Source: an optimization exercise on an open RTL-to-GDS flow (aim: small area, a short achievable clock period and few clock cycles). Production flows keep margins and buffers that such runs may drop. Function was checked by simulation only, so behaviour that the tests miss may differ from the original. Not every run is shown, and edits may drop behaviour that the tests do not exercise.

Run 1, the worst timing path:
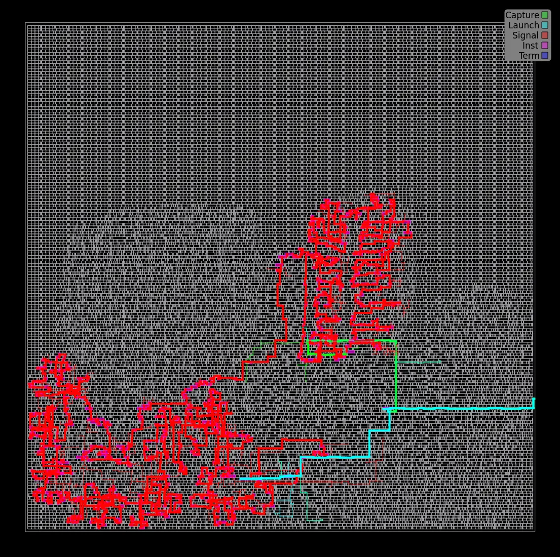
Run 1, signal wires on met1:
Scale: 1 px per um. Supply wires on this layer in grey.
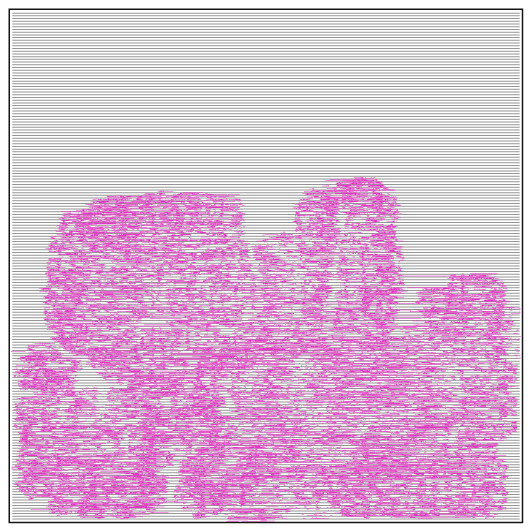
Run 1, clock network drawn from the DEF:
Scale: 1 px per um.
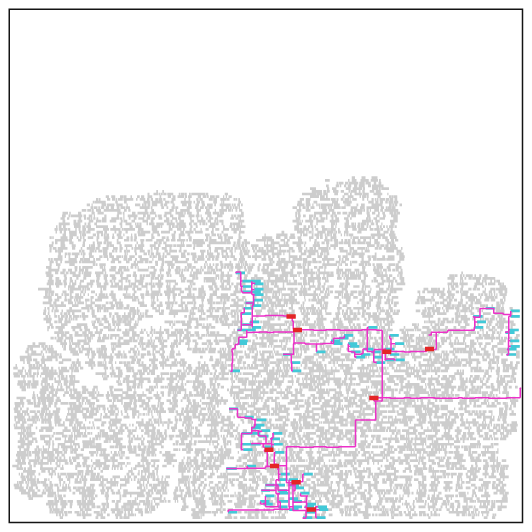
--- flow/config.mk ---
export PLATFORM = sky130hd
export DESIGN_NAME = EC_TOP
export DESIGN_NICKNAME = EC_TOP
export VERILOG_FILES = /design/flow/design.v
export SDC_FILE = /design/flow/constraint.sdc
export NUM_CORES = 4
export LEC_CHECK = 0
export CAP_MARGIN = 20
export CORE_MARGIN = 2
export CORE_UTILIZATION = 30
export SLEW_MARGIN = 20
--- flow/constraint.sdc ---
create_clock -name core_clock -period 160.0 [get_ports {clk}]
set_input_delay 32.0000 -clock core_clock [delete_from_list [all_inputs] [get_ports {clk}]]
set_output_delay 32.0000 -clock core_clock [all_outputs]
set_load 0.01 [all_outputs]
--- flow/design.v ---
module INV_IP #(parameter IP_WIDTH = 6) (
    IN_1, IN_2,
    OUT_INV
);
input  [IP_WIDTH-1:0] IN_1, IN_2;
output signed [IP_WIDTH-1:0] OUT_INV;
reg [IP_WIDTH-1:0] a[IP_WIDTH+2:0];
reg [IP_WIDTH-1:0] b[IP_WIDTH+2:0];
reg [IP_WIDTH-1:0] q[IP_WIDTH+2:0];
reg [IP_WIDTH-1:0] mo[IP_WIDTH+2:0];
reg signed [IP_WIDTH-1:0] d[IP_WIDTH+2:0];
reg signed [IP_WIDTH-1:0] s[IP_WIDTH+2:0];
reg signed [IP_WIDTH-1:0] t[IP_WIDTH+2:0];
genvar i;
generate
    for(i=0;i<IP_WIDTH+3;i=i+1)begin:loop_mo
        always@(*)begin
          if(i==0)begin
            if(IN_1>IN_2)begin
                a[0] = IN_1;
                b[0] = IN_2;
            end
            else begin
                a[0] = IN_2;
                b[0] = IN_1;
            end
            q[0] = a[0]/b[0];
            mo[0] = a[0]%b[0];
          end
          else if(mo[i-1]!=0) begin
            a[i] = b[i-1];
            b[i] = mo[i-1];
            q[i] = a[i]/b[i];
            mo[i] = a[i]%b[i];
          end
          else begin
            a[i] = 1;
            b[i] = 0;
            q[i] = 0;
            mo[i] = 0;
          end
        end
    end
endgenerate
genvar j;
generate
    for(j=0;j<IP_WIDTH+3;j=j+1)begin:cal
        always@(*)begin
            if(b[IP_WIDTH+2-j]==0)begin
                d[j] = 1;
                s[j] = 1;
                t[j] = 0;
            end
            else if(j==0)begin
                d[j] = 1;
                s[j] = 1;
                t[j] = 0;
            end
            else  begin
                d[j] = d[(j==0)?0:j-1];
                s[j] = t[(j==0)?0:j-1];
                t[j] = s[(j==0)?0:j-1]-q[IP_WIDTH+2-j]*t[(j==0)?0:j-1];
            end
        end
    end
endgenerate
assign OUT_INV =(t[IP_WIDTH+2]>0)? t[IP_WIDTH+2]:t[IP_WIDTH+2]+a[0];
endmodule
module EC_TOP(
    clk, rst_n, in_valid,
    in_Px, in_Py, in_Qx, in_Qy, in_prime, in_a,
    out_valid, out_Rx, out_Ry
);
input clk, rst_n, in_valid;
input [6-1:0] in_Px, in_Py, in_Qx, in_Qy, in_prime, in_a;
output reg out_valid;
output reg [6-1:0] out_Rx, out_Ry;
parameter IDLE = 3'b0;
parameter IN_DATA = 3'b1;
parameter CAL1 = 3'b010;
parameter CAL2 = 3'b011;
parameter CAL3 = 3'b100;
parameter CAL4 = 3'b101;
parameter OUT = 3'b110;
reg [2:0] current_state,next_state;
reg [5:0] Px,Py,Qx,Qy;
reg [5:0] npx,npy,nqx,nqy,nrx;
reg [5:0] pr,a;
reg [5:0] in1,in2;
wire [5:0] wout;
reg [20:0] fup;
reg [20:0] s;
reg  [7:0] Rx,Ry;
reg [10:0] bin1;
always@(posedge clk or negedge rst_n)begin
    if(!rst_n) current_state<=IDLE;
    else current_state<=next_state;
end
always@(*)begin
    case(current_state)
    IDLE:begin
        if(in_valid) next_state = IN_DATA;
        else next_state = IDLE;
    end
    IN_DATA:begin
      if(!in_valid)  next_state = CAL1;
      else next_state = IN_DATA;
    end
    CAL1:begin
        next_state = CAL2;
    end
    CAL2:begin
        next_state = CAL3;
    end
    CAL3:begin
        next_state = CAL4;
    end
    CAL4:begin
        next_state = OUT;
    end
    OUT:begin
        next_state = IDLE;
    end
    default:next_state = IDLE;
    endcase
end
always@(posedge clk or negedge rst_n)begin
    if(!rst_n)begin
        Px<=0;
        Py<=0;
        Qx<=0;
        Qy<=0;
        pr<=0;
        a<=0;
    end
    else if(in_valid)begin
        Px<=in_Px;
        Py<=in_Py;
        Qx<=in_Qx;
        Qy<=in_Qy;
        pr<=in_prime;
        a<=in_a;
    end
end
always@(*)begin
    npx = pr-Px;
    npy = pr-Py;
    nqx = pr-Qx;
    nqy = pr-Qy;
    nrx = pr-Rx;
end
always@(*)begin
    if((Px==Qx)&&(Py==Qy)) begin
        bin1 = (2*Py)%pr;
        in1=bin1;
        in2=pr;
    end
    else begin
        bin1 = (Qx+npx)%pr;
        in1=bin1;
        in2 = pr;
    end
end
INV_IP #(.IP_WIDTH(6)) I_INV_IP ( .IN_1(in1), .IN_2(in2), .OUT_INV(wout));
always @(posedge clk or negedge rst_n) begin
    if(!rst_n)begin
        fup<=0;
    end
    else if(current_state==CAL1)begin
        if((Px==Qx)&&(Py==Qy)) begin
            fup<=(3*Px*Px+a)%pr;
        end
        else begin
            fup<=(Qy+npy)%pr;
        end
    end
end
always @(posedge clk or negedge rst_n) begin
    if(!rst_n)begin
        s<=0;
    end
    else if(current_state==CAL2)begin
            s<=(fup*wout)%pr;
    end
end
always @(posedge clk or negedge rst_n) begin
    if(!rst_n)begin
        Rx<=0;
    end
    else if(current_state==CAL3)begin
            Rx<=((s*s)+npx+nqx)%pr;
    end
end
always @(posedge clk or negedge rst_n) begin
    if(!rst_n)begin
        Ry<=0;
    end
    else if(current_state==CAL4)begin
        Ry<=(s*(Px+nrx)+npy)%pr;
    end
end
always@(posedge clk or negedge rst_n)begin
    if(!rst_n)begin
        out_valid<=0;
        out_Rx<=0;
        out_Ry<=0;
    end
    else if(current_state==OUT)begin
        out_valid<=1;
        out_Rx<=Rx;
        out_Ry<=Ry;
    end
    else begin
        out_valid<=0;
        out_Rx<=0;
        out_Ry<=0;
    end
end
endmodule
--- flow/run.sh ---
#!/bin/bash
# synth_recipe.tcl (not shown) runs the flow's synth.tcl, then flattens the netlist and writes it again
# the make line also repeats each setting of config.mk as NAME=value (left out here)
make -C /OpenROAD-flow-scripts/flow DESIGN_CONFIG=/design/flow/config.mk WORK_HOME=/design/flow/orfs CLKGATE_MAP_FILE= SYNTH_SCRIPT=/design/flow/synth_recipe.tcl finish
==> results.py, run 1 <==
metrics = {
    "outcome": {
        "status": "no timing/DRC/antenna violations",
    },
    "synth": {
        "syn_area_um2": 77300,
        "yosysTopAreaCellShare": 0.173,
        "synthArstFlopShare": 1.00,
        "synth_compound_area_frac": 0.256,
        "synth_top_area_cell": "ha_1",
    },
    "final_layout": {
        "seq_area_um2": 2660,
        "num-nonclk-buffers": 166,
        "seq_share": 0.0322,
        "multiInputGateArea_um2": 71000,
        "multi_input_area_share": 0.860,
        "area_delta_synth_final_pct": 6.80,
        "drive_gt1_frac": 0.0766,
        "fillers": 27600,
        "num-nets-final": 11800,
    },
    "floorplanning": {
        "ios": 52,
        "num_rows": 186,
        "tap_cells": 3384,
    },
    "clock_tree": {
        "cts_tree": "yes",
        "cts_setup_buffers": 0,
        "htree_levels": 3,
        "numClockSinks": 106,
    },
    "sta": {
        "final_max_slew_viol_count": 0,
        "fmax_ghz": 0.00673,
        "finalCritPeriodShare": 0.928,
        "hold_viol_final": 0,
    },
    "setup_path": {
        "reg2regPathDepth": 706,
    },
    "placement": {
        "place_inst": 13600,
        "pre_cts_slack_ps": 2170,
    },
    "drt": {
        "drt_iter0_markers": 4889,
    },
    "min_path": {
        "hold_depth": 2,
    },
    "global_route": {
        "grt_pass1_vias": 70800,
    },
}
Testbench counts for the RTL of run 1, summed over its fixed seeds: cycles 11,208.
-- 'the worst timing path' (at the start) --
Core Util, Final: 0.322
min cycle time layout: 148,550 ps
Non-Filler Instances: 13,700

-- 'signal wires on met1' (at the start) --
nets with wire on the layer: 11,292
wire length on this layer: 110 mm
main direction: horizontal
share of all routed wire: 48%
longest straight run: 105 um
vias post-DR: 74,800
GR Layer Usage met1: 0.236
routed wire length: 229 mm

-- 'clock network drawn from the DEF' (at the start) --
legend:
  cyan:
    item: flip-flops
    count: 106
  magenta:
    item: clock wires
    length: 2,040 um
  red:
    item: clock drivers
    count: 9
routed clock nets: 10
clock latency on the worst-skew pair: 410 ps
Fin Clk Skew: 19.7 ps

==> run 1: metal layers <==
layer | vias up | track usage | share of wire
li1 | 37600 | - | -
met1 | 35300 | 0.236 | 0.48
met2 | 1677 | 0.285 | 0.46
met3 | 245 | 0.00965 | 0.039
met4 | 2 | 0.0320 | 0.020
met5 | - | 0 | 0.000079
==> run 1: flip-flops by register name (all words and copies together) (netlist names) <==
signal,count
fup,21
s,21
Px,6
Py,6
Qx,6
Qy,6
Rx,6
Ry,6
a,6
out_Rx,6
out_Ry,6
pr,6
current_state,3
out_valid,1
==> run 1: cell usage in the layout, fill, tap and decap left out, types with 225 or more instances in the layout <==
master / n
ha_1: 1068
nand2_1: 910
nor2_1: 815
inv_1: 759
a21oi_1: 587
nor3_1: 546
xnor2_1: 463
o21a_1: 433
o21ai_0: 415
fa_1: 372
and2_1: 303
xor2_1: 225
==> run 1: through the flow <==
stage,TNS [ps],cell area (um2),utilization,hold slack [ps]
final,0,82600,0.322,485
after global routing,-5790,82600,0.322,506
after CTS,0,81800,0.319,492
after detailed placement,0,81500,0.317,470
after global placement,0,81500,0.317,462
after floorplan,0,77400,-,442
Run 1, I/O pins on the die edge:
Scale: 1 px per um. Pins as bars across the die edge, other pins in grey.
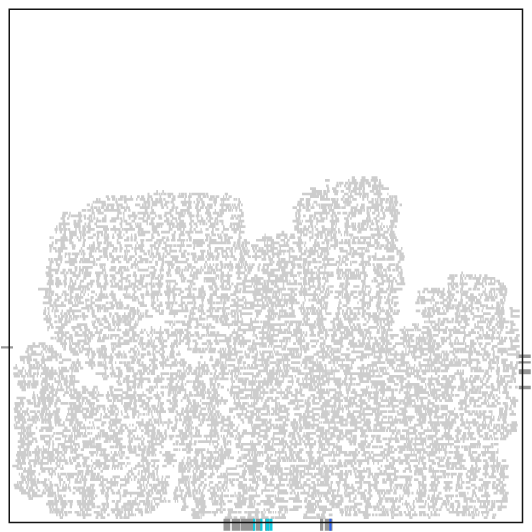

==> run 2: changes to the inputs <==
==> flow/design.v (replaced) <==
module EC_TOP(
    clk, rst_n, in_valid,
    in_Px, in_Py, in_Qx, in_Qy, in_prime, in_a,
    out_valid, out_Rx, out_Ry
);
input clk, rst_n, in_valid;
input [5:0] in_Px, in_Py, in_Qx, in_Qy, in_prime, in_a;
output reg out_valid;
output reg [5:0] out_Rx, out_Ry;
wire [5:0] p = in_prime;
wire [5:0] Px = in_Px, Py = in_Py, Qx = in_Qx, Qy = in_Qy, a = in_a;
function [5:0] modred;
    input [13:0] x;
    input [5:0]  p;
    input integer rows;
    reg [14:0] r;
    integer k;
    begin
        r = {1'b0, x};
        for (k = 7; k >= 0; k = k - 1)
            if (k < rows && r[k +: 7] >= {1'b0, p})
                r[k +: 7] = r[k +: 7] - {1'b0, p};
        modred = r[5:0];
    end
endfunction
function [5:0] modsub;
    input [5:0] x, y, p;
    reg [6:0] d;
    begin
        d = {1'b0, x} - {1'b0, y};
        if (d[6]) d = d + {1'b0, p};
        modsub = d[5:0];
    end
endfunction
function [5:0] half;
    input [5:0] x, p;
    reg [6:0] t;
    begin
        t = x[0] ? {1'b0, x} + {1'b0, p} : {1'b0, x};
        half = t[6:1];
    end
endfunction
wire dbl = (Px == Qx);
wire [11:0] px2  = Px * Px;
wire [5:0]  px2m = modred({2'b0, px2}, p, 6);
wire [7:0]  n3   = {2'b0, px2m} + {1'b0, px2m, 1'b0} + {2'b0, a};
wire [5:0]  numd = modred({6'b0, n3}, p, 2);
wire [5:0]  numa = modsub(Qy, Py, p);
wire [6:0]  py2  = {Py, 1'b0};
wire [5:0]  dend = (py2 >= {1'b0, p}) ? py2 - {1'b0, p} : py2[5:0];
wire [5:0]  dena = modsub(Qx, Px, p);
wire [5:0]  num  = dbl ? numd : numa;
wire [5:0]  den  = dbl ? dend : dena;
function [5:0] bound;
    input [5:0] x;
    input integer m;
    integer b;
    begin
        for (b = 0; b < 6; b = b + 1)
            bound[b] = (m >= (1 << b)) ? x[b] : 1'b0;
    end
endfunction
function [5:0] halfsub;
    input [5:0] xa, xb, p;
    reg [6:0] d;
    reg [7:0] t;
    begin
        d = {1'b0, xa} - {1'b0, xb};
        t = {d[6], d} + (d[0] ? {2'b0, p} : d[6] ? {1'b0, p, 1'b0} : 8'd0);
        halfsub = t[6:1];
    end
endfunction
reg [5:0] u, v, x1, x2, xa, xb;
reg [6:0] du;
reg swap;
integer i;
always @(*) begin
    u = den; v = p; x1 = num; x2 = 6'd0;
    for (i = 0; i < 10; i = i + 1) begin
        u = bound(u, (i == 0) ? 60 : (i < 7) ? 30 : (i == 7) ? 15 : (i == 8) ? 7 : 3);
        v = bound(v, (i < 6) ? 61 : (i == 6) ? 29 : (i == 7) ? 9 : (i == 8) ? 5 : 3);
        du = {1'b0, u} - {1'b0, v};
        swap = u[0] & du[6];
        xa = swap ? x2 : x1;
        xb = u[0] ? (swap ? x1 : x2) : 6'd0;
        if (swap) begin
            x2 = x1;
            v = u;
        end
        x1 = halfsub(xa, xb, p);
        u = !u[0] ? u >> 1 : swap ? (~du[5:0] + 6'd1) >> 1 : du[6:1];
    end
end
wire [5:0] s = x2;
wire [11:0] s2  = s * s;
wire [6:0]  cx  = {p, 1'b0} - {1'b0, Px} - {1'b0, Qx};
wire [5:0]  Rx  = modred({2'b0, s2} + {7'b0, cx}, p, 6);
wire [6:0]  e   = {1'b0, Px} + {1'b0, p} - {1'b0, Rx};
wire [12:0] se  = s * e;
wire [5:0]  Ry  = modred({1'b0, se} + {8'b0, p} - {8'b0, Py}, p, 7);
always @(posedge clk or negedge rst_n) begin
    if (!rst_n) begin
        out_valid <= 1'b0;
        out_Rx <= 6'd0;
        out_Ry <= 6'd0;
    end else begin
        out_valid <= in_valid;
        out_Rx <= in_valid ? Rx : 6'd0;
        out_Ry <= in_valid ? Ry : 6'd0;
    end
end
endmodule
Run 2, I/O pins on the die edge:
Scale: 1.5 px per um. Pins as bars across the die edge, other pins in grey.
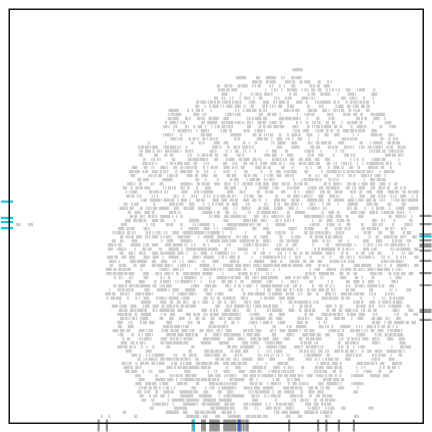
legend:
  blue:
    port: out_valid
    pins: 1
    direction: output
    edge: bottom
  cyan:
    port: in_Py
    pins: 6
    direction: input
    edge: 4 left, 1 bottom, 1 right
all pins by edge: 34 bottom, 14 right, 4 left
Die X-Extent: 275 um
I/O Buffers: 51
die height: 275 um

==> results.py, run 2 <==
metrics = {
    "final_layout": {
        "num-nets-final": 3440,
        "layout_common_cells": "409 x ha_1, 326 x inv_1, 233 x a21oi_1",
        "fillers": 7788,
        "multi_input_area_share": 0.851,
        "multiInputGateArea_um2": 20200,
        "seq_share": 0.0137,
        "drive_gt1_frac": 0.0671,
    },
    "drt": {
        "topRoutingLayerUsed": "met5",
        "met2RoutedLength_mm": 28.0,
        "wl_met3_mm": 1.76,
        "via_count": 19600,
    },
    "sta": {
        "hold_viol_final": 0,
        "setup_tns_ps": 0,
        "finalCritPeriodShare": 0.715,
        "fmax_ghz": 0.00874,
    },
    "synth": {
        "synth_top_area_cell": "ha_1",
        "synthArstFlopShare": 1.00,
        "yosysTopAreaCellShare": 0.232,
    },
    "placement": {
        "place_area_um2": 23600,
    },
    "clock_tree": {
        "cts_setup_buffers": 0,
        "numClockSinks": 13,
        "cts_tree": "yes",
    },
    "global_route": {
        "met2_usage": 0.278,
        "use_met3": 0.00820,
        "busiest_layer": "met2",
        "grt_pass1_vias": 19300,
        "use_met1": 0.212,
    },
    "floorplanning": {
        "ios": 52,
        "tap_cells": 959,
    },
    "outcome": {
        "status": "no timing/DRC/antenna violations",
    },
}
Testbench counts for the RTL of run 2, summed over its fixed seeds: cycles 1,608.
Run 2, clock network drawn from the DEF:
Scale: 1.5 px per um.
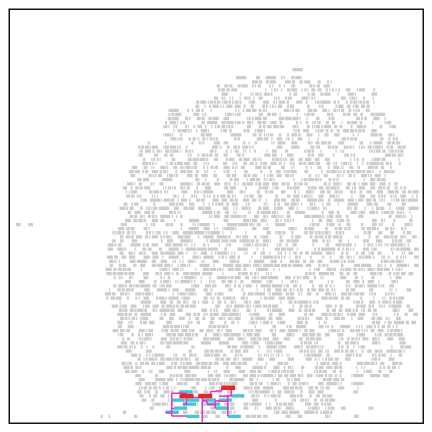
legend:
  cyan:
    item: flip-flops
    count: 13
  magenta:
    item: clock wires
    length: 160 um
  red:
    item: clock drivers
    count: 3
flops lie: bottom middle

## run 2: changes by cell type in the layout (fill, tap and decap cells not counted), sizes merged, moves of 128 or more
| cell | delta |
|---|---|
| and2 | -292 |
| nand2 | -720 |
| nand3 | -181 |
| ha | -659 |
| fa | -258 |
| o31ai | -193 |
| xor2 | -128 |
| a21oi | -380 |
| o21ai | -388 |
| nor2 | -618 |
| inv | -451 |
| xnor2 | -295 |
| nor3 | -546 |
| o21a | -416 |
## run 2: path summary, 6_finish.rpt
path | start | endpoint | slack (ps) | depth (start not counted)
setup / recovery | in_Px[4] | out_Ry[5]$_DFF_PN0_ | 45620 | 394
hold / removal | rst_n | out_Rx[3]$_DFF_PN0_ | 32130 | 1
max in group asynchronous | rst_n | out_Ry[1]$_DFF_PN0_ | 127490 | 1
min in group core_clock | in_valid | out_valid$_DFF_PN0_ | 32230 | 1
## run 2: metrics by stage
step / hold WS (ps) / setup WS (ps) / instances / utilization
finish: 32130 / 45620 / 3836 / 0.325
global route: 32190 / 38460 / 3836 / 0.325
CTS: 32150 / 45680 / 3836 / 0.325
global placement: 32400 / 46730 / 3832 / 0.324
floorplan: 31700 / 53790 / 2861 / -
detailed placement: 32410 / 45730 / 3832 / 0.324
Run 2, drive-strength map:
Scale: 1.5 px per um.
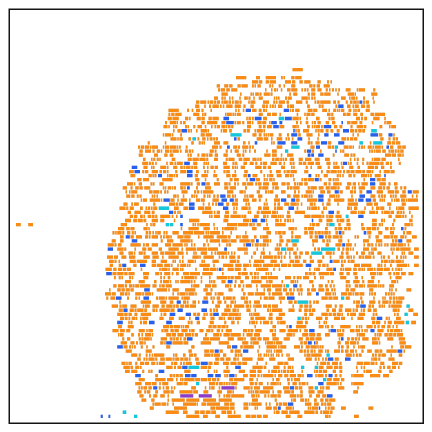

==> run 3: changes to the inputs <==
==> flow/flow/run.sh (new file) <==
#!/bin/bash
# Own layout flow: the standard ORFS flow, with a different synthesis mapping:
#  - ripple-carry adders (no Kogge-Stone extra map, no full-adder cell extraction),
#  - abc technology mapping with flow/abc.script (area-oriented map with a delay target).
# Registers, their names and everything after synthesis are as in the standard flow.
set -euo pipefail
W=$(pwd)
mkdir -p "$W/mysynth"
python3 - "$FLOW_HOME/scripts/synth.tcl" "$W/mysynth/synth.tcl" "$W/flow/abc.script" <<'PY'
import sys
src, dst, abc = sys.argv[1:]
s = open(src).read()
old = "  log_cmd abc {*}$abc_args\n"
assert s.count(old) == 1
s = s.replace(old, "  set abc_args [lreplace $abc_args 1 1 %s]\n%s" % (abc, old))
open(dst, "w").write(s)
PY
bash standard.sh SYNTH_SCRIPT="$W/flow/my_synth.tcl" MY_SYNTH_TCL="$W/mysynth/synth.tcl" \
    SYNTH_OPERATIONS_ARGS=-nofsm ADDER_MAP_FILE= finish > "$W/flow_make.log" 2>&1
==> flow/flow/abc.script (new file) <==
strash
dch
map -D 70000 -B 0.9
topo
stime -c
buffer -c
upsize -c -D 70000
dnsize -c -D 70000
==> flow/flow/my_synth.tcl (new file) <==
# The standard flow's synthesis wrapper (synth_recipe.tcl), sourcing a copy of ORFS's synth.tcl
# whose abc call uses flow/abc.script (see run.sh).
proc synth {args} { yosys synth -nofsm -noshare {*}$args }
source $::env(MY_SYNTH_TCL)
# left out here: clear keep_hierarchy, flatten, clean up, hide names made inside functions, write 1_2_yosys.v
==> flow/standard.sh (new file) <==
#!/bin/bash
# synth_recipe.tcl (not shown) runs the flow's synth.tcl, then flattens the netlist and writes it again
# the make line also repeats each setting of config.mk as NAME=value (left out here)
make -C /OpenROAD-flow-scripts/flow DESIGN_CONFIG=/design/flow/config.mk WORK_HOME=/design/flow/orfs CLKGATE_MAP_FILE= SYNTH_SCRIPT=/design/flow/synth_recipe.tcl "${@:-finish}"
removed: flow/run.sh
Run 3, drive-strength map:
Scale: 2 px per um.
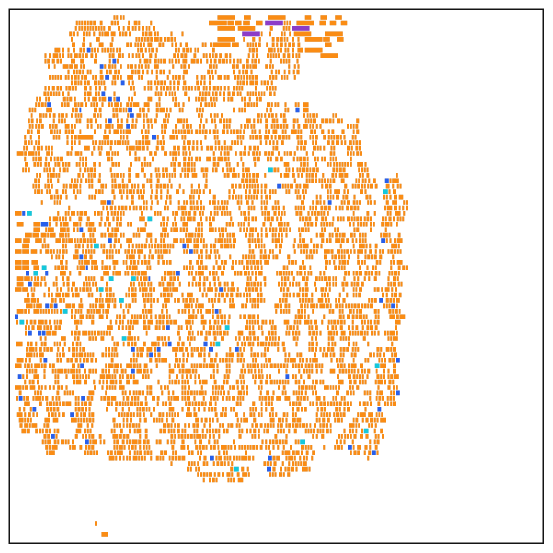
legend:
  purple:
    size: _6 and larger
    cells: 3
    share: 0.065%
  cyan:
    size: _3 and _4 cells
    cells: 20
    share: 0.43%
  orange:
    size: _0 and _1 cells
    cells: 4,514
    share: 98%
  blue:
    size: _2 cells
    cells: 71
    share: 1.5%
Non-CTS buffers: 71
setup slack after layout: 77,030 ps

Run 3, signal wires on met1:
Scale: 2 px per um. Supply wires on this layer in grey.
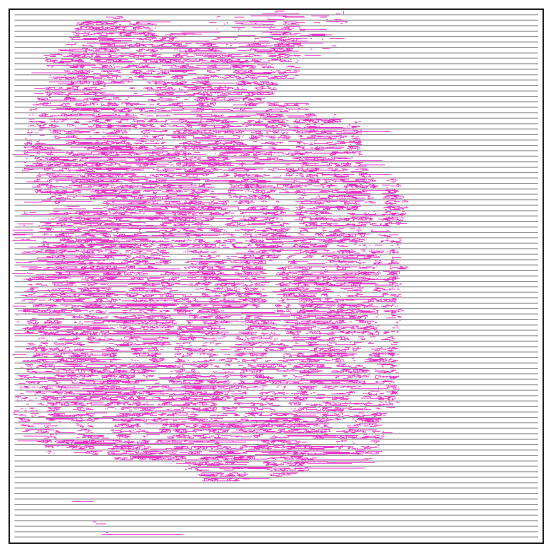
share of all routed wire: 46%
nets with wire on the layer: 4,446
longest straight run: 49.7 um
main direction: horizontal
GR Layer Usage met1: 0.245
vias post-DR: 27,300
routed wire length: 66.9 mm

==> results.py, run 3 <==
metrics = {
    "placement": {
        "portBuffers": 51,
        "place_inst": 5486,
    },
    "final_layout": {
        "top_regs": "out_Rx: 6 flops, out_Ry: 6 flops, out_valid: 1 flops",
        "multiInputGateArea_um2": 17600,
        "final_cells": 5490,
        "seq_share": 0.0147,
        "seq_area_um2": 325,
        "layout_common_cells": "2,083 x nand2_1, 747 x nand3_1, 603 x inv_1",
    },
    "sta": {
        "period_needed_ps": 82970,
        "finalCritPeriodShare": 0.519,
        "whs_ps": 32140,
        "setup_tns_ps": 0,
        "hold_viol_final": 0,
    },
    "synth": {
        "synth_compound_area_frac": 0.105,
        "synth_top_area_cell": "nand2_1",
        "syn_area_um2": 20600,
        "yosysTopAreaCellShare": 0.379,
    },
    "clock_tree": {
        "cts_setup_buffers": 0,
        "numClockSinks": 13,
    },
    "drt": {
        "drt_iter0_markers": 2079,
        "met2RoutedLength_mm": 30.2,
        "wl_met3_mm": 4.21,
    },
    "floorplanning": {
        "dieHeight_um": 266,
        "ios": 52,
        "die_w_um": 266,
    },
    "global_route": {
        "met2_usage": 0.323,
        "busiest_layer": "met2",
        "grt_pass1_vias": 24000,
    },
    "outcome": {
        "status": "no timing/DRC/antenna violations",
    },
}
run 3: cells by family (layout without fill, tap and decap cells):
kind of cell | after synthesis | after routing
buffers and inverters | 714 | 690
AND/OR/NAND/NOR | 3348 | 3348
flip-flops | 13 | 13
AO/OA/AOI/OAI | 388 | 388
XOR/XNOR | 167 | 167
multiplexers | 2 | 2
run 3: critical path: cells and delay by family:
family,cells,cell delay (ps)
simple gates,316,37740
compound gates,31,8980
buf+inv,35,2790
xor+xnor,6,1480
run 3: worst paths after layout:
path                          start             endpoint  slack (ps)  cells past startpoint
setup / recovery           in_Px[2]  out_Ry[1]$_DFF_PN0_       77030                    388
min in group core_clock    in_valid  out_valid$_DFF_PN0_       32370                      1
max in group asynchronous     rst_n  out_Rx[0]$_DFF_PN0_      127480                      1
hold / removal                rst_n  out_Ry[4]$_DFF_PN0_       32140                      1
Run 3, clock network drawn from the DEF:
Scale: 2 px per um.
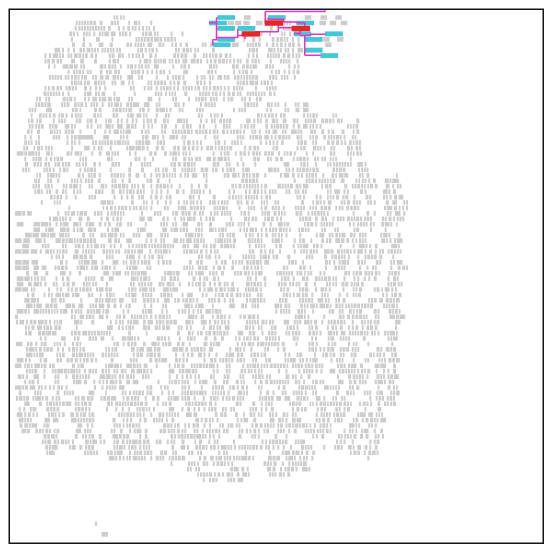

==> run 4: a larger rewrite; changed files in full <==
==> flow/design.v <==
module EC_TOP(
    clk, rst_n, in_valid,
    in_Px, in_Py, in_Qx, in_Qy, in_prime, in_a,
    out_valid, out_Rx, out_Ry
);
input clk, rst_n, in_valid;
input [5:0] in_Px, in_Py, in_Qx, in_Qy, in_prime, in_a;
output reg out_valid;
output [5:0] out_Rx, out_Ry;
localparam CUT = 7;
function [5:0] modred;
    input [13:0] x;
    input [5:0]  p;
    input integer rows;
    reg [14:0] r;
    reg [7:0] t;
    integer k;
    begin
        r = {1'b0, x};
        for (k = 7; k >= 0; k = k - 1)
            if (k < rows) begin
                t = {1'b0, r[k +: 7]} - {2'b0, p};
                if (!t[7]) r[k +: 7] = t[6:0];
            end
        modred = r[5:0];
    end
endfunction
function [5:0] modsub;
    input [5:0] x, y, p;
    reg [6:0] d;
    begin
        d = {1'b0, x} - {1'b0, y};
        if (d[6]) d = d + {1'b0, p};
        modsub = d[5:0];
    end
endfunction
function [11:0] square;
    input [5:0] x;
    integer i, j;
    reg [11:0] acc;
    begin
        acc = 12'd0;
        for (i = 0; i < 6; i = i + 1) begin
            acc = acc + ({11'd0, x[i]} << (2 * i));
            for (j = i + 1; j < 6; j = j + 1)
                acc = acc + ({11'd0, x[i] & x[j]} << (i + j + 1));
        end
        square = acc;
    end
endfunction
function [5:0] bound;
    input [5:0] x;
    input integer m;
    integer b;
    begin
        for (b = 0; b < 6; b = b + 1)
            bound[b] = (m >= (1 << b)) ? x[b] : 1'b0;
    end
endfunction
function [5:0] halfsub;
    input [5:0] xa, xb, p;
    reg [6:0] d;
    reg [7:0] t;
    begin
        d = {1'b0, xa} - {1'b0, xb};
        t = {d[6], d} + (d[0] ? {2'b0, p} : d[6] ? {1'b0, p, 1'b0} : 8'd0);
        halfsub = t[6:1];
    end
endfunction
function integer umax;
    input integer i;
    umax = (i == 0) ? 60 : (i < 7) ? 30 : (i == 7) ? 15 : (i == 8) ? 7 : 3;
endfunction
function integer vmax;
    input integer i;
    vmax = (i < 6) ? 61 : (i == 6) ? 29 : (i == 7) ? 9 : (i == 8) ? 5 : 3;
endfunction
wire [5:0] p = in_prime;
wire [5:0] Px = in_Px, Py = in_Py, Qx = in_Qx, Qy = in_Qy, a = in_a;
wire dbl = (Px == Qx);
wire [11:0] px2  = square(Px);
wire [5:0]  px2m = modred({2'b0, px2}, p, 6);
wire [7:0]  n3   = {2'b0, px2m} + {1'b0, px2m, 1'b0} + {2'b0, a};
wire [5:0]  numd = modred({6'b0, n3}, p, 2);
wire [5:0]  numa = modsub(Qy, Py, p);
wire [6:0]  py2  = {Py, 1'b0};
wire [7:0]  pyd  = {1'b0, py2} - {2'b0, p};
wire [5:0]  dend = pyd[7] ? py2[5:0] : pyd[5:0];
wire [5:0]  dena = modsub(Qx, Px, p);
wire [5:0]  num  = dbl ? numd : numa;
wire [5:0]  den  = dbl ? dend : dena;
function [23:0] step;
    input integer i;
    input [23:0] st;
    input [5:0] p;
    reg [5:0] u, v, x1, x2, xa, xb;
    reg [6:0] du, dv;
    reg swap;
    begin
        u = bound(st[23:18], umax(i));
        v = bound(st[17:12], vmax(i));
        x1 = st[11:6];
        x2 = st[5:0];
        du = {1'b0, u} - {1'b0, v};
        dv = {1'b0, v} - {1'b0, u};
        swap = u[0] & du[6];
        xa = swap ? x2 : x1;
        xb = u[0] ? (swap ? x1 : x2) : 6'd0;
        if (swap) begin
            x2 = x1;
            v = u;
        end
        x1 = halfsub(xa, xb, p);
        u = !u[0] ? u >> 1 : swap ? dv[6:1] : du[6:1];
        step = {u, v, x1, x2};
    end
endfunction
reg [23:0] sta;
integer ia;
always @(*) begin
    sta = {den, p, num, 6'd0};
    for (ia = 0; ia < CUT; ia = ia + 1)
        sta = step(ia, sta, p);
end
reg [23:0] st_r;
reg [5:0] p_r, px_r, py_r;
reg [6:0] cx_r;
always @(posedge clk) begin
    st_r <= sta;
    p_r  <= p;
    px_r <= Px;
    py_r <= Py;
    cx_r <= {p, 1'b0} - {1'b0, Px} - {1'b0, Qx};
end
always @(posedge clk or negedge rst_n) begin
    if (!rst_n) out_valid <= 1'b0;
    else        out_valid <= in_valid;
end
reg [23:0] stb;
integer ib;
always @(*) begin
    stb = st_r;
    for (ib = CUT; ib < 10; ib = ib + 1)
        stb = step(ib, stb, p_r);
end
wire [5:0] s = stb[5:0];
wire [11:0] s2  = square(s);
wire [5:0]  Rx  = modred({2'b0, s2} + {7'b0, cx_r}, p_r, 6);
wire [6:0]  e   = {1'b0, px_r} + {1'b0, p_r} - {1'b0, Rx};
wire [12:0] se  = s * e;
wire [5:0]  Ry  = modred({1'b0, se} + {8'b0, p_r} - {8'b0, py_r}, p_r, 7);
assign out_Rx = out_valid ? Rx : 6'd0;
assign out_Ry = out_valid ? Ry : 6'd0;
endmodule
==> flow/flow/abc.script <==
strash
balance
rewrite
refactor
balance
rewrite
rewrite -z
balance
refactor -z
rewrite -z
balance
ifraig
scorr
dc2
dretime
strash
dch -f
map -D 30000 -B 0.9
topo
stime -c
buffer -c
upsize -c -D 30000
dnsize -c -D 30000
==> flow/config.mk <==
export PLATFORM = sky130hd
export DESIGN_NAME = EC_TOP
export DESIGN_NICKNAME = EC_TOP
export VERILOG_FILES = /design/flow/design.v
export SDC_FILE = /design/flow/constraint.sdc
export NUM_CORES = 4
export LEC_CHECK = 0
export CAP_MARGIN = 20
export CORE_MARGIN = 2
export CORE_UTILIZATION = 55
export SLEW_MARGIN = 20
Run 4, clock network drawn from the DEF:
Scale: 2 px per um.
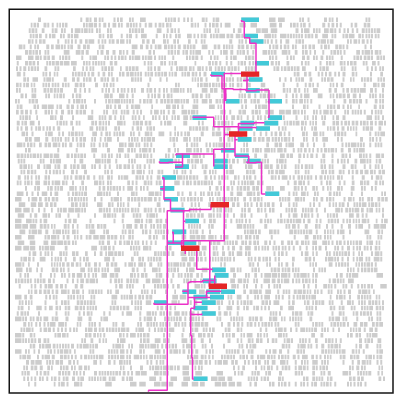
legend:
  cyan:
    item: flip-flops
    count: 46
  magenta:
    item: clock wires
    length: 771 um
  red:
    item: clock drivers
    count: 5
routed clock nets: 6

Run 4, the worst timing path:
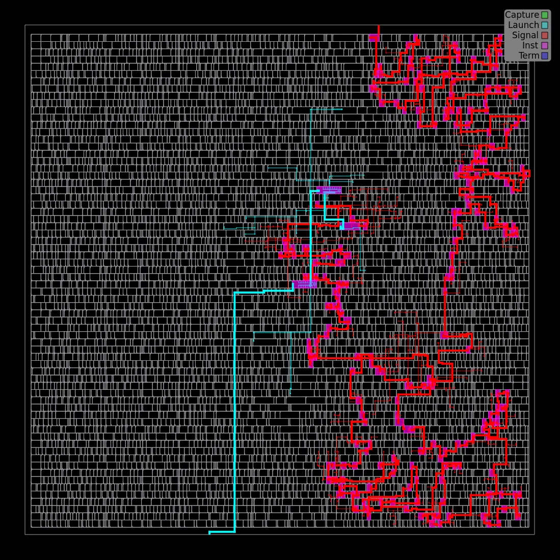
min cycle time layout: 60,970 ps
setup slack after layout: 99,030 ps
setup_tns: 0 ps
Core Util, Final: 0.589
Non-Filler Instances: 4,605

==> results.py, run 4 <==
metrics = {
    "placement": {
        "portBuffers": 51,
        "pre_cts_slack_ps": 99740,
        "place_area_um2": 20200,
        "place_inst": 4597,
    },
    "clock_tree": {
        "htree_levels": 2,
        "cts_tree": "yes",
        "cts_setup_buffers": 0,
        "hold_buffers": 0,
    },
    "sta": {
        "finalCritPeriodShare": 0.381,
        "final_max_slew_viol_count": 0,
        "hold_viol_final": 0,
        "fmax_ghz": 0.0164,
        "whs_ps": 31830,
    },
    "drt": {
        "drt_iter0_markers": 1448,
        "wl_mm": 55.9,
        "via_count": 24100,
    },
    "setup_path": {
        "cp_common_cell": "nand2_1",
        "endpoint": "out_Ry[0]",
    },
    "final_layout": {
        "drive_gt1_frac": 0.0272,
        "num-nets-final": 4188,
        "biggestCellCategory": "multi-input gates",
        "multi_input_area_share": 0.780,
        "top_regs": "st_r: 20 flops, cx_r: 7 flops",
        "final_cell_area_um2": 20400,
        "seq_share": 0.0455,
        "regMostFlops": "st_r",
        "layout_common_cells": "1,811 x nand2_1, 637 x nand3_1, 556 x inv_1",
        "area_delta_synth_final_pct": 5.64,
        "num-nonclk-buffers": 78,
        "largest_register_ffs": 20,
        "final_common_cell": "nand2_1",
    },
    "floorplanning": {
        "ios": 52,
        "die_w_um": 191,
        "tap_cells": 455,
        "dieHeight_um": 191,
        "die_area_um2": 36500,
    },
    "synth": {
        "syn_area_um2": 19300,
        "yosysTopAreaCellShare": 0.353,
        "syn_area_per_cell_um2": 4.64,
        "synthArstFlopShare": 0.0217,
        "synth_top_area_cell": "nand2_1",
    },
    "outcome": {
        "status": "no timing/DRC/antenna violations",
    },
    "global_route": {
        "grt_pass1_vias": 20400,
    },
}
Testbench counts for the RTL of run 4, summed over its fixed seeds: cycles 1,608.
==> run 4: changes by cell type in the layout (fill, tap and decap cells not counted), moves of 15 or more <==
cell,delta
o21ai_0,+60
o211ai_1,-17
nand2_1,-272
a31oi_1,+16
nand3_1,-110
or2_2,+15
nor2_1,-124
xnor2_1,+15
inv_1,-47
dfxtp_1,+45
==> run 4: layer usage <==
layer / up-vias / share of wire / track usage
li1: 13200 / - / -
met2: 513 / 0.44 / 0.530
met5: - / 0 / 0
met4: 0 / 0.032 / 0.102
met3: 101 / 0.047 / 0.0134
met1: 10300 / 0.48 / 0.399
==> run 4: critical path, delay by kind of cell, from the launching register on <==
| kind | cells | cell delay [ps] |
|---|---|---|
| flops | 1 | 630 |
| simple gates | 193 | 22500 |
| buf+inv | 17 | 1770 |
| compound gates | 13 | 3580 |
| xor+xnor | 1 | 130 |
==> run 4: cell families after synthesis <==
kind of cell | after synthesis | synth area share
and+or+nand+nor | 2830 | 0.616
buffers and inverters | 656 | 0.128
AOI/OAI and AO/OA | 448 | 0.128
xor gates and xnor gates | 172 | 0.0782
DFF | 46 | 0.0481
adders and majority gates | 5 | 0.00260
Run 4, drive-strength map:
Scale: 2 px per um.
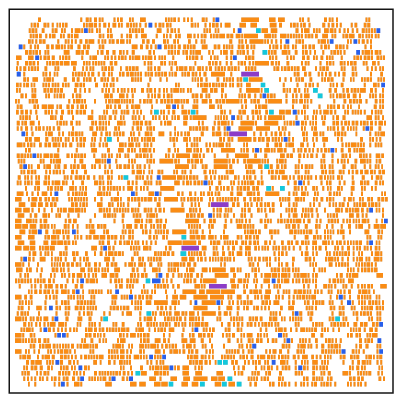

==> run 5: changes to the inputs <==
--- a/flow/design.v
+++ b/flow/design.v
@@ -146,9 +146,9 @@
 wire [5:0] s = stb[5:0];
 wire [11:0] s2  = square(s);
 wire [5:0]  Rx  = modred({2'b0, s2} + {7'b0, cx_r}, p_r, 6);
-wire [6:0]  e   = {1'b0, px_r} + {1'b0, p_r} - {1'b0, Rx};
-wire [12:0] se  = s * e;
-wire [5:0]  Ry  = modred({1'b0, se} + {8'b0, p_r} - {8'b0, py_r}, p_r, 7);
+wire [5:0]  e   = modsub(px_r, Rx, p_r);
+wire [11:0] se  = s * e;
+wire [5:0]  Ry  = modred({2'b0, se} + {8'b0, p_r} - {8'b0, py_r}, p_r, 6);
 assign out_Rx = out_valid ? Rx : 6'd0;
 assign out_Ry = out_valid ? Ry : 6'd0;
 endmodule
--- a/flow/flow/run.sh
+++ b/flow/flow/run.sh
@@ -1,6 +1,6 @@
 #!/bin/bash
 # Own layout flow: the standard ORFS flow, with a different synthesis mapping:
-#  - ripple-carry adders (no Kogge-Stone extra map, no full-adder cell extraction),
+#  - no full-adder cell extraction (adders stay plain gates for abc),
 #  - abc technology mapping with flow/abc.script (area-oriented map with a delay target).
 # Registers, their names and everything after synthesis are as in the standard flow.
 set -euo pipefail
@@ -16,4 +16,4 @@
 open(dst, "w").write(s)
 PY
 bash standard.sh SYNTH_SCRIPT="$W/flow/my_synth.tcl" MY_SYNTH_TCL="$W/mysynth/synth.tcl" \
-    SYNTH_OPERATIONS_ARGS=-nofsm ADDER_MAP_FILE= finish > "$W/flow_make.log" 2>&1
+    ADDER_MAP_FILE= finish > "$W/flow_make.log" 2>&1
==> flow/flow/abc.script (replaced) <==
strash
ifraig
scorr
dc2
dretime
strash
dch -f
map -D 30000 -B 0.9
strash
dch -f
map -D 30000 -B 0.9
topo
stime -c
buffer -c
upsize -c -D 30000
dnsize -c -D 30000
--- a/flow/config.mk
+++ b/flow/config.mk
@@ -7,5 +7,5 @@
 export LEC_CHECK = 0
 export CAP_MARGIN = 20
 export CORE_MARGIN = 2
-export CORE_UTILIZATION = 55
+export CORE_UTILIZATION = 70
 export SLEW_MARGIN = 20
Run 5, drive-strength map:
Scale: 3 px per um.
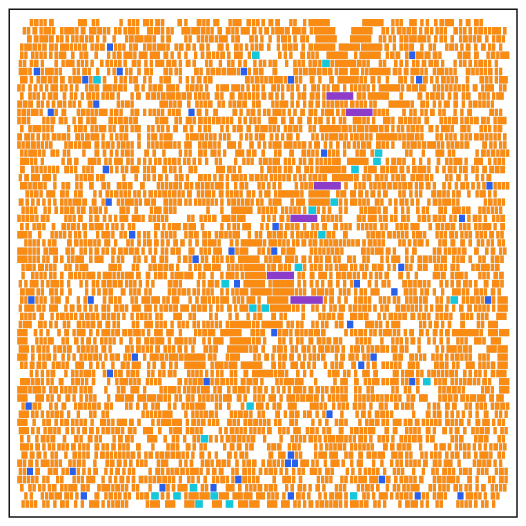
legend:
  purple:
    size: _6 and larger
    cells: 6
    share: 0.15%
  cyan:
    size: _3 and _4 cells
    cells: 24
    share: 0.58%
  orange:
    size: _0 and _1 cells
    cells: 4,056
    share: 98%
  blue:
    size: _2 cells
    cells: 51
    share: 1.2%
Non-CTS buffers: 74
Final Cell Area: 19,900 um2

==> results.py, run 5 <==
metrics = {
    "final_layout": {
        "multiInputGateArea_um2": 15500,
        "top_regs": "st_r: 20 flops, cx_r: 7 flops",
        "num-nets-final": 4175,
        "seq_area_um2": 926,
        "largest_register_ffs": 20,
        "final_cells": 4478,
        "final_common_cell": "nand2_1",
        "drive_gt1_frac": 0.0196,
        "layout_common_cells": "1,852 x nand2_1, 581 x inv_1, 577 x nand3_1",
        "regMostFlops": "st_r",
    },
    "drt": {
        "topRoutingLayerUsed": "met4",
        "wirelength_met1_mm": 23.8,
    },
    "sta": {
        "finalCritPeriodShare": 0.375,
        "period_needed_ps": 60020,
        "final_max_slew_viol_count": 0,
        "fmax_ghz": 0.0167,
        "hold_viol_final": 0,
    },
    "placement": {
        "portBuffers": 51,
        "place_inst": 4470,
    },
    "synth": {
        "syn_area_um2": 19000,
        "synthArstFlopShare": 0.0217,
        "synth_top_area_cell": "nand2_1",
    },
    "clock_tree": {
        "cts_setup_buffers": 0,
        "hold_buffers": 0,
        "cts_tree": "yes",
        "numClockSinks": 46,
    },
    "outcome": {
        "status": "no timing/DRC/antenna violations",
    },
    "global_route": {
        "busiest_layer": "met2",
        "met2_usage": 0.646,
        "grt_pass1_vias": 20500,
        "use_met3": 0.0227,
    },
    "setup_path": {
        "cp_common_cell": "nand2_1",
        "endpoint": "out_Ry[0]",
    },
}
Testbench counts for the RTL of run 5, summed over its fixed seeds: cycles 1,608.
Run 5, I/O pins on the die edge:
Scale: 3 px per um. Pins as bars across the die edge, other pins in grey.
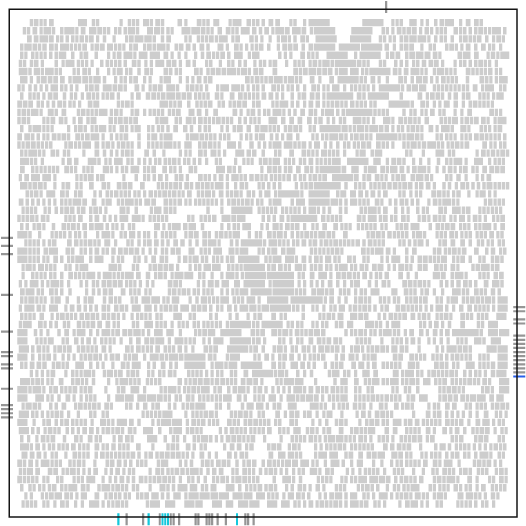
legend:
  cyan:
    port: in_Py
    pins: 6
    direction: input
    edge: bottom
  blue:
    port: out_valid
    pins: 1
    direction: output
    edge: right
Die X-Extent: 169 um
die height: 169 um

## run 5: worst max-delay path, delay by kind of cell, from the launching register on
| kind | cells | cell delay [ps] |
|---|---|---|
| buffers and inverters | 13 | 2380 |
| and+or+nand+nor | 192 | 22760 |
| AOI/OAI and AO/OA | 8 | 1860 |
| DFF | 1 | 620 |
## run 5: metrics by stage
step	util	setup slack [ps]	hold WS (ps)	instance area, um2
after global routing	0.744	95600	31860	19900
after detailed placement	0.738	100920	32160	19800
final	0.744	99980	31840	19900
after global placement	0.738	101240	32150	19800
after CTS	0.744	100460	31850	19900
after floorplan	-	106300	31700	19000
## run 5: layout make-up
cell class	count	area share
flip-flops and latches	46	0.0464
clock inverters	2	0.00188
well taps	341	0.0214
clock buffers	6	0.00646
inverters	586	0.110
multi-input cells	3423	0.779
repair buffers	74	0.0343
## run 5: cell families after synthesis
| family | share of synthesized area |
|---|---|
| AO/OA/AOI/OAI | 0.115 |
| XOR/XNOR | 0.0834 |
| multiplexers | 0.000527 |
| flip-flops | 0.0487 |
| buffers and inverters | 0.133 |
| AND/OR/NAND/NOR | 0.618 |
| adder cells (fa/ha/maj) | 0.000527 |
Run 5, clock network drawn from the DEF:
Scale: 3 px per um.
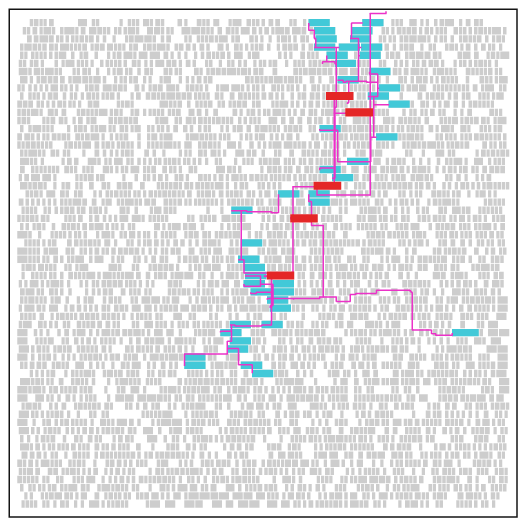

==> run 6: changes to the inputs <==
--- a/flow/design.v
+++ b/flow/design.v
@@ -7,7 +7,7 @@
 input [5:0] in_Px, in_Py, in_Qx, in_Qy, in_prime, in_a;
 output reg out_valid;
 output [5:0] out_Rx, out_Ry;
-localparam CUT = 7;
+localparam CUT = 8;
 function [5:0] modred;
     input [13:0] x;
     input [5:0]  p;
@@ -78,8 +78,10 @@
 wire [5:0] p = in_prime;
 wire [5:0] Px = in_Px, Py = in_Py, Qx = in_Qx, Qy = in_Qy, a = in_a;
 wire dbl = (Px == Qx);
-wire [11:0] px2  = square(Px);
-wire [5:0]  px2m = modred({2'b0, px2}, p, 6);
+wire [6:0]  pmx  = {1'b0, p} - {1'b0, Px};
+wire [5:0]  h    = (pmx[5:0] < Px) ? pmx[5:0] : Px;
+wire [11:0] h2   = square(h);
+wire [5:0]  px2m = modred({2'b0, h2}, p, 4);
 wire [7:0]  n3   = {2'b0, px2m} + {1'b0, px2m, 1'b0} + {2'b0, a};
 wire [5:0]  numd = modred({6'b0, n3}, p, 2);
 wire [5:0]  numa = modsub(Qy, Py, p);
--- a/flow/config.mk
+++ b/flow/config.mk
@@ -7,5 +7,5 @@
 export LEC_CHECK = 0
 export CAP_MARGIN = 20
 export CORE_MARGIN = 2
-export CORE_UTILIZATION = 70
+export CORE_UTILIZATION = 55
 export SLEW_MARGIN = 20
Run 6, clock network drawn from the DEF:
Scale: 2 px per um.
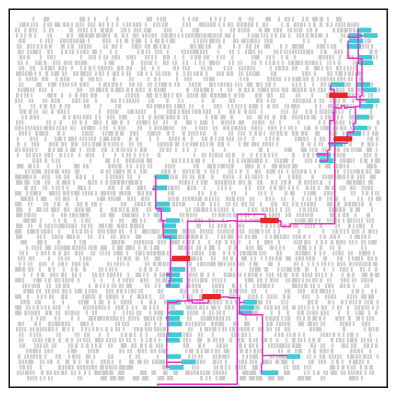
legend:
  red:
    item: clock drivers
    count: 5
  cyan:
    item: flip-flops
    count: 44
  magenta:
    item: clock wires
    length: 780 um
routed clock nets: 6

Run 6, drive-strength map:
Scale: 2 px per um.
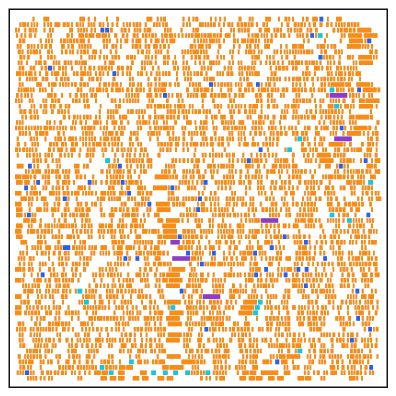
legend:
  blue:
    size: _2 cells
    cells: 60
    share: 1.5%
  orange:
    size: _0 and _1 cells
    cells: 3,960
    share: 98%
  cyan:
    size: _3 and _4 cells
    cells: 24
    share: 0.59%
  purple:
    size: _6 and larger
    cells: 6
    share: 0.15%
area grow syn2layout: 5.70%
Final Cell Area: 19,700 um2

==> results.py, run 6 <==
metrics = {
    "final_layout": {
        "clock_buffers": 6,
        "utilization": 0.590,
        "biggestCellCategory": "multi-input gates",
        "buffer_area_frac": 0.0343,
        "num-nonclk-buffers": 73,
        "layout_common_cells": "1,833 x nand2_1, 572 x nand3_1, 532 x inv_1",
        "drive_gt1_frac": 0.0222,
        "inverters": 547,
        "top_regs": "st_r: 18 flops, cx_r: 7 flops",
        "seq_cells": 44,
        "regMostFlops": "st_r",
        "seq_share": 0.0449,
        "clkCellAreaFrac": 0.00780,
        "multiInputGateArea_um2": 15400,
        "multi_input_area_share": 0.780,
        "final_common_cell": "nand2_1",
    },
    "synth": {
        "synthArstFlopShare": 0.0227,
        "synth_top_area_cell": "nand2_1",
        "yosysTopAreaCellShare": 0.369,
        "syn_area_per_cell_um2": 4.60,
        "syn_area_um2": 18700,
    },
    "floorplanning": {
        "num_rows": 67,
        "ios": 52,
        "die_area_um2": 35400,
        "tap_cells": 448,
    },
    "drt": {
        "drt_iter0_markers": 1691,
        "via_count": 23500,
        "wl_mm": 55.2,
    },
    "sta": {
        "fmax_ghz": 0.0170,
        "hold_viol_final": 0,
        "final_max_slew_viol_count": 0,
        "whs_ps": 31820,
    },
    "placement": {
        "pre_cts_slack_ps": 101210,
        "portBuffers": 51,
        "place_inst": 4490,
    },
    "global_route": {
        "grt_pass1_vias": 19700,
    },
    "clock_tree": {
        "numClockSinks": 44,
        "cts_setup_buffers": 0,
    },
    "setup_path": {
        "cp-startpoint": "in_prime[0]",
        "cp_common_cell": "nand2_1",
    },
    "outcome": {
        "status": "no timing/DRC/antenna violations",
    },
}
Testbench counts for the RTL of run 6, summed over its fixed seeds: cycles 1,608.
run 6: worst max-delay path, delay by kind of cell:
kind | cells | cell delay [ps]
AND/OR/NAND/NOR | 206 | 20630
AO/OA/AOI/OAI | 15 | 4040
buffers and inverters | 14 | 1780
XOR/XNOR | 2 | 420
run 6: kinds of logic (layout without fill, tap and decap cells):
| family | after synthesis | in the layout | synth area share |
|---|---|---|---|
| simple gates | 2794 | 2794 | 0.618 |
| buf+inv | 634 | 628 | 0.128 |
| compound gates | 394 | 394 | 0.117 |
| xor+xnor | 187 | 187 | 0.0878 |
| flops | 44 | 44 | 0.0475 |
| fa+ha+maj | 3 | 3 | 0.00161 |
run 6: final timing paths:
| kind | endpoint | cells after the start |
|---|---|---|
| worst max-delay path | st_r[11]$_DFF_P_ | 237 |
| worst min-delay path | out_valid$_DFF_PN0_ | 1 |
| max in group asynchronous | out_valid$_DFF_PN0_ | 1 |
| min in group core_clock | out_valid$_DFF_PN0_ | 1 |
run 6: per-layer routing:
layer	vias to the layer above	GRT usage	wire [um]
met5	-	0	0
li1	12800	-	-
met4	0	0.0633	843
met1	10000	0.425	26500
met3	63	0.0171	3280
met2	588	0.521	24500
Run 6, I/O pins on the die edge:
Scale: 2 px per um. Pins as bars across the die edge, other pins in grey.
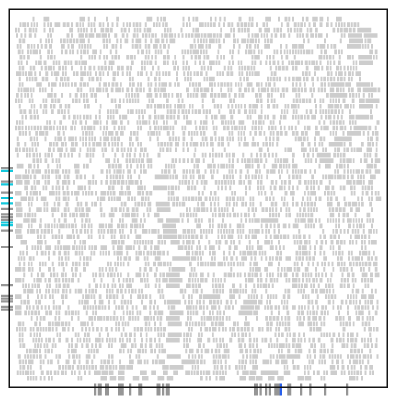

==> run 7: changes to the inputs <==
--- a/flow/flow/run.sh
+++ b/flow/flow/run.sh
@@ -1,7 +1,7 @@
 #!/bin/bash
 # Own layout flow: the standard ORFS flow, with a different synthesis mapping:
 #  - no full-adder cell extraction (adders stay plain gates for abc),
-#  - abc technology mapping with flow/abc.script (area-oriented map with a delay target).
+#  - abc with flow/abc.script: &deepsyn restructuring, then an area-oriented map with a delay target.
 # Registers, their names and everything after synthesis are as in the standard flow.
 set -euo pipefail
 W=$(pwd)
--- a/flow/flow/abc.script
+++ b/flow/flow/abc.script
@@ -4,6 +4,9 @@
 dc2
 dretime
 strash
+&get -n
+&deepsyn -T 120
+&put
 dch -f
 map -D 30000 -B 0.9
 strash
Run 7, I/O pins on the die edge:
Scale: 2 px per um. Pins as bars across the die edge, other pins in grey.
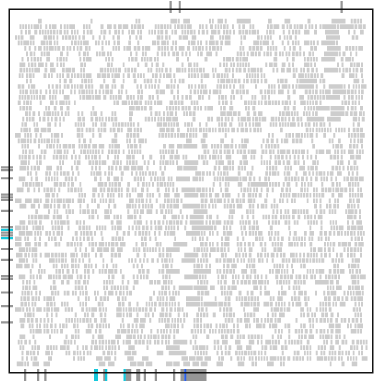
legend:
  blue:
    port: out_valid
    pins: 1
    direction: output
    edge: bottom
  cyan:
    port: in_Py
    pins: 6
    direction: input
    edge: 4 bottom, 2 left
all pins by edge: 30 bottom, 19 left, 3 top
Die X-Extent: 181 um
die height: 181 um

==> results.py, run 7 <==
metrics = {
    "drt": {
        "wl_met3_mm": 3.09,
        "wl_mm": 53.5,
        "topRoutingLayerUsed": "met4",
        "drt_iter0_markers": 1580,
        "met2RoutedLength_mm": 25.1,
    },
    "setup_path": {
        "cp_common_cell": "nand2_1",
        "cp_num_buf_inv": 9,
        "critPathTopFamily": "simple AND/OR/NAND/NOR gates",
    },
    "clock_tree": {
        "hold_buffers": 0,
        "numClockSinks": 44,
        "htree_levels": 2,
    },
    "synth": {
        "synth_compound_area_frac": 0.107,
        "synth_mux_area_frac": 0,
        "synth_xor_area_frac": 0.0979,
        "yosysTopAreaCellShare": 0.346,
        "synth-simple-area-share": 0.623,
    },
    "outcome": {
        "status": "no timing/DRC/antenna violations",
    },
    "final_layout": {
        "regMostFlops": "st_r",
        "num-nets-final": 3720,
        "area_delta_synth_final_pct": 6.18,
        "largest_register_ffs": 18,
    },
    "floorplanning": {
        "num_rows": 64,
        "ios": 52,
    },
    "sta": {
        "setup_tns_ps": 0,
        "final_max_slew_viol_count": 0,
        "hold_viol_final": 0,
    },
    "placement": {
        "portBuffers": 51,
        "place_inst": 4070,
    },
    "global_route": {
        "use_met1": 0.399,
    },
}
Run 7, the worst timing path:
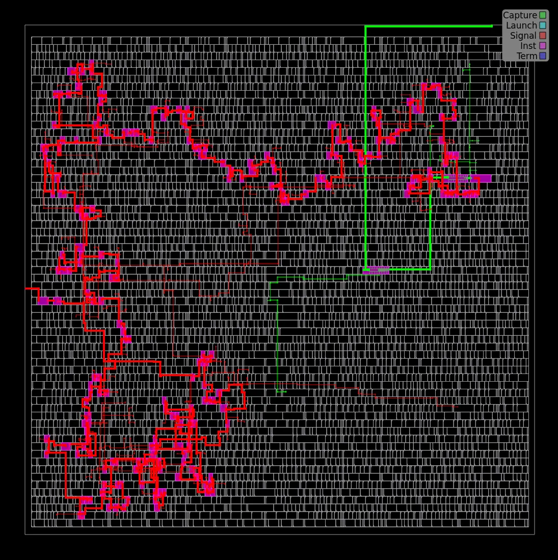
min cycle time layout: 58,440 ps
Core Util, Final: 0.595
Non-Filler Instances: 4,078
setup slack after layout: 101,560 ps

## run 7: layout make-up
| cell class | instances | area (um2) | area share |
|---|---|---|---|
| tap | 396 | 495 | 0.0271 |
| multi-input combinational | 3073 | 14300 | 0.779 |
| clock buffer | 5 | 125 | 0.00684 |
| clock inverter | 3 | 46.3 | 0.00253 |
| sequential | 44 | 886 | 0.0484 |
| timing repair buffer | 72 | 668 | 0.0365 |
| inverter | 485 | 1820 | 0.0995 |
## run 7: worst max-delay path by stage
stage / slack [ps] / startpoint / cells after the start / endpoint
4_1_cts: 102150 / in_prime[3] / 220 / st_r[11]$_DFF_P_
2_1_floorplan: 107020 / in_prime[3] / 213 / st_r[11]$_DFF_P_
3_5_place_dp: 101930 / in_prime[3] / 220 / st_r[11]$_DFF_P_
3_3_place_gp: 103030 / in_prime[3] / 212 / st_r[11]$_DFF_P_
6_report: 101560 / in_prime[3] / 211 / st_r[11]$_DFF_P_
5_1_grt: 97760 / in_prime[3] / 219 / st_r[11]$_DFF_P_
## run 7: logic make-up after synthesis
kind of cell	Yosys count
AOI/OAI and AO/OA	330
xor gates and xnor gates	191
buffers and inverters	557
DFF	44
and+or+nand+nor	2552
Run 7, clock network drawn from the DEF:
Scale: 2 px per um.
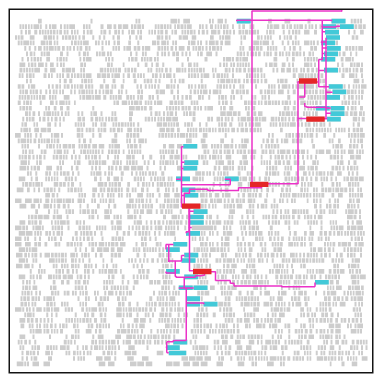

==> run 8: changes to the inputs <==
==> flow/flow/abc.script (replaced) <==
strash
ifraig
scorr
dc2
dretime
strash
&get -n
&deepsyn -T 120
&put
dch -f
map -D 40000 -B 0.9
strash
dch -f
map -D 40000 -B 0.9
topo
stime -c
buffer -c
upsize -c -D 40000
dnsize -c -D 40000
Run 8, clock network drawn from the DEF:
Scale: 3 px per um.
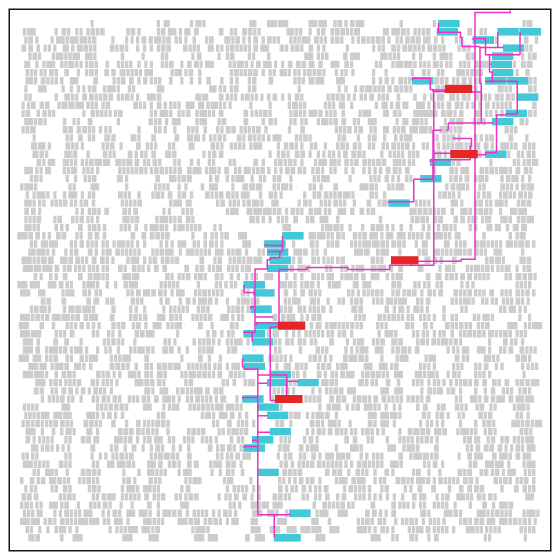
legend:
  cyan:
    item: flip-flops
    count: 44
  red:
    item: clock drivers
    count: 5
  magenta:
    item: clock wires
    length: 778 um
routed clock nets: 6

Run 8, drive-strength map:
Scale: 3 px per um.
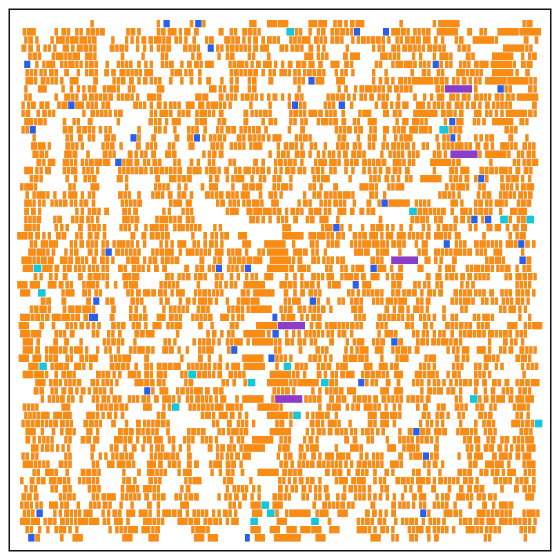
legend:
  orange:
    size: _0 and _1 cells
    cells: 3,528
    share: 98%
  cyan:
    size: _3 and _4 cells
    cells: 20
    share: 0.56%
  blue:
    size: _2 cells
    cells: 47
    share: 1.3%
  purple:
    size: _6 and larger
    cells: 5
    share: 0.14%
area grow syn2layout: 5.93%
Non-CTS buffers: 70
setup slack after layout: 101,970 ps
Final Cell Area: 18,000 um2

==> results.py, run 8 <==
metrics = {
    "global_route": {
        "use_met3": 0.0211,
    },
    "final_layout": {
        "multi_input_area_share": 0.779,
        "utilization": 0.591,
        "seq_share": 0.0491,
        "regMostFlops": "st_r",
        "fillers": 3276,
        "clock_buffers": 5,
        "top_regs": "st_r: 18 flops, cx_r: 7 flops",
        "final_cells": 3996,
        "drive_gt1_frac": 0.0200,
        "largest_register_ffs": 18,
    },
    "clock_tree": {
        "htree_levels": 2,
    },
    "sta": {
        "fmax_ghz": 0.0172,
        "finalCritPeriodShare": 0.363,
        "setup_tns_ps": 0,
    },
    "synth": {
        "syn_area_um2": 17000,
        "synth_top_area_cell": "nand2_1",
    },
    "drt": {
        "wl_mm": 52.0,
        "via_count": 21900,
    },
    "setup_path": {
        "cp_num_buf_inv": 6,
    },
    "outcome": {
        "status": "no timing/DRC/antenna violations",
    },
    "placement": {
        "portBuffers": 51,
    },
}
[run 8: changes by cell type after synthesis, sizes merged, moves of 6 or more]
cell / change
nand2: -62
nand3: -44
nand3b: +13
nor2: -11
o211ai: +6
o21ai: +13
o22ai: +13
or2: -13
xnor2: +11
[run 8: logic make-up (layout without fill, tap and decap cells)]
| logic type | Yosys count | in the layout | synth area share |
|---|---|---|---|
| xor gates and xnor gates | 203 | 203 | 0.105 |
| DFF | 44 | 44 | 0.0520 |
| buffers and inverters | 556 | 560 | 0.123 |
| and+or+nand+nor | 2432 | 2432 | 0.601 |
| AOI/OAI and AO/OA | 361 | 361 | 0.119 |
Run 8, I/O pins on the die edge:
Scale: 3 px per um. Pins as bars across the die edge, other pins in grey.
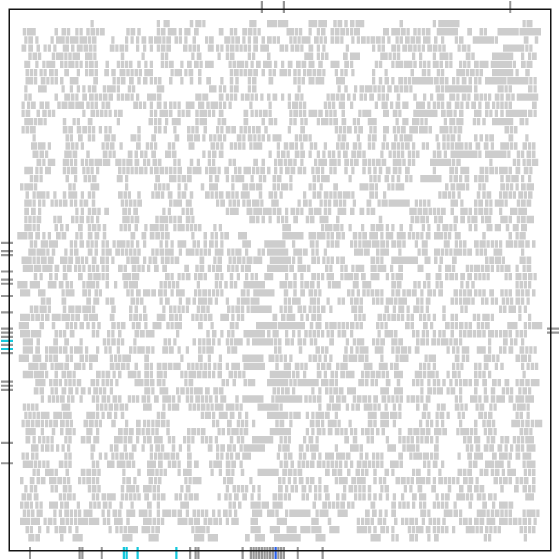

==> run 9: changes to the inputs <==
--- a/flow/design.v
+++ b/flow/design.v
@@ -146,8 +146,10 @@
         stb = step(ib, stb, p_r);
 end
 wire [5:0] s = stb[5:0];
-wire [11:0] s2  = square(s);
-wire [5:0]  Rx  = modred({2'b0, s2} + {7'b0, cx_r}, p_r, 6);
+wire [6:0]  pms = {1'b0, p_r} - {1'b0, s};
+wire [5:0]  g   = (pms[5:0] < s) ? pms[5:0] : s;
+wire [11:0] s2  = square(g);
+wire [5:0]  Rx  = modred({2'b0, s2} + {7'b0, cx_r}, p_r, 5);
 wire [5:0]  e   = modsub(px_r, Rx, p_r);
 wire [11:0] se  = s * e;
 wire [5:0]  Ry  = modred({2'b0, se} + {8'b0, p_r} - {8'b0, py_r}, p_r, 6);
==> flow/flow/abc.script (replaced) <==
strash
ifraig
scorr
dc2
dretime
strash
&get -n
&deepsyn -T 120
&put
dch -f
map -D 30000 -B 0.9
strash
dch -f
map -D 30000 -B 0.9
topo
stime -c
buffer -c
upsize -c -D 30000
dnsize -c -D 30000
Run 9, I/O pins on the die edge:
Scale: 2 px per um. Pins as bars across the die edge, other pins in grey.
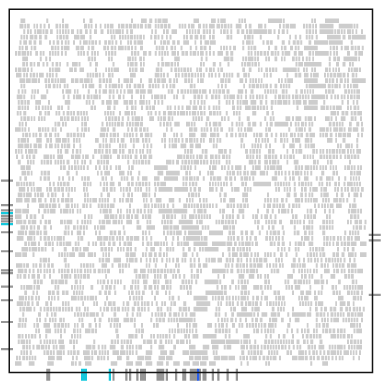
legend:
  blue:
    port: out_valid
    pins: 1
    direction: output
    edge: bottom
  cyan:
    port: in_Py
    pins: 6
    direction: input
    edge: 4 bottom, 2 left
all pins by edge: 33 bottom, 16 left, 3 right
die height: 181 um
Die X-Extent: 181 um

==> results.py, run 9 <==
metrics = {
    "floorplanning": {
        "ios": 52,
        "die_area_um2": 32700,
        "num_rows": 64,
    },
    "sta": {
        "period_needed_ps": 58000,
        "final_max_slew_viol_count": 0,
        "finalCritPeriodShare": 0.363,
        "setup_tns_ps": 0,
    },
    "setup_path": {
        "endpoint": "st_r[11]$_DFF_P_",
        "cp_common_cell": "nand2_1",
        "critPathTopFamily": "simple AND/OR/NAND/NOR gates",
        "cp_num_buf_inv": 8,
        "path_depth": 217,
    },
    "synth": {
        "syn_area_per_cell_um2": 4.72,
        "yosysTopAreaCellShare": 0.349,
        "synthArstFlopShare": 0.0227,
        "synth_xor_area_frac": 0.105,
        "syn_area_um2": 17200,
        "synth_top_family_by_area": "simple AND/OR/NAND/NOR gates",
        "synth_top_area_cell": "nand2_1",
    },
    "clock_tree": {
        "htree_levels": 2,
        "hold_buffers": 0,
        "cts_tree": "yes",
    },
    "drt": {
        "wl_met3_mm": 3.28,
        "wirelength_met1_mm": 23.1,
        "drt_iter0_markers": 1559,
        "wl_mm": 53.1,
        "topRoutingLayerUsed": "met4",
    },
    "final_layout": {
        "layout_common_cells": "1,597 x nand2_1, 548 x nand3_1, 492 x inv_1",
        "final_common_cell": "nand2_1",
        "regMostFlops": "st_r",
        "final_cell_area_um2": 18300,
        "top_regs": "st_r: 18 flops, cx_r: 7 flops",
        "largest_register_ffs": 18,
        "utilization": 0.596,
    },
    "placement": {
        "portBuffers": 51,
    },
    "outcome": {
        "status": "no timing/DRC/antenna violations",
    },
    "global_route": {
        "grt_pass1_vias": 19500,
        "use_met3": 0.0238,
        "busiest_layer": "met2",
        "met2_usage": 0.573,
        "use_met1": 0.395,
    },
}
Testbench counts for the RTL of run 9, summed over its fixed seeds: cycles 1,608.
Run 9, drive-strength map:
Scale: 2 px per um.
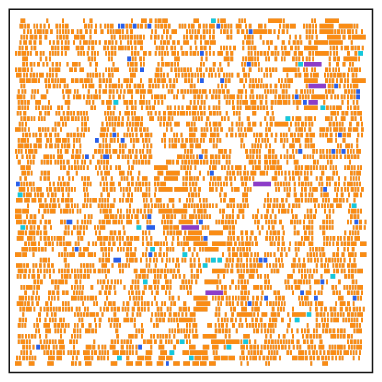
legend:
  orange:
    size: _0 and _1 cells
    cells: 3,575
    share: 98%
  blue:
    size: _2 cells
    cells: 50
    share: 1.4%
  purple:
    size: _6 and larger
    cells: 6
    share: 0.16%
  cyan:
    size: _3 and _4 cells
    cells: 25
    share: 0.68%
setup slack after layout: 102,000 ps
area grow syn2layout: 6.28%

-- run 9: area by class of cell --
class                   count  area, um2
fillers                  3278      12400
flip-flops and latches     44        886
well taps                 396        495
repair buffers             75        686
multi-input cells        3031      14200
inverters                 498       1870
clock inverters             1       7.51
clock buffers               7        143
-- run 9: how the worst min path moves through the flow --
stage / startpoint / to / slack, ps / cells after the start
floorplan: rst_n / out_valid$_DFF_PN0_ / 31700 / 0
global placement: rst_n / out_valid$_DFF_PN0_ / 32150 / 1
detailed placement: rst_n / out_valid$_DFF_PN0_ / 32150 / 1
CTS: rst_n / out_valid$_DFF_PN0_ / 31820 / 1
global route: rst_n / out_valid$_DFF_PN0_ / 31830 / 1
finish: rst_n / out_valid$_DFF_PN0_ / 31820 / 1
-- run 9: per-stage QoR --
stage	instances	worst slack, ps	hold WS [ps]
global route	4052	97740	31830
global placement	4044	102870	32150
CTS	4052	102310	31820
detailed placement	4044	102080	32150
floorplan	3644	107370	31700
finish	4052	102000	31820
Run 9, the worst timing path:
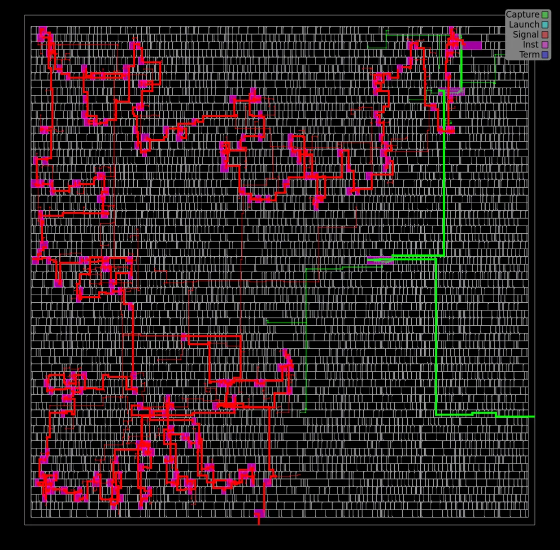

==> run 10: changes to the inputs <==
--- a/flow/flow/run.sh
+++ b/flow/flow/run.sh
@@ -2,7 +2,9 @@
 # Own layout flow: the standard ORFS flow, with a different synthesis mapping:
 #  - no full-adder cell extraction (adders stay plain gates for abc),
 #  - abc with flow/abc.script: &deepsyn restructuring, then an area-oriented map with a delay target.
-# Registers, their names and everything after synthesis are as in the standard flow.
+#  - every input and output port still gets a buffer, but a sky130_fd_sc_hd__buf_2
+#    instead of the delay buffer buffer_ports picks by default.
+# Registers, their names and everything else are as in the standard flow.
 set -euo pipefail
 W=$(pwd)
 mkdir -p "$W/mysynth"
@@ -16,4 +18,4 @@
 open(dst, "w").write(s)
 PY
 bash standard.sh SYNTH_SCRIPT="$W/flow/my_synth.tcl" MY_SYNTH_TCL="$W/mysynth/synth.tcl" \
-    ADDER_MAP_FILE= finish > "$W/flow_make.log" 2>&1
+    ADDER_MAP_FILE= BUFFER_PORTS_ARGS="-buffer_cell sky130_fd_sc_hd__buf_2" finish > "$W/flow_make.log" 2>&1
==> flow/flow/abc.script (replaced) <==
strash
ifraig
scorr
dc2
dretime
strash
&get -n
&deepsyn -T 120
&put
dch -f
map -D 40000 -B 0.9
strash
dch -f
map -D 40000 -B 0.9
topo
stime -c
buffer -c
upsize -c -D 40000
dnsize -c -D 40000
Run 10, the worst timing path:
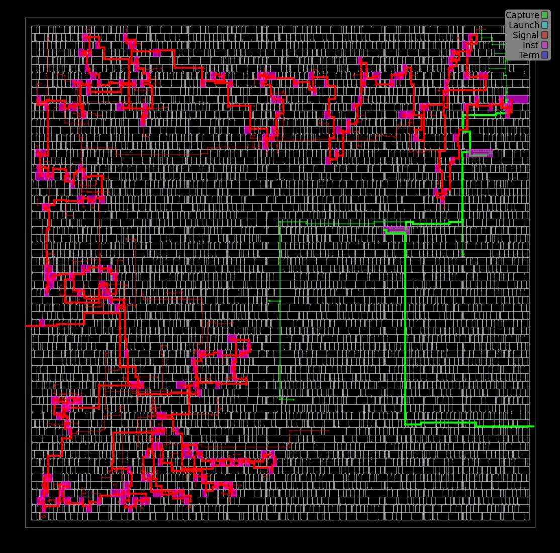
Core Util, Final: 0.584
Non-Filler Instances: 4,003
setup slack after layout: 102,020 ps

Run 10, I/O pins on the die edge:
Scale: 3 px per um. Pins as bars across the die edge, other pins in grey.
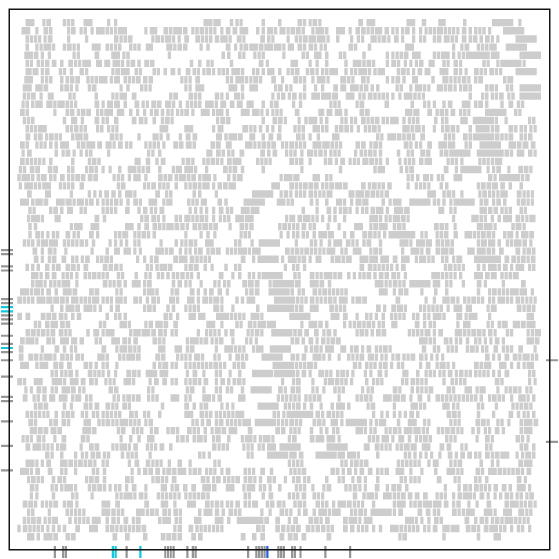
legend:
  blue:
    port: out_valid
    pins: 1
    direction: output
    edge: bottom
  cyan:
    port: in_Py
    pins: 6
    direction: input
    edge: 3 bottom, 3 left
all pins by edge: 28 bottom, 22 left, 2 right
die height: 180 um
Die X-Extent: 180 um

==> results.py, run 10 <==
metrics = {
    "placement": {
        "portBuffers": 51,
        "pre_cts_slack_ps": 102120,
        "place_inst": 3994,
        "place_area_um2": 17700,
    },
    "final_layout": {
        "largest_register_ffs": 18,
        "drive_gt1_frac": 0.0366,
        "final_cell_area_um2": 17800,
        "area_delta_synth_final_pct": 5.01,
        "num-nets-final": 3644,
        "fillers": 3307,
        "final_common_cell": "nand2_1",
    },
    "setup_path": {
        "cp_common_cell": "nand2_1",
        "cp-startpoint": "in_prime[1]",
        "endpoint": "st_r[11]$_DFF_P_",
    },
    "global_route": {
        "grt_pass1_vias": 19200,
    },
    "clock_tree": {
        "numClockSinks": 44,
        "cts_setup_buffers": 0,
        "hold_buffers": 0,
        "cts_tree": "yes",
    },
    "drt": {
        "wl_mm": 51.7,
        "via_count": 21700,
    },
    "synth": {
        "syn_area_um2": 17000,
        "synth_top_area_cell": "nand2_1",
        "synth_top_family_by_area": "simple AND/OR/NAND/NOR gates",
        "synth_compound_area_frac": 0.118,
        "yosysTopAreaCellShare": 0.345,
        "yosys.area_share.adder": 0.000590,
        "synthArstFlopShare": 0.0227,
        "syn_area_per_cell_um2": 4.73,
        "synth_mux_area_frac": 0,
    },
    "sta": {
        "setup_tns_ps": 0,
        "finalCritPeriodShare": 0.362,
        "final_max_slew_viol_count": 0,
        "period_needed_ps": 57980,
        "fmax_ghz": 0.0172,
        "hold_viol_final": 0,
    },
    "floorplanning": {
        "ios": 52,
        "num_rows": 64,
    },
    "outcome": {
        "status": "no timing/DRC/antenna violations",
    },
}
==> run 10: cell types whose count changed in the layout (fill, tap and decap cells not counted), moves of 13 or more <==
cell,change
buf_2,+50
clkdlybuf4s50_1,-50
nand2_1,-37
nand3_1,-48
nor2_1,+17
o21ai_0,+13
==> run 10: per-stage QoR <==
stage | util | hold slack, ps
after global placement | 0.579 | 31770
after CTS | 0.584 | 31440
final | 0.584 | 31450
after floorplan | - | 31700
after detailed placement | 0.579 | 31780
after global routing | 0.584 | 31440
==> run 10: layout make-up <==
class / instances / area, um2 / share of cell area
Sequential cell: 44 / 886 / 0.0497
Tap cell: 396 / 495 / 0.0278
Inverter: 493 / 1850 / 0.104
Multi-Input combinational cell: 2985 / 14000 / 0.785
Clock inverter: 1 / 7.51 / 0.000421
Timing Repair Buffer: 76 / 443 / 0.0249
Clock buffer: 7 / 143 / 0.00801
Antenna cell: 1 / 2.50 / 0.000140
==> run 10: critical path, delay by kind of cell <==
family,cells,cell delay [ps]
compound gates,6,1490
buf+inv,10,1730
simple gates,198,21580
xor+xnor,5,1300
==> run 10: layer usage <==
metal  wire [um]  track usage
met4        1230       0.0937
met2       23700        0.540
met3        3550       0.0310
met1       23200        0.403
met5           0            0
Run 10, clock network drawn from the DEF:
Scale: 3 px per um.
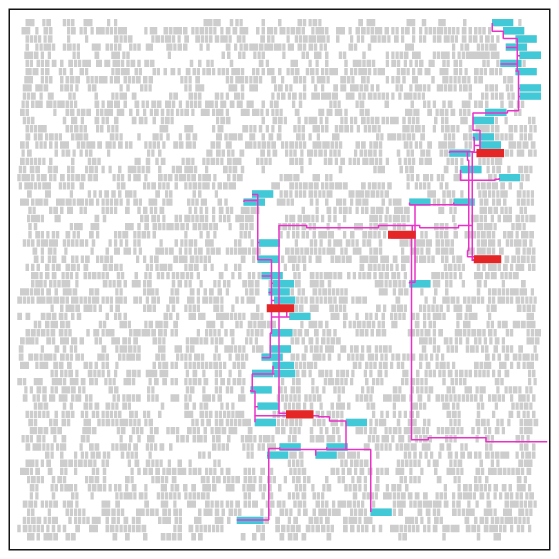

==> run 11: changes to the inputs <==
==> flow/flow/abc.script (replaced) <==
strash
ifraig
scorr
dc2
dretime
strash
&get -n
&deepsyn -T 120
&put
dch -f
map -D 47000 -B 0.9
strash
dch -f
map -D 47000 -B 0.9
topo
stime -c
buffer -c
upsize -c -D 47000
dnsize -c -D 47000
Run 11, clock network drawn from the DEF:
Scale: 3 px per um.
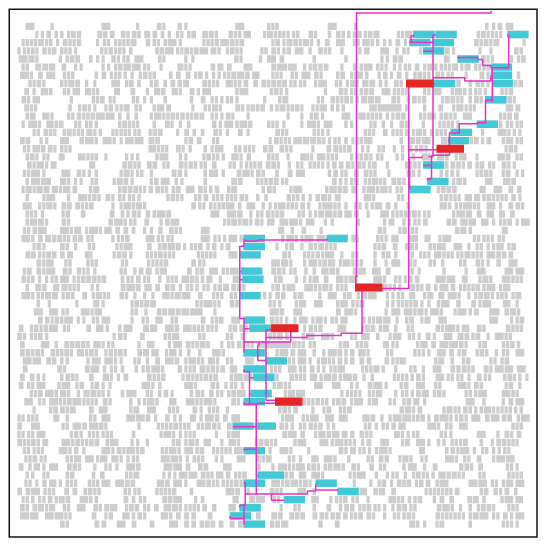
legend:
  cyan:
    item: flip-flops
    count: 44
  red:
    item: clock drivers
    count: 5
  magenta:
    item: clock wires
    length: 750 um
routed clock nets: 6

Run 11, I/O pins on the die edge:
Scale: 3 px per um. Pins as bars across the die edge, other pins in grey.
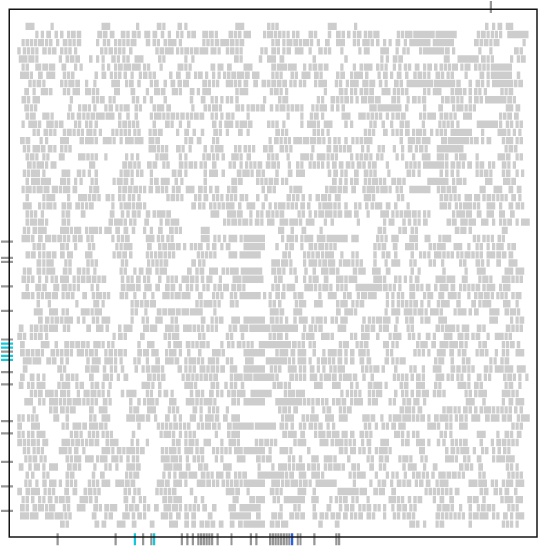
legend:
  blue:
    port: out_valid
    pins: 1
    direction: output
    edge: bottom
  cyan:
    port: in_Py
    pins: 6
    direction: input
    edge: 4 left, 2 bottom
all pins by edge: 33 bottom, 18 left, 1 top
Die X-Extent: 175 um
die height: 175 um

==> results.py, run 11 <==
metrics = {
    "final_layout": {
        "regMostFlops": "st_r",
        "fillers": 3094,
        "num-nets-final": 3330,
        "multiInputGateArea_um2": 13400,
        "layout_common_cells": "1,277 x nand2_1, 424 x inv_1, 311 x nand3_1",
        "final_common_cell": "nand2_1",
        "final_cells": 3676,
        "largest_register_ffs": 18,
        "area_delta_synth_final_pct": 5.19,
        "seq_area_um2": 886,
        "top_regs": "st_r: 18 flops, cx_r: 7 flops",
    },
    "drt": {
        "wirelength_met1_mm": 21.2,
        "wl_mm": 47.9,
        "via_count": 19800,
        "wl_met3_mm": 2.56,
        "drt_iter0_markers": 1203,
        "met2RoutedLength_mm": 22.6,
    },
    "synth": {
        "syn_area_um2": 16200,
        "synthArstFlopShare": 0.0227,
        "syn_area_per_cell_um2": 4.94,
        "yosysTopAreaCellShare": 0.296,
    },
    "global_route": {
        "use_met1": 0.379,
        "met2_usage": 0.548,
        "use_met3": 0.0167,
        "busiest_layer": "met2",
    },
    "setup_path": {
        "critPathTopFamily": "simple AND/OR/NAND/NOR gates",
        "cp_num_buf_inv": 14,
        "endpoint": "st_r[11]$_DFF_P_",
        "cp_common_cell": "nand2_1",
    },
    "placement": {
        "place_inst": 3667,
        "portBuffers": 51,
    },
    "sta": {
        "finalCritPeriodShare": 0.386,
        "period_needed_ps": 61740,
        "fmax_ghz": 0.0162,
        "hold_viol_final": 0,
        "setup_tns_ps": 0,
    },
    "outcome": {
        "status": "no timing/DRC/antenna violations",
    },
    "floorplanning": {
        "die_area_um2": 30800,
    },
    "clock_tree": {
        "cts_tree": "yes",
        "htree_levels": 2,
        "hold_buffers": 0,
        "numClockSinks": 44,
    },
}
-- run 11: area by class of cell --
cell class / instances / share of cell area
clock buffer: 5 / 0.00736
clock inverter: 3 / 0.00272
inverter: 429 / 0.0947
multi-input combinational: 2738 / 0.790
sequential: 44 / 0.0521
tap: 384 / 0.0283
timing repair buffer: 73 / 0.0247
-- run 11: stage by stage --
| stage | area, um2 | setup slack (ps) |
|---|---|---|
| after CTS | 17000 | 98590 |
| after floorplan | 16200 | 103610 |
| after global routing | 17000 | 94020 |
| after global placement | 16800 | 99530 |
| after detailed placement | 16800 | 98400 |
| final | 17000 | 98260 |
-- run 11: kinds of logic (layout without fill, tap and decap cells) --
logic type      count (synthesis)  in the layout  synth area share
buf+inv                       493            510             0.114
flops                          44             44            0.0548
compound gates                442            442             0.154
fa+ha+maj                       5              5           0.00310
simple gates                 2014           2014             0.522
xor+xnor                      277            277             0.151
Run 11, the worst timing path:
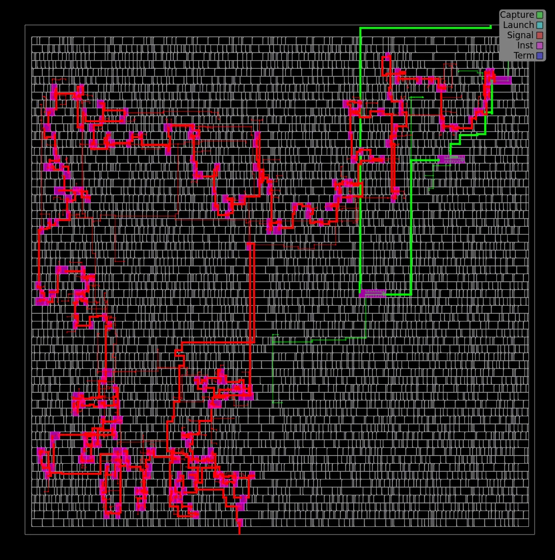

==> run 12: changes to the inputs <==
--- a/flow/design.v
+++ b/flow/design.v
@@ -146,10 +146,8 @@
         stb = step(ib, stb, p_r);
 end
 wire [5:0] s = stb[5:0];
-wire [6:0]  pms = {1'b0, p_r} - {1'b0, s};
-wire [5:0]  g   = (pms[5:0] < s) ? pms[5:0] : s;
-wire [11:0] s2  = square(g);
-wire [5:0]  Rx  = modred({2'b0, s2} + {7'b0, cx_r}, p_r, 5);
+wire [11:0] s2  = square(s);
+wire [5:0]  Rx  = modred({2'b0, s2} + {7'b0, cx_r}, p_r, 6);
 wire [5:0]  e   = modsub(px_r, Rx, p_r);
 wire [11:0] se  = s * e;
 wire [5:0]  Ry  = modred({2'b0, se} + {8'b0, p_r} - {8'b0, py_r}, p_r, 6);
==> flow/flow/abc.script (replaced) <==
strash
ifraig
scorr
dc2
dretime
strash
&get -n
&deepsyn -T 120
&put
dch -f
map -D 40000 -B 0.9
strash
dch -f
map -D 40000 -B 0.9
topo
stime -c
buffer -c
upsize -c -D 40000
dnsize -c -D 40000
Run 12, the worst timing path:
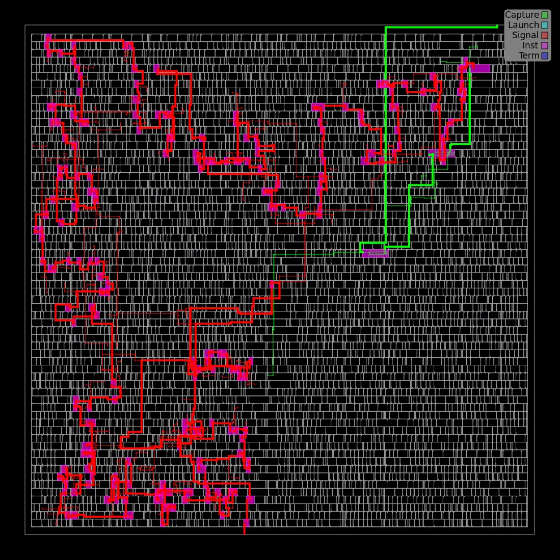
min cycle time layout: 58,240 ps
Core Util, Final: 0.583
Non-Filler Instances: 3,997

Run 12, clock network drawn from the DEF:
Scale: 3 px per um.
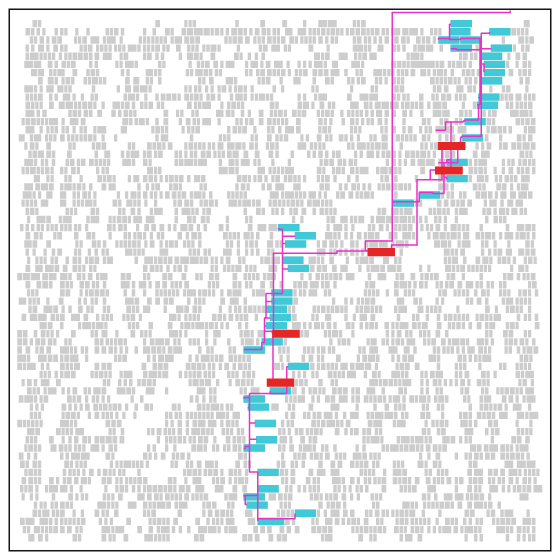
legend:
  cyan:
    item: flip-flops
    count: 44
  magenta:
    item: clock wires
    length: 641 um
  red:
    item: clock drivers
    count: 5
routed clock nets: 6

==> results.py, run 12 <==
metrics = {
    "outcome": {
        "status": "no timing/DRC/antenna violations",
    },
    "placement": {
        "place_area_um2": 17600,
        "pre_cts_slack_ps": 102020,
        "place_inst": 3986,
        "portBuffers": 51,
    },
    "clock_tree": {
        "htree_levels": 2,
        "numClockSinks": 44,
        "hold_buffers": 0,
        "cts_tree": "yes",
    },
    "floorplanning": {
        "die_w_um": 180,
        "die_area_um2": 32400,
    },
    "global_route": {
        "use_met3": 0.0233,
        "met2_usage": 0.565,
        "busiest_layer": "met2",
    },
    "final_layout": {
        "area_delta_synth_final_pct": 4.45,
        "final_cell_area_um2": 17800,
        "fillers": 3280,
        "top_regs": "st_r: 18 flops, cx_r: 7 flops",
        "largest_register_ffs": 18,
    },
    "sta": {
        "setup_ws_ps": 101760,
        "hold_viol_final": 0,
        "fmax_ghz": 0.0172,
    },
    "drt": {
        "topRoutingLayerUsed": "met4",
        "wl_mm": 52.3,
        "wl_met3_mm": 3.17,
    },
    "synth": {
        "synthArstFlopShare": 0.0227,
        "synth_mux_area_frac": 0,
        "synth_top_area_cell": "nand2_1",
        "syn_area_um2": 17000,
        "syn_area_per_cell_um2": 4.74,
        "synth-simple-area-share": 0.601,
    },
    "setup_path": {
        "cp_num_buf_inv": 6,
    },
}
Testbench counts for the RTL of run 12, summed over its fixed seeds: cycles 1,608.
-- run 12: cell count changes in the layout (fill, tap and decap cells not counted), sizes merged, moves of 13 or more --
cell   delta
or2      -33
a21oi    -31
nand3   +230
inv      +49
nand2   +250
xnor2    -23
nor2     -36
nand4    +13
xor2     -51
o21ai    -24
-- run 12: final timing paths --
| check | end | from | depth (start not counted) | slack [ps] |
|---|---|---|---|---|
| worst max-delay path | st_r[11]$_DFF_P_ | in_prime[0] | 207 | 101760 |
| worst min-delay path | out_valid$_DFF_PN0_ | rst_n | 1 | 31470 |
| min in group core_clock | out_valid$_DFF_PN0_ | in_valid | 1 | 31810 |
| max in group asynchronous | out_valid$_DFF_PN0_ | rst_n | 1 | 128450 |
-- run 12: cell type report --
type,count,share of cell area
inverter,482,0.102
clock buffer,7,0.00802
antenna,3,0.000422
timing repair buffer,68,0.0215
tap,396,0.0278
clock inverter,1,0.000422
sequential,44,0.0498
multi-input combinational,2996,0.790
Run 12, signal wires on met1:
Scale: 3 px per um. Supply wires on this layer in grey.
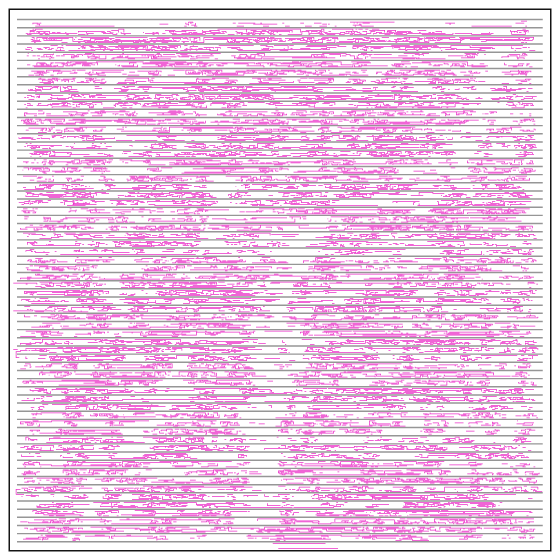

==> run 13: changes to the inputs <==
--- a/flow/flow/run.sh
+++ b/flow/flow/run.sh
@@ -2,7 +2,7 @@
 # Own layout flow: the standard ORFS flow, with a different synthesis mapping:
 #  - no full-adder cell extraction (adders stay plain gates for abc),
 #  - abc with flow/abc.script: &deepsyn restructuring, then an area-oriented map with a delay target.
-#  - every input and output port still gets a buffer, but a sky130_fd_sc_hd__buf_2
+#  - every input and output port still gets a buffer, but a sky130_fd_sc_hd__buf_1
 #    instead of the delay buffer buffer_ports picks by default.
 # Registers, their names and everything else are as in the standard flow.
 set -euo pipefail
@@ -18,4 +18,4 @@
 open(dst, "w").write(s)
 PY
 bash standard.sh SYNTH_SCRIPT="$W/flow/my_synth.tcl" MY_SYNTH_TCL="$W/mysynth/synth.tcl" \
-    ADDER_MAP_FILE= BUFFER_PORTS_ARGS="-buffer_cell sky130_fd_sc_hd__buf_2" finish > "$W/flow_make.log" 2>&1
+    ADDER_MAP_FILE= BUFFER_PORTS_ARGS="-buffer_cell sky130_fd_sc_hd__buf_1" finish > "$W/flow_make.log" 2>&1
Run 13, signal wires on met1:
Scale: 3 px per um. Supply wires on this layer in grey.
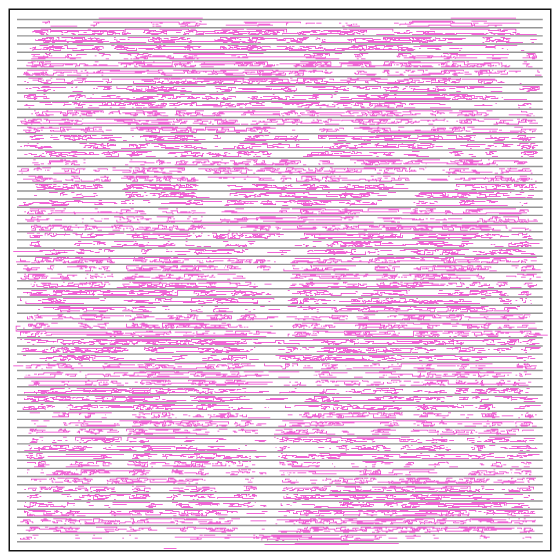
share of all routed wire: 44%
main direction: horizontal
routed wire length: 52.0 mm
GR Layer Usage met1: 0.385
vias post-DR: 21,800

==> results.py, run 13 <==
metrics = {
    "outcome": {
        "status": "no timing/DRC/antenna violations",
    },
    "synth": {
        "synth_edf_count": 0,
        "yosys.cell_count.top_type": "nand2_1",
        "synthArstFlopShare": 0.0227,
        "synth_xor_area_frac": 0.105,
        "synth_mux_area_frac": 0,
        "synth_top_area_cell": "nand2_1",
        "yosysTopAreaCellShare": 0.336,
        "synth-simple-area-share": 0.601,
        "syn_area_per_cell_um2": 4.74,
        "synth_top_family_by_area": "simple AND/OR/NAND/NOR gates",
        "syn_area_um2": 17000,
        "synth_compound_area_frac": 0.119,
        "yosys.area_share.adder": 0,
    },
    "placement": {
        "place_area_um2": 17600,
        "portBuffers": 51,
        "pre_cts_slack_ps": 101870,
        "place_inst": 3989,
    },
    "final_layout": {
        "top_regs": "st_r: 18 flops, cx_r: 7 flops",
        "largest_register_ffs": 18,
        "num-nets-final": 3639,
        "utilization": 0.582,
        "layout_common_cells": "1,527 x nand2_1, 541 x nand3_1, 474 x inv_1",
        "final_cells": 4001,
        "final_common_cell": "nand2_1",
        "regMostFlops": "st_r",
        "fillers": 3318,
    },
    "clock_tree": {
        "numClockSinks": 44,
        "cts_tree": "yes",
        "post_cts_resized": 0,
        "hold_buffers": 0,
    },
    "setup_path": {
        "cp_num_buf_inv": 5,
        "cp_common_cell": "nand2_1",
        "critPathTopFamily": "simple AND/OR/NAND/NOR gates",
        "cp-startpoint": "in_prime[0]",
    },
    "sta": {
        "fmax_ghz": 0.0172,
        "final_max_slew_viol_count": 0,
        "setup_ws_ps": 101740,
        "period_needed_ps": 58260,
        "whs_ps": 31450,
        "hold_viol_final": 0,
        "setup_tns_ps": 0,
    },
    "drt": {
        "drt_iter0_markers": 1368,
        "ant_nets": 0,
    },
    "global_route": {
        "grt_use_total": 0.312,
        "grt_pass1_vias": 19200,
        "grt_pass1_wl_mm": 86.4,
    },
    "floorplanning": {
        "die_area_um2": 32400,
        "num_rows": 64,
        "die_w_um": 180,
    },
}
Run 13, drive-strength map:
Scale: 3 px per um.
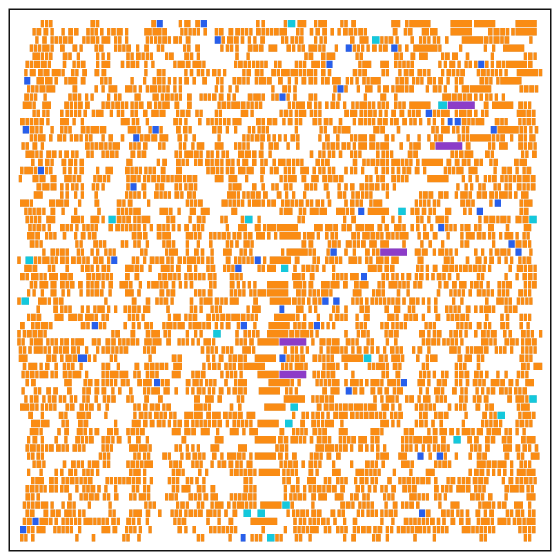
legend:
  purple:
    size: _6 and larger
    cells: 5
    share: 0.14%
  blue:
    size: _2 cells
    cells: 47
    share: 1.3%
  orange:
    size: _0 and _1 cells
    cells: 3,528
    share: 98%
  cyan:
    size: _3 and _4 cells
    cells: 21
    share: 0.58%
area grow syn2layout: 4.19%
Final Cell Area: 17,700 um2

## run 13: per-layer routing
metal	up-vias	routed length, um	global-route usage	share of wire
met2	536	24300	0.553	0.47
met3	138	2770	0.0318	0.053
met5	-	41	0	0.00079
met1	9605	23000	0.385	0.44
li1	11500	-	-	-
met4	6	1960	0.125	0.038
## run 13: worst paths after layout
kind / end / cells after the start
setup / recovery: st_r[11]$_DFF_P_ / 211
min in group core_clock: out_valid$_DFF_PN0_ / 1
max in group asynchronous: out_valid$_DFF_PN0_ / 1
hold / removal: out_valid$_DFF_PN0_ / 1
## run 13: area by class of cell
| cell class | instances | area [um2] | area share |
|---|---|---|---|
| well taps | 396 | 495 | 0.0279 |
| clock buffers | 5 | 125 | 0.00705 |
| multi-input cells | 2996 | 14100 | 0.792 |
| clock inverters | 3 | 18.8 | 0.00106 |
| flip-flops and latches | 44 | 886 | 0.0499 |
| diodes | 4 | 10.0 | 0.000564 |
| inverters | 482 | 1810 | 0.102 |
| repair buffers | 71 | 343 | 0.0193 |
## run 13: cells by family after synthesis
group | Yosys count
and+or+nand+nor | 2432
xor gates and xnor gates | 203
buffers and inverters | 556
DFF | 44
AOI/OAI and AO/OA | 361
Run 13, the worst timing path:
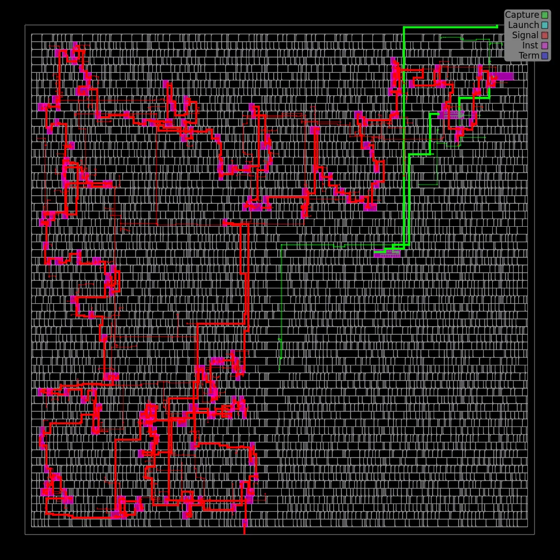

==> run 14: changes to the inputs <==
--- a/flow/design.v
+++ b/flow/design.v
@@ -7,7 +7,7 @@
 input [5:0] in_Px, in_Py, in_Qx, in_Qy, in_prime, in_a;
 output reg out_valid;
 output [5:0] out_Rx, out_Ry;
-localparam CUT = 8;
+localparam CUT = 7;
 function [5:0] modred;
     input [13:0] x;
     input [5:0]  p;
@@ -78,10 +78,8 @@
 wire [5:0] p = in_prime;
 wire [5:0] Px = in_Px, Py = in_Py, Qx = in_Qx, Qy = in_Qy, a = in_a;
 wire dbl = (Px == Qx);
-wire [6:0]  pmx  = {1'b0, p} - {1'b0, Px};
-wire [5:0]  h    = (pmx[5:0] < Px) ? pmx[5:0] : Px;
-wire [11:0] h2   = square(h);
-wire [5:0]  px2m = modred({2'b0, h2}, p, 4);
+wire [11:0] px2  = square(Px);
+wire [5:0]  px2m = modred({2'b0, px2}, p, 6);
 wire [7:0]  n3   = {2'b0, px2m} + {1'b0, px2m, 1'b0} + {2'b0, a};
 wire [5:0]  numd = modred({6'b0, n3}, p, 2);
 wire [5:0]  numa = modsub(Qy, Py, p);
==> flow/run.sh (new file) <==
#!/bin/bash
# synth_recipe.tcl (not shown) runs the flow's synth.tcl, then flattens the netlist and writes it again
# the make line also repeats each setting of config.mk as NAME=value (left out here)
make -C /OpenROAD-flow-scripts/flow DESIGN_CONFIG=/design/flow/config.mk WORK_HOME=/design/flow/orfs CLKGATE_MAP_FILE= SYNTH_SCRIPT=/design/flow/synth_recipe.tcl finish
--- a/flow/config.mk
+++ b/flow/config.mk
@@ -5,6 +5,7 @@
 export SDC_FILE = /design/flow/constraint.sdc
 export NUM_CORES = 4
 export LEC_CHECK = 0
+export ABC_AREA = 1
 export CAP_MARGIN = 20
 export CORE_MARGIN = 2
 export CORE_UTILIZATION = 55
removed: flow/flow/run.sh
removed: flow/flow/abc.script
removed: flow/flow/my_synth.tcl
removed: flow/standard.sh
Run 14, the worst timing path:
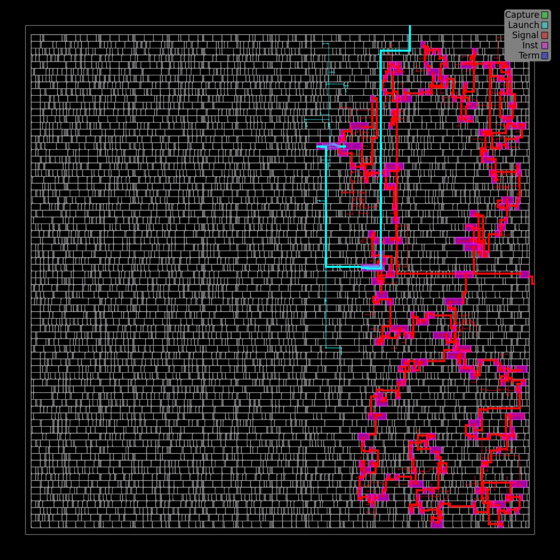
setup slack after layout: 90,320 ps
min cycle time layout: 69,680 ps
Non-Filler Instances: 3,939
Core Util, Final: 0.586

Run 14, I/O pins on the die edge:
Scale: 2 px per um. Pins as bars across the die edge, other pins in grey.
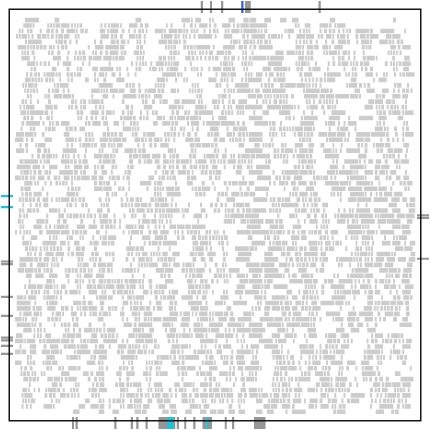
legend:
  cyan:
    port: in_Py
    pins: 6
    direction: input
    edge: 4 bottom, 2 left
  blue:
    port: out_valid
    pins: 1
    direction: output
    edge: top
die height: 205 um
Die X-Extent: 205 um

==> results.py, run 14 <==
metrics = {
    "global_route": {
        "use_met3": 0.0110,
        "grt_pass1_wl_mm": 95.0,
        "busiest_layer": "met2",
        "grt_use_total": 0.273,
        "use_met1": 0.342,
    },
    "final_layout": {
        "area_delta_synth_final_pct": 5.06,
        "nMultiInputCombCells": 2692,
        "multiInputGateArea_um2": 18700,
        "drive_gt1_frac": 0.0568,
        "num-nonclk-buffers": 69,
        "clkCellAreaFrac": 0.00638,
        "top_regs": "st_r: 20 flops, cx_r: 7 flops",
        "final_common_cell": "nand2_1",
        "inverters": 599,
        "final_cell_area_um2": 23300,
        "num-nets-final": 3971,
    },
    "drt": {
        "via_count": 21200,
        "drt_iter0_markers": 1125,
    },
    "clock_tree": {
        "post_cts_resized": 0,
        "cts_setup_buffers": 0,
        "cts_tree": "yes",
        "hold_buffers": 0,
    },
    "synth": {
        "synth_edf_count": 0,
        "syn_area_per_cell_um2": 6.53,
        "syn_area_um2": 22200,
        "yosys.cell_count.top_type": "nand2_1",
        "synthArstFlopShare": 0.0217,
    },
    "placement": {
        "portBuffers": 51,
        "place_area_um2": 23200,
        "place_inst": 3931,
    },
    "floorplanning": {
        "num_rows": 73,
    },
    "sta": {
        "whs_ps": 31840,
        "finalCritPeriodShare": 0.435,
        "fmax_ghz": 0.0144,
        "final_max_slew_viol_count": 0,
        "hold_viol_final": 0,
    },
    "setup_path": {
        "endpoint": "out_Ry[0]",
    },
    "outcome": {
        "status": "no timing/DRC/antenna violations",
    },
}
Testbench counts for the RTL of run 14, summed over its fixed seeds: cycles 1,608.
run 14: changes by cell type after synthesis, moves of 44 or more:
cell,delta
fa_1,+109
nand2_1,-733
inv_1,+82
nand3_1,-354
a21oi_1,+185
nor2_1,-44
nand3b_1,-44
ha_1,+410
run 14: cell families (layout without fill, tap and decap cells):
group | count (synthesis) | in the layout | share of synthesized area
AO/OA/AOI/OAI | 655 | 655 | 0.167
XOR/XNOR | 221 | 221 | 0.0871
adder cells (fa/ha/maj) | 519 | 519 | 0.329
multiplexers | 8 | 8 | 0.00372
flip-flops | 46 | 46 | 0.0417
AND/OR/NAND/NOR | 1289 | 1289 | 0.255
buffers and inverters | 661 | 676 | 0.116
run 14: worst max-delay path, delay by kind of cell, from the launching register on:
kind	cells	cell delay [ps]
compound gates	71	11970
fa+ha+maj	30	11010
simple gates	80	8970
buf+inv	39	3620
xor+xnor	6	1340
flops	1	380
run 14: metal layers:
layer  part of all wire  vias to the layer above
met5                  0                        -
met4              0.032                        0
met3              0.033                      110
met2               0.48                      410
met1               0.45                     9665
li1                   -                    11000
Run 14, drive-strength map:
Scale: 2 px per um.
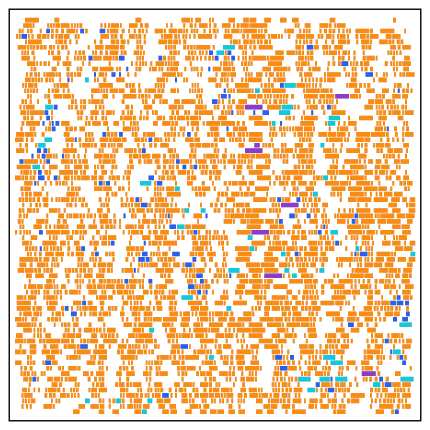

==> run 15: changes to the inputs <==
--- a/flow/config.mk
+++ b/flow/config.mk
@@ -8,5 +8,5 @@
 export ABC_AREA = 1
 export CAP_MARGIN = 20
 export CORE_MARGIN = 2
-export CORE_UTILIZATION = 55
+export CORE_UTILIZATION = 70
 export SLEW_MARGIN = 20
Run 15, drive-strength map:
Scale: 2 px per um.
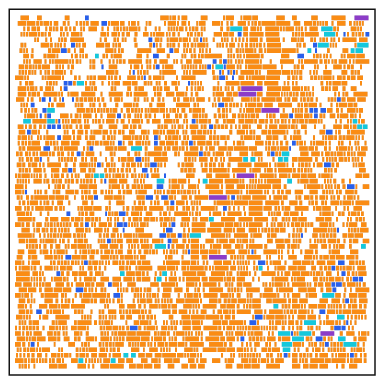
legend:
  purple:
    size: _6 and larger
    cells: 8
    share: 0.23%
  cyan:
    size: _3 and _4 cells
    cells: 51
    share: 1.5%
  orange:
    size: _0 and _1 cells
    cells: 3,221
    share: 94%
  blue:
    size: _2 cells
    cells: 136
    share: 4.0%
Final Cell Area: 23,200 um2
area grow syn2layout: 4.52%
setup slack after layout: 90,070 ps
Non-CTS buffers: 71

Run 15, clock network drawn from the DEF:
Scale: 2 px per um.
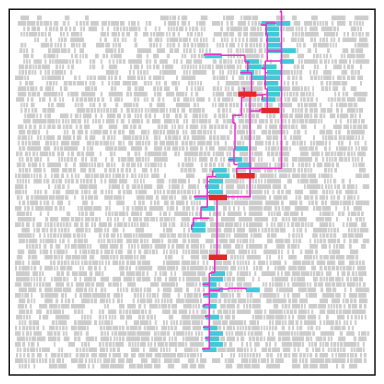
legend:
  red:
    item: clock drivers
    count: 5
  magenta:
    item: clock wires
    length: 568 um
  cyan:
    item: flip-flops
    count: 46
routed clock nets: 6

==> results.py, run 15 <==
metrics = {
    "outcome": {
        "status": "no timing/DRC/antenna violations",
    },
    "synth": {
        "yosys.cell_count.top_type": "nand2_1",
        "synth_top_area_cell": "ha_1",
        "syn_area_per_cell_um2": 6.53,
        "synth_xor_area_frac": 0.0871,
        "synth-simple-area-share": 0.255,
        "synth_compound_area_frac": 0.167,
    },
    "final_layout": {
        "antenna_cells": 0,
        "top_regs": "st_r: 20 flops, cx_r: 7 flops",
        "utilization": 0.739,
        "layout_common_cells": "794 x nand2_1, 556 x inv_1, 410 x ha_1",
        "final_cells": 3818,
    },
    "sta": {
        "whs_ps": 31850,
        "finalCritPeriodShare": 0.437,
        "fmax_ghz": 0.0143,
        "period_needed_ps": 69930,
        "hold_viol_final": 0,
        "final_max_slew_viol_count": 0,
    },
    "global_route": {
        "grt_pass1_wl_mm": 96.2,
        "met2_usage": 0.619,
        "grt_use_total": 0.344,
    },
    "drt": {
        "via_count": 21700,
        "wirelength_met1_mm": 24.3,
        "met2RoutedLength_mm": 26.6,
        "ant_nets": 0,
    },
    "placement": {
        "place_inst": 3810,
        "portBuffers": 51,
    },
    "setup_path": {
        "cp_common_cell": "a21oi_1",
        "path_depth": 223,
    },
    "clock_tree": {
        "hold_buffers": 0,
        "post_cts_resized": 0,
        "numClockSinks": 46,
        "htree_levels": 2,
    },
    "floorplanning": {
        "num_rows": 65,
        "die_area_um2": 33200,
    },
}
==> run 15: cell count changes in the layout (fill, tap and decap cells not counted), sizes merged <==
cell / change
buf: +2
bufinv: +1
clkbuf: +1
inv: -1
clkinvlp: -1
==> run 15: path summary, 6_finish.rpt <==
kind | start | to | slack, ps
max | st_r[18]$_DFF_P_ | out_Ry[4] | 90070
min | rst_n | out_valid$_DFF_PN0_ | 31850
max in group asynchronous | rst_n | out_valid$_DFF_PN0_ | 128040
min in group core_clock | in_valid | out_valid$_DFF_PN0_ | 32170
==> run 15: cell type report <==
type / instances / area, um2 / area share
clock buffer: 6 / 129 / 0.00555
clock inverter: 2 / 37.5 / 0.00162
inverter: 599 / 2260 / 0.0973
multi-input combinational: 2692 / 18700 / 0.806
sequential: 46 / 926 / 0.0399
tap: 402 / 503 / 0.0217
timing repair buffer: 71 / 661 / 0.0285
==> run 15: cells by family (layout without fill, tap and decap cells) <==
logic type / count (synthesis) / after routing
muxes: 8 / 8
xor gates and xnor gates: 221 / 221
buffers and inverters: 661 / 678
DFF: 46 / 46
adders and majority gates: 519 / 519
and+or+nand+nor: 1289 / 1289
AOI/OAI and AO/OA: 655 / 655
Run 15, the worst timing path:
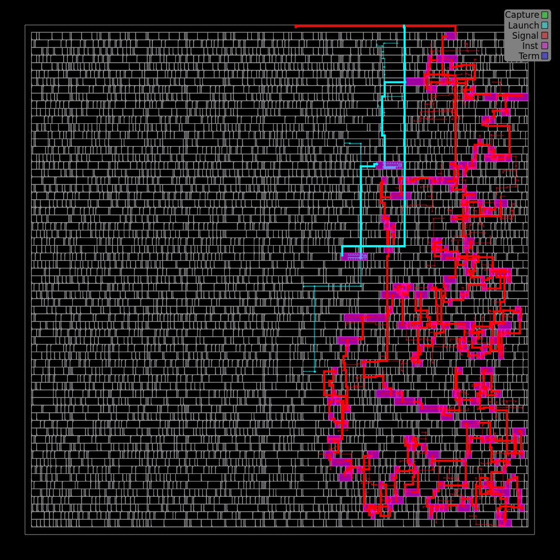

==> run 16: changes to the inputs <==
--- a/flow/design.v
+++ b/flow/design.v
@@ -7,7 +7,7 @@
 input [5:0] in_Px, in_Py, in_Qx, in_Qy, in_prime, in_a;
 output reg out_valid;
 output [5:0] out_Rx, out_Ry;
-localparam CUT = 7;
+localparam CUT = 8;
 function [5:0] modred;
     input [13:0] x;
     input [5:0]  p;
@@ -78,8 +78,10 @@
 wire [5:0] p = in_prime;
 wire [5:0] Px = in_Px, Py = in_Py, Qx = in_Qx, Qy = in_Qy, a = in_a;
 wire dbl = (Px == Qx);
-wire [11:0] px2  = square(Px);
-wire [5:0]  px2m = modred({2'b0, px2}, p, 6);
+wire [6:0]  pmx  = {1'b0, p} - {1'b0, Px};
+wire [5:0]  h    = (pmx[5:0] < Px) ? pmx[5:0] : Px;
+wire [11:0] h2   = square(h);
+wire [5:0]  px2m = modred({2'b0, h2}, p, 4);
 wire [7:0]  n3   = {2'b0, px2m} + {1'b0, px2m, 1'b0} + {2'b0, a};
 wire [5:0]  numd = modred({6'b0, n3}, p, 2);
 wire [5:0]  numa = modsub(Qy, Py, p);
--- a/flow/config.mk
+++ b/flow/config.mk
@@ -8,5 +8,5 @@
 export ABC_AREA = 1
 export CAP_MARGIN = 20
 export CORE_MARGIN = 2
-export CORE_UTILIZATION = 70
+export CORE_UTILIZATION = 55
 export SLEW_MARGIN = 20
Run 16, the worst timing path:
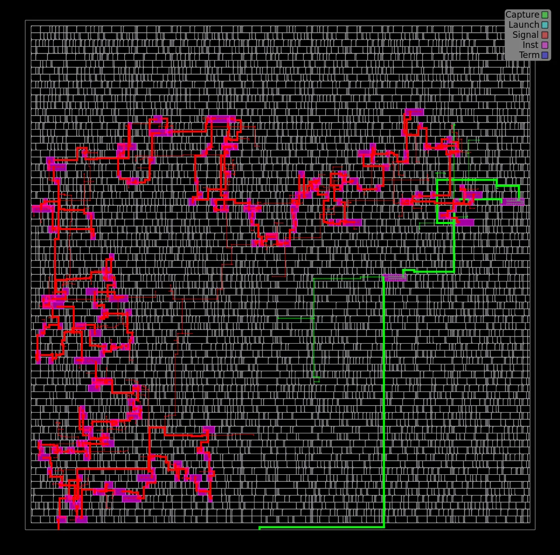
Core Util, Final: 0.583
setup slack after layout: 92,090 ps
min cycle time layout: 67,910 ps
Non-Filler Instances: 3,774

==> results.py, run 16 <==
metrics = {
    "floorplanning": {
        "ios": 52,
    },
    "synth": {
        "synth_top_area_cell": "ha_1",
        "synthArstFlopShare": 0.0227,
        "syn_area_um2": 21300,
        "synth_edf_count": 0,
        "syn_area_per_cell_um2": 6.58,
    },
    "final_layout": {
        "final_cell_area_um2": 22400,
        "seq_area_um2": 886,
        "num-nonclk-buffers": 73,
        "clock_buffers": 5,
        "drive_gt1_frac": 0.0433,
        "seq_share": 0.0395,
        "seq_cells": 44,
        "clkCellAreaFrac": 0.00641,
        "layout_common_cells": "689 x nand2_1, 518 x inv_1, 408 x ha_1",
        "top_regs": "st_r: 18 flops, cx_r: 7 flops",
        "area_delta_synth_final_pct": 5.38,
        "nMultiInputCombCells": 2578,
        "buffer_area_frac": 0.0301,
        "fillers": 3824,
        "final_common_cell": "nand2_1",
    },
    "placement": {
        "place_area_um2": 22300,
        "portBuffers": 51,
        "place_inst": 3766,
        "pre_cts_slack_ps": 92190,
    },
    "clock_tree": {
        "numClockSinks": 44,
        "post_cts_resized": 0,
        "cts_tree": "yes",
        "cts_setup_buffers": 0,
        "hold_buffers": 0,
        "htree_levels": 2,
    },
    "sta": {
        "finalCritPeriodShare": 0.424,
        "fmax_ghz": 0.0147,
        "setup_tns_ps": 0,
    },
    "global_route": {
        "grt_pass1_vias": 19500,
        "grt_pass1_wl_mm": 93.3,
        "grt_use_total": 0.277,
    },
    "drt": {
        "ant_nets": 0,
        "drt_iter0_markers": 1043,
    },
    "setup_path": {
        "cp_common_cell": "nand2_1",
        "critPathTopFamily": "adder cells",
        "endpoint": "st_r[11]$_DFF_P_",
        "path_depth": 199,
    },
    "outcome": {
        "status": "no timing/DRC/antenna violations",
    },
}
Testbench counts for the RTL of run 16, summed over its fixed seeds: cycles 1,608.
Run 16, I/O pins on the die edge:
Scale: 2 px per um. Pins as bars across the die edge, other pins in grey.
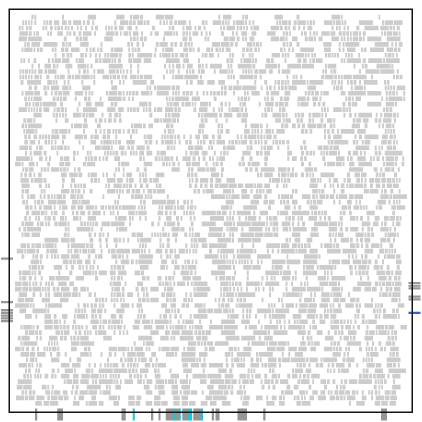
legend:
  cyan:
    port: in_Py
    pins: 6
    direction: input
    edge: bottom
  blue:
    port: out_valid
    pins: 1
    direction: output
    edge: right
all pins by edge: 39 bottom, 7 left, 6 right
Die X-Extent: 201 um
die height: 201 um

run 16: changes by cell type after synthesis, moves of 10 or more:
cell | previous run | this run
inv_1 | 556 | 518
o21ai_0 | 226 | 258
nand3_1 | 187 | 166
nor2_1 | 167 | 190
o22ai_1 | 35 | 25
nand2_2 | 32 | 16
xor2_1 | 127 | 114
nand2_1 | 794 | 689
run 16: per-stage QoR:
step | util | hold slack (ps)
after global placement | 0.580 | 32150
final | 0.583 | 31820
after CTS | 0.583 | 31820
after floorplan | - | 31700
after global routing | 0.583 | 31830
after detailed placement | 0.580 | 32160
run 16: layer usage:
layer | routed length (um) | vias to the layer above | track usage
li1 | - | 10600 | -
met1 | 26300 | 9228 | 0.364
met2 | 26400 | 319 | 0.502
met3 | 1830 | 58 | 0.0143
met4 | 996 | 0 | 0.0582
met5 | 0 | - | 0
run 16: cells by family after synthesis:
logic type	count (synthesis)	share of synthesized area
AOI/OAI and AO/OA	679	0.177
xor gates and xnor gates	216	0.0888
adders and majority gates	517	0.342
buffers and inverters	615	0.113
DFF	44	0.0416
muxes	6	0.00288
and+or+nand+nor	1160	0.235

==> layout pictures side by side <==
The worst timing path.
image #1
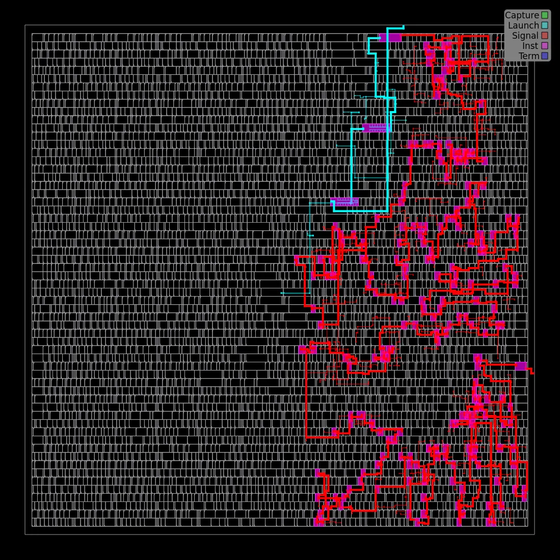
image #2
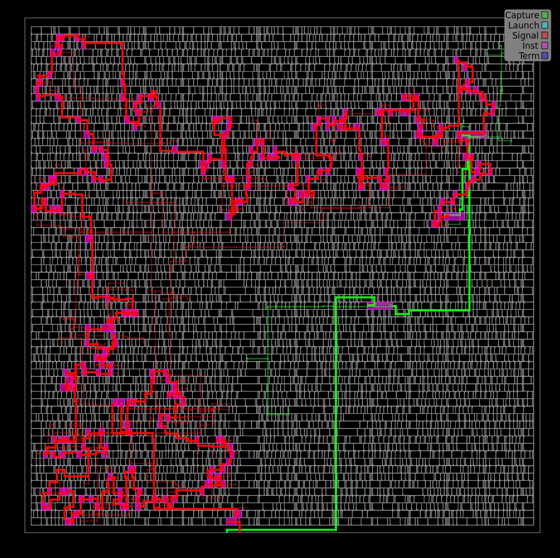
Of these, highest utilization: image #1
| from | picture |
|---|---|
| run 6 | image #2 |
| run 5 | image #1 |


## Gallery

Drive-strength map.
(a)
Scale: 2 px per um.
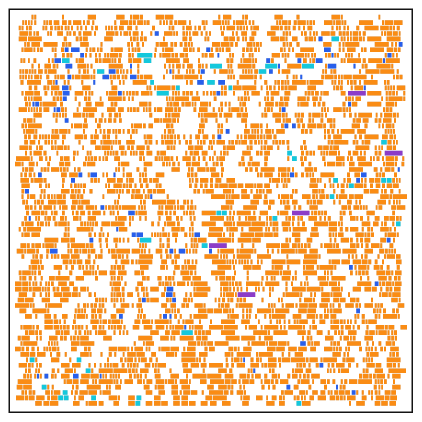
(b)
Scale: 3 px per um.
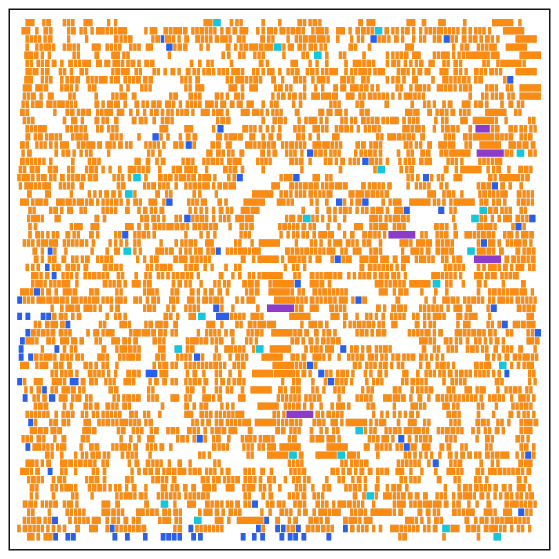
(a) is run 16.
(b) is run 10.

Key to (a):
legend:
  orange:
    size: _0 and _1 cells
    cells: 3,115
    share: 96%
  purple:
    size: _6 and larger
    cells: 5
    share: 0.15%
  blue:
    size: _2 cells
    cells: 96
    share: 2.9%
  cyan:
    size: _3 and _4 cells
    cells: 40
    share: 1.2%

## re-timing with driven ports
In the flow no input, the clock included, has a driving cell. The finished layouts below were timed again as built, in two steps. Step 1: set_driving_cell puts a clkbuf_16 on clk and a buf_2 on each other input, an assumption about the parent block. Step 2 times the ports against the registers' clock, not the clock port: input delays grow and output delays shrink by t, the midpoint of the rising clock arrivals with the driver on. Three values: ideal, step 1, step 2; two values: the first two.
| run | t, ns | setup WS [ns] | worst hold slack (ns) |
|---|---|---|---|
| run 1 | 0.453 | 11.453 / 11.453 / 11.453 | 0.485 / 0.485 / 0.485 |
| run 2 | 0.260 | 45.620 / 45.607 / 45.348 | 32.135 / 32.137 / 32.397 |
| run 3 | 0.263 | 77.032 / 77.030 / 76.767 | 32.137 / 32.133 / 32.396 |
| run 4 | 0.344 | 99.027 / 98.982 / 99.326 | 31.835 / 31.818 / 32.162 |
| run 5 | 0.328 | 99.977 / 99.938 / 100.266 | 31.842 / 31.834 / 32.161 |
| run 6 | 0.352 | 101.240 / 101.263 / 100.910 | 31.822 / 31.797 / 32.150 |
| run 7 | 0.346 | 101.557 / 101.575 / 101.229 | 31.820 / 31.801 / 32.147 |
| run 8 | 0.348 | 101.965 / 101.985 / 101.636 | 31.833 / 31.813 / 32.161 |
| run 9 | 0.347 | 102.000 / 102.022 / 101.675 | 31.825 / 31.802 / 32.149 |
| run 10 | 0.346 | 102.016 / 102.037 / 101.691 | 31.450 / 31.427 / 31.773 |
| run 11 | 0.347 | 98.261 / 98.286 / 97.939 | 31.455 / 31.429 / 31.776 |
| run 12 | 0.333 | 101.756 / 101.780 / 101.448 | 31.468 / 31.445 / 31.778 |
| run 13 | 0.340 | 101.737 / 101.758 / 101.418 | 31.447 / 31.429 / 31.769 |
| run 14 | 0.332 | 90.322 / 90.278 / 90.609 | 31.844 / 31.839 / 32.171 |
| run 15 | 0.327 | 90.073 / 90.033 / 90.360 | 31.854 / 31.836 / 32.163 |
| run 16 | 0.351 | 92.091 / 92.114 / 91.762 | 31.820 / 31.802 / 32.154 |
After both steps setup and hold are still met in every run listed. For run 6, which loses most, drivers alone change the setup slack by +0.023 ns; drivers and shift together by -0.330 ns.
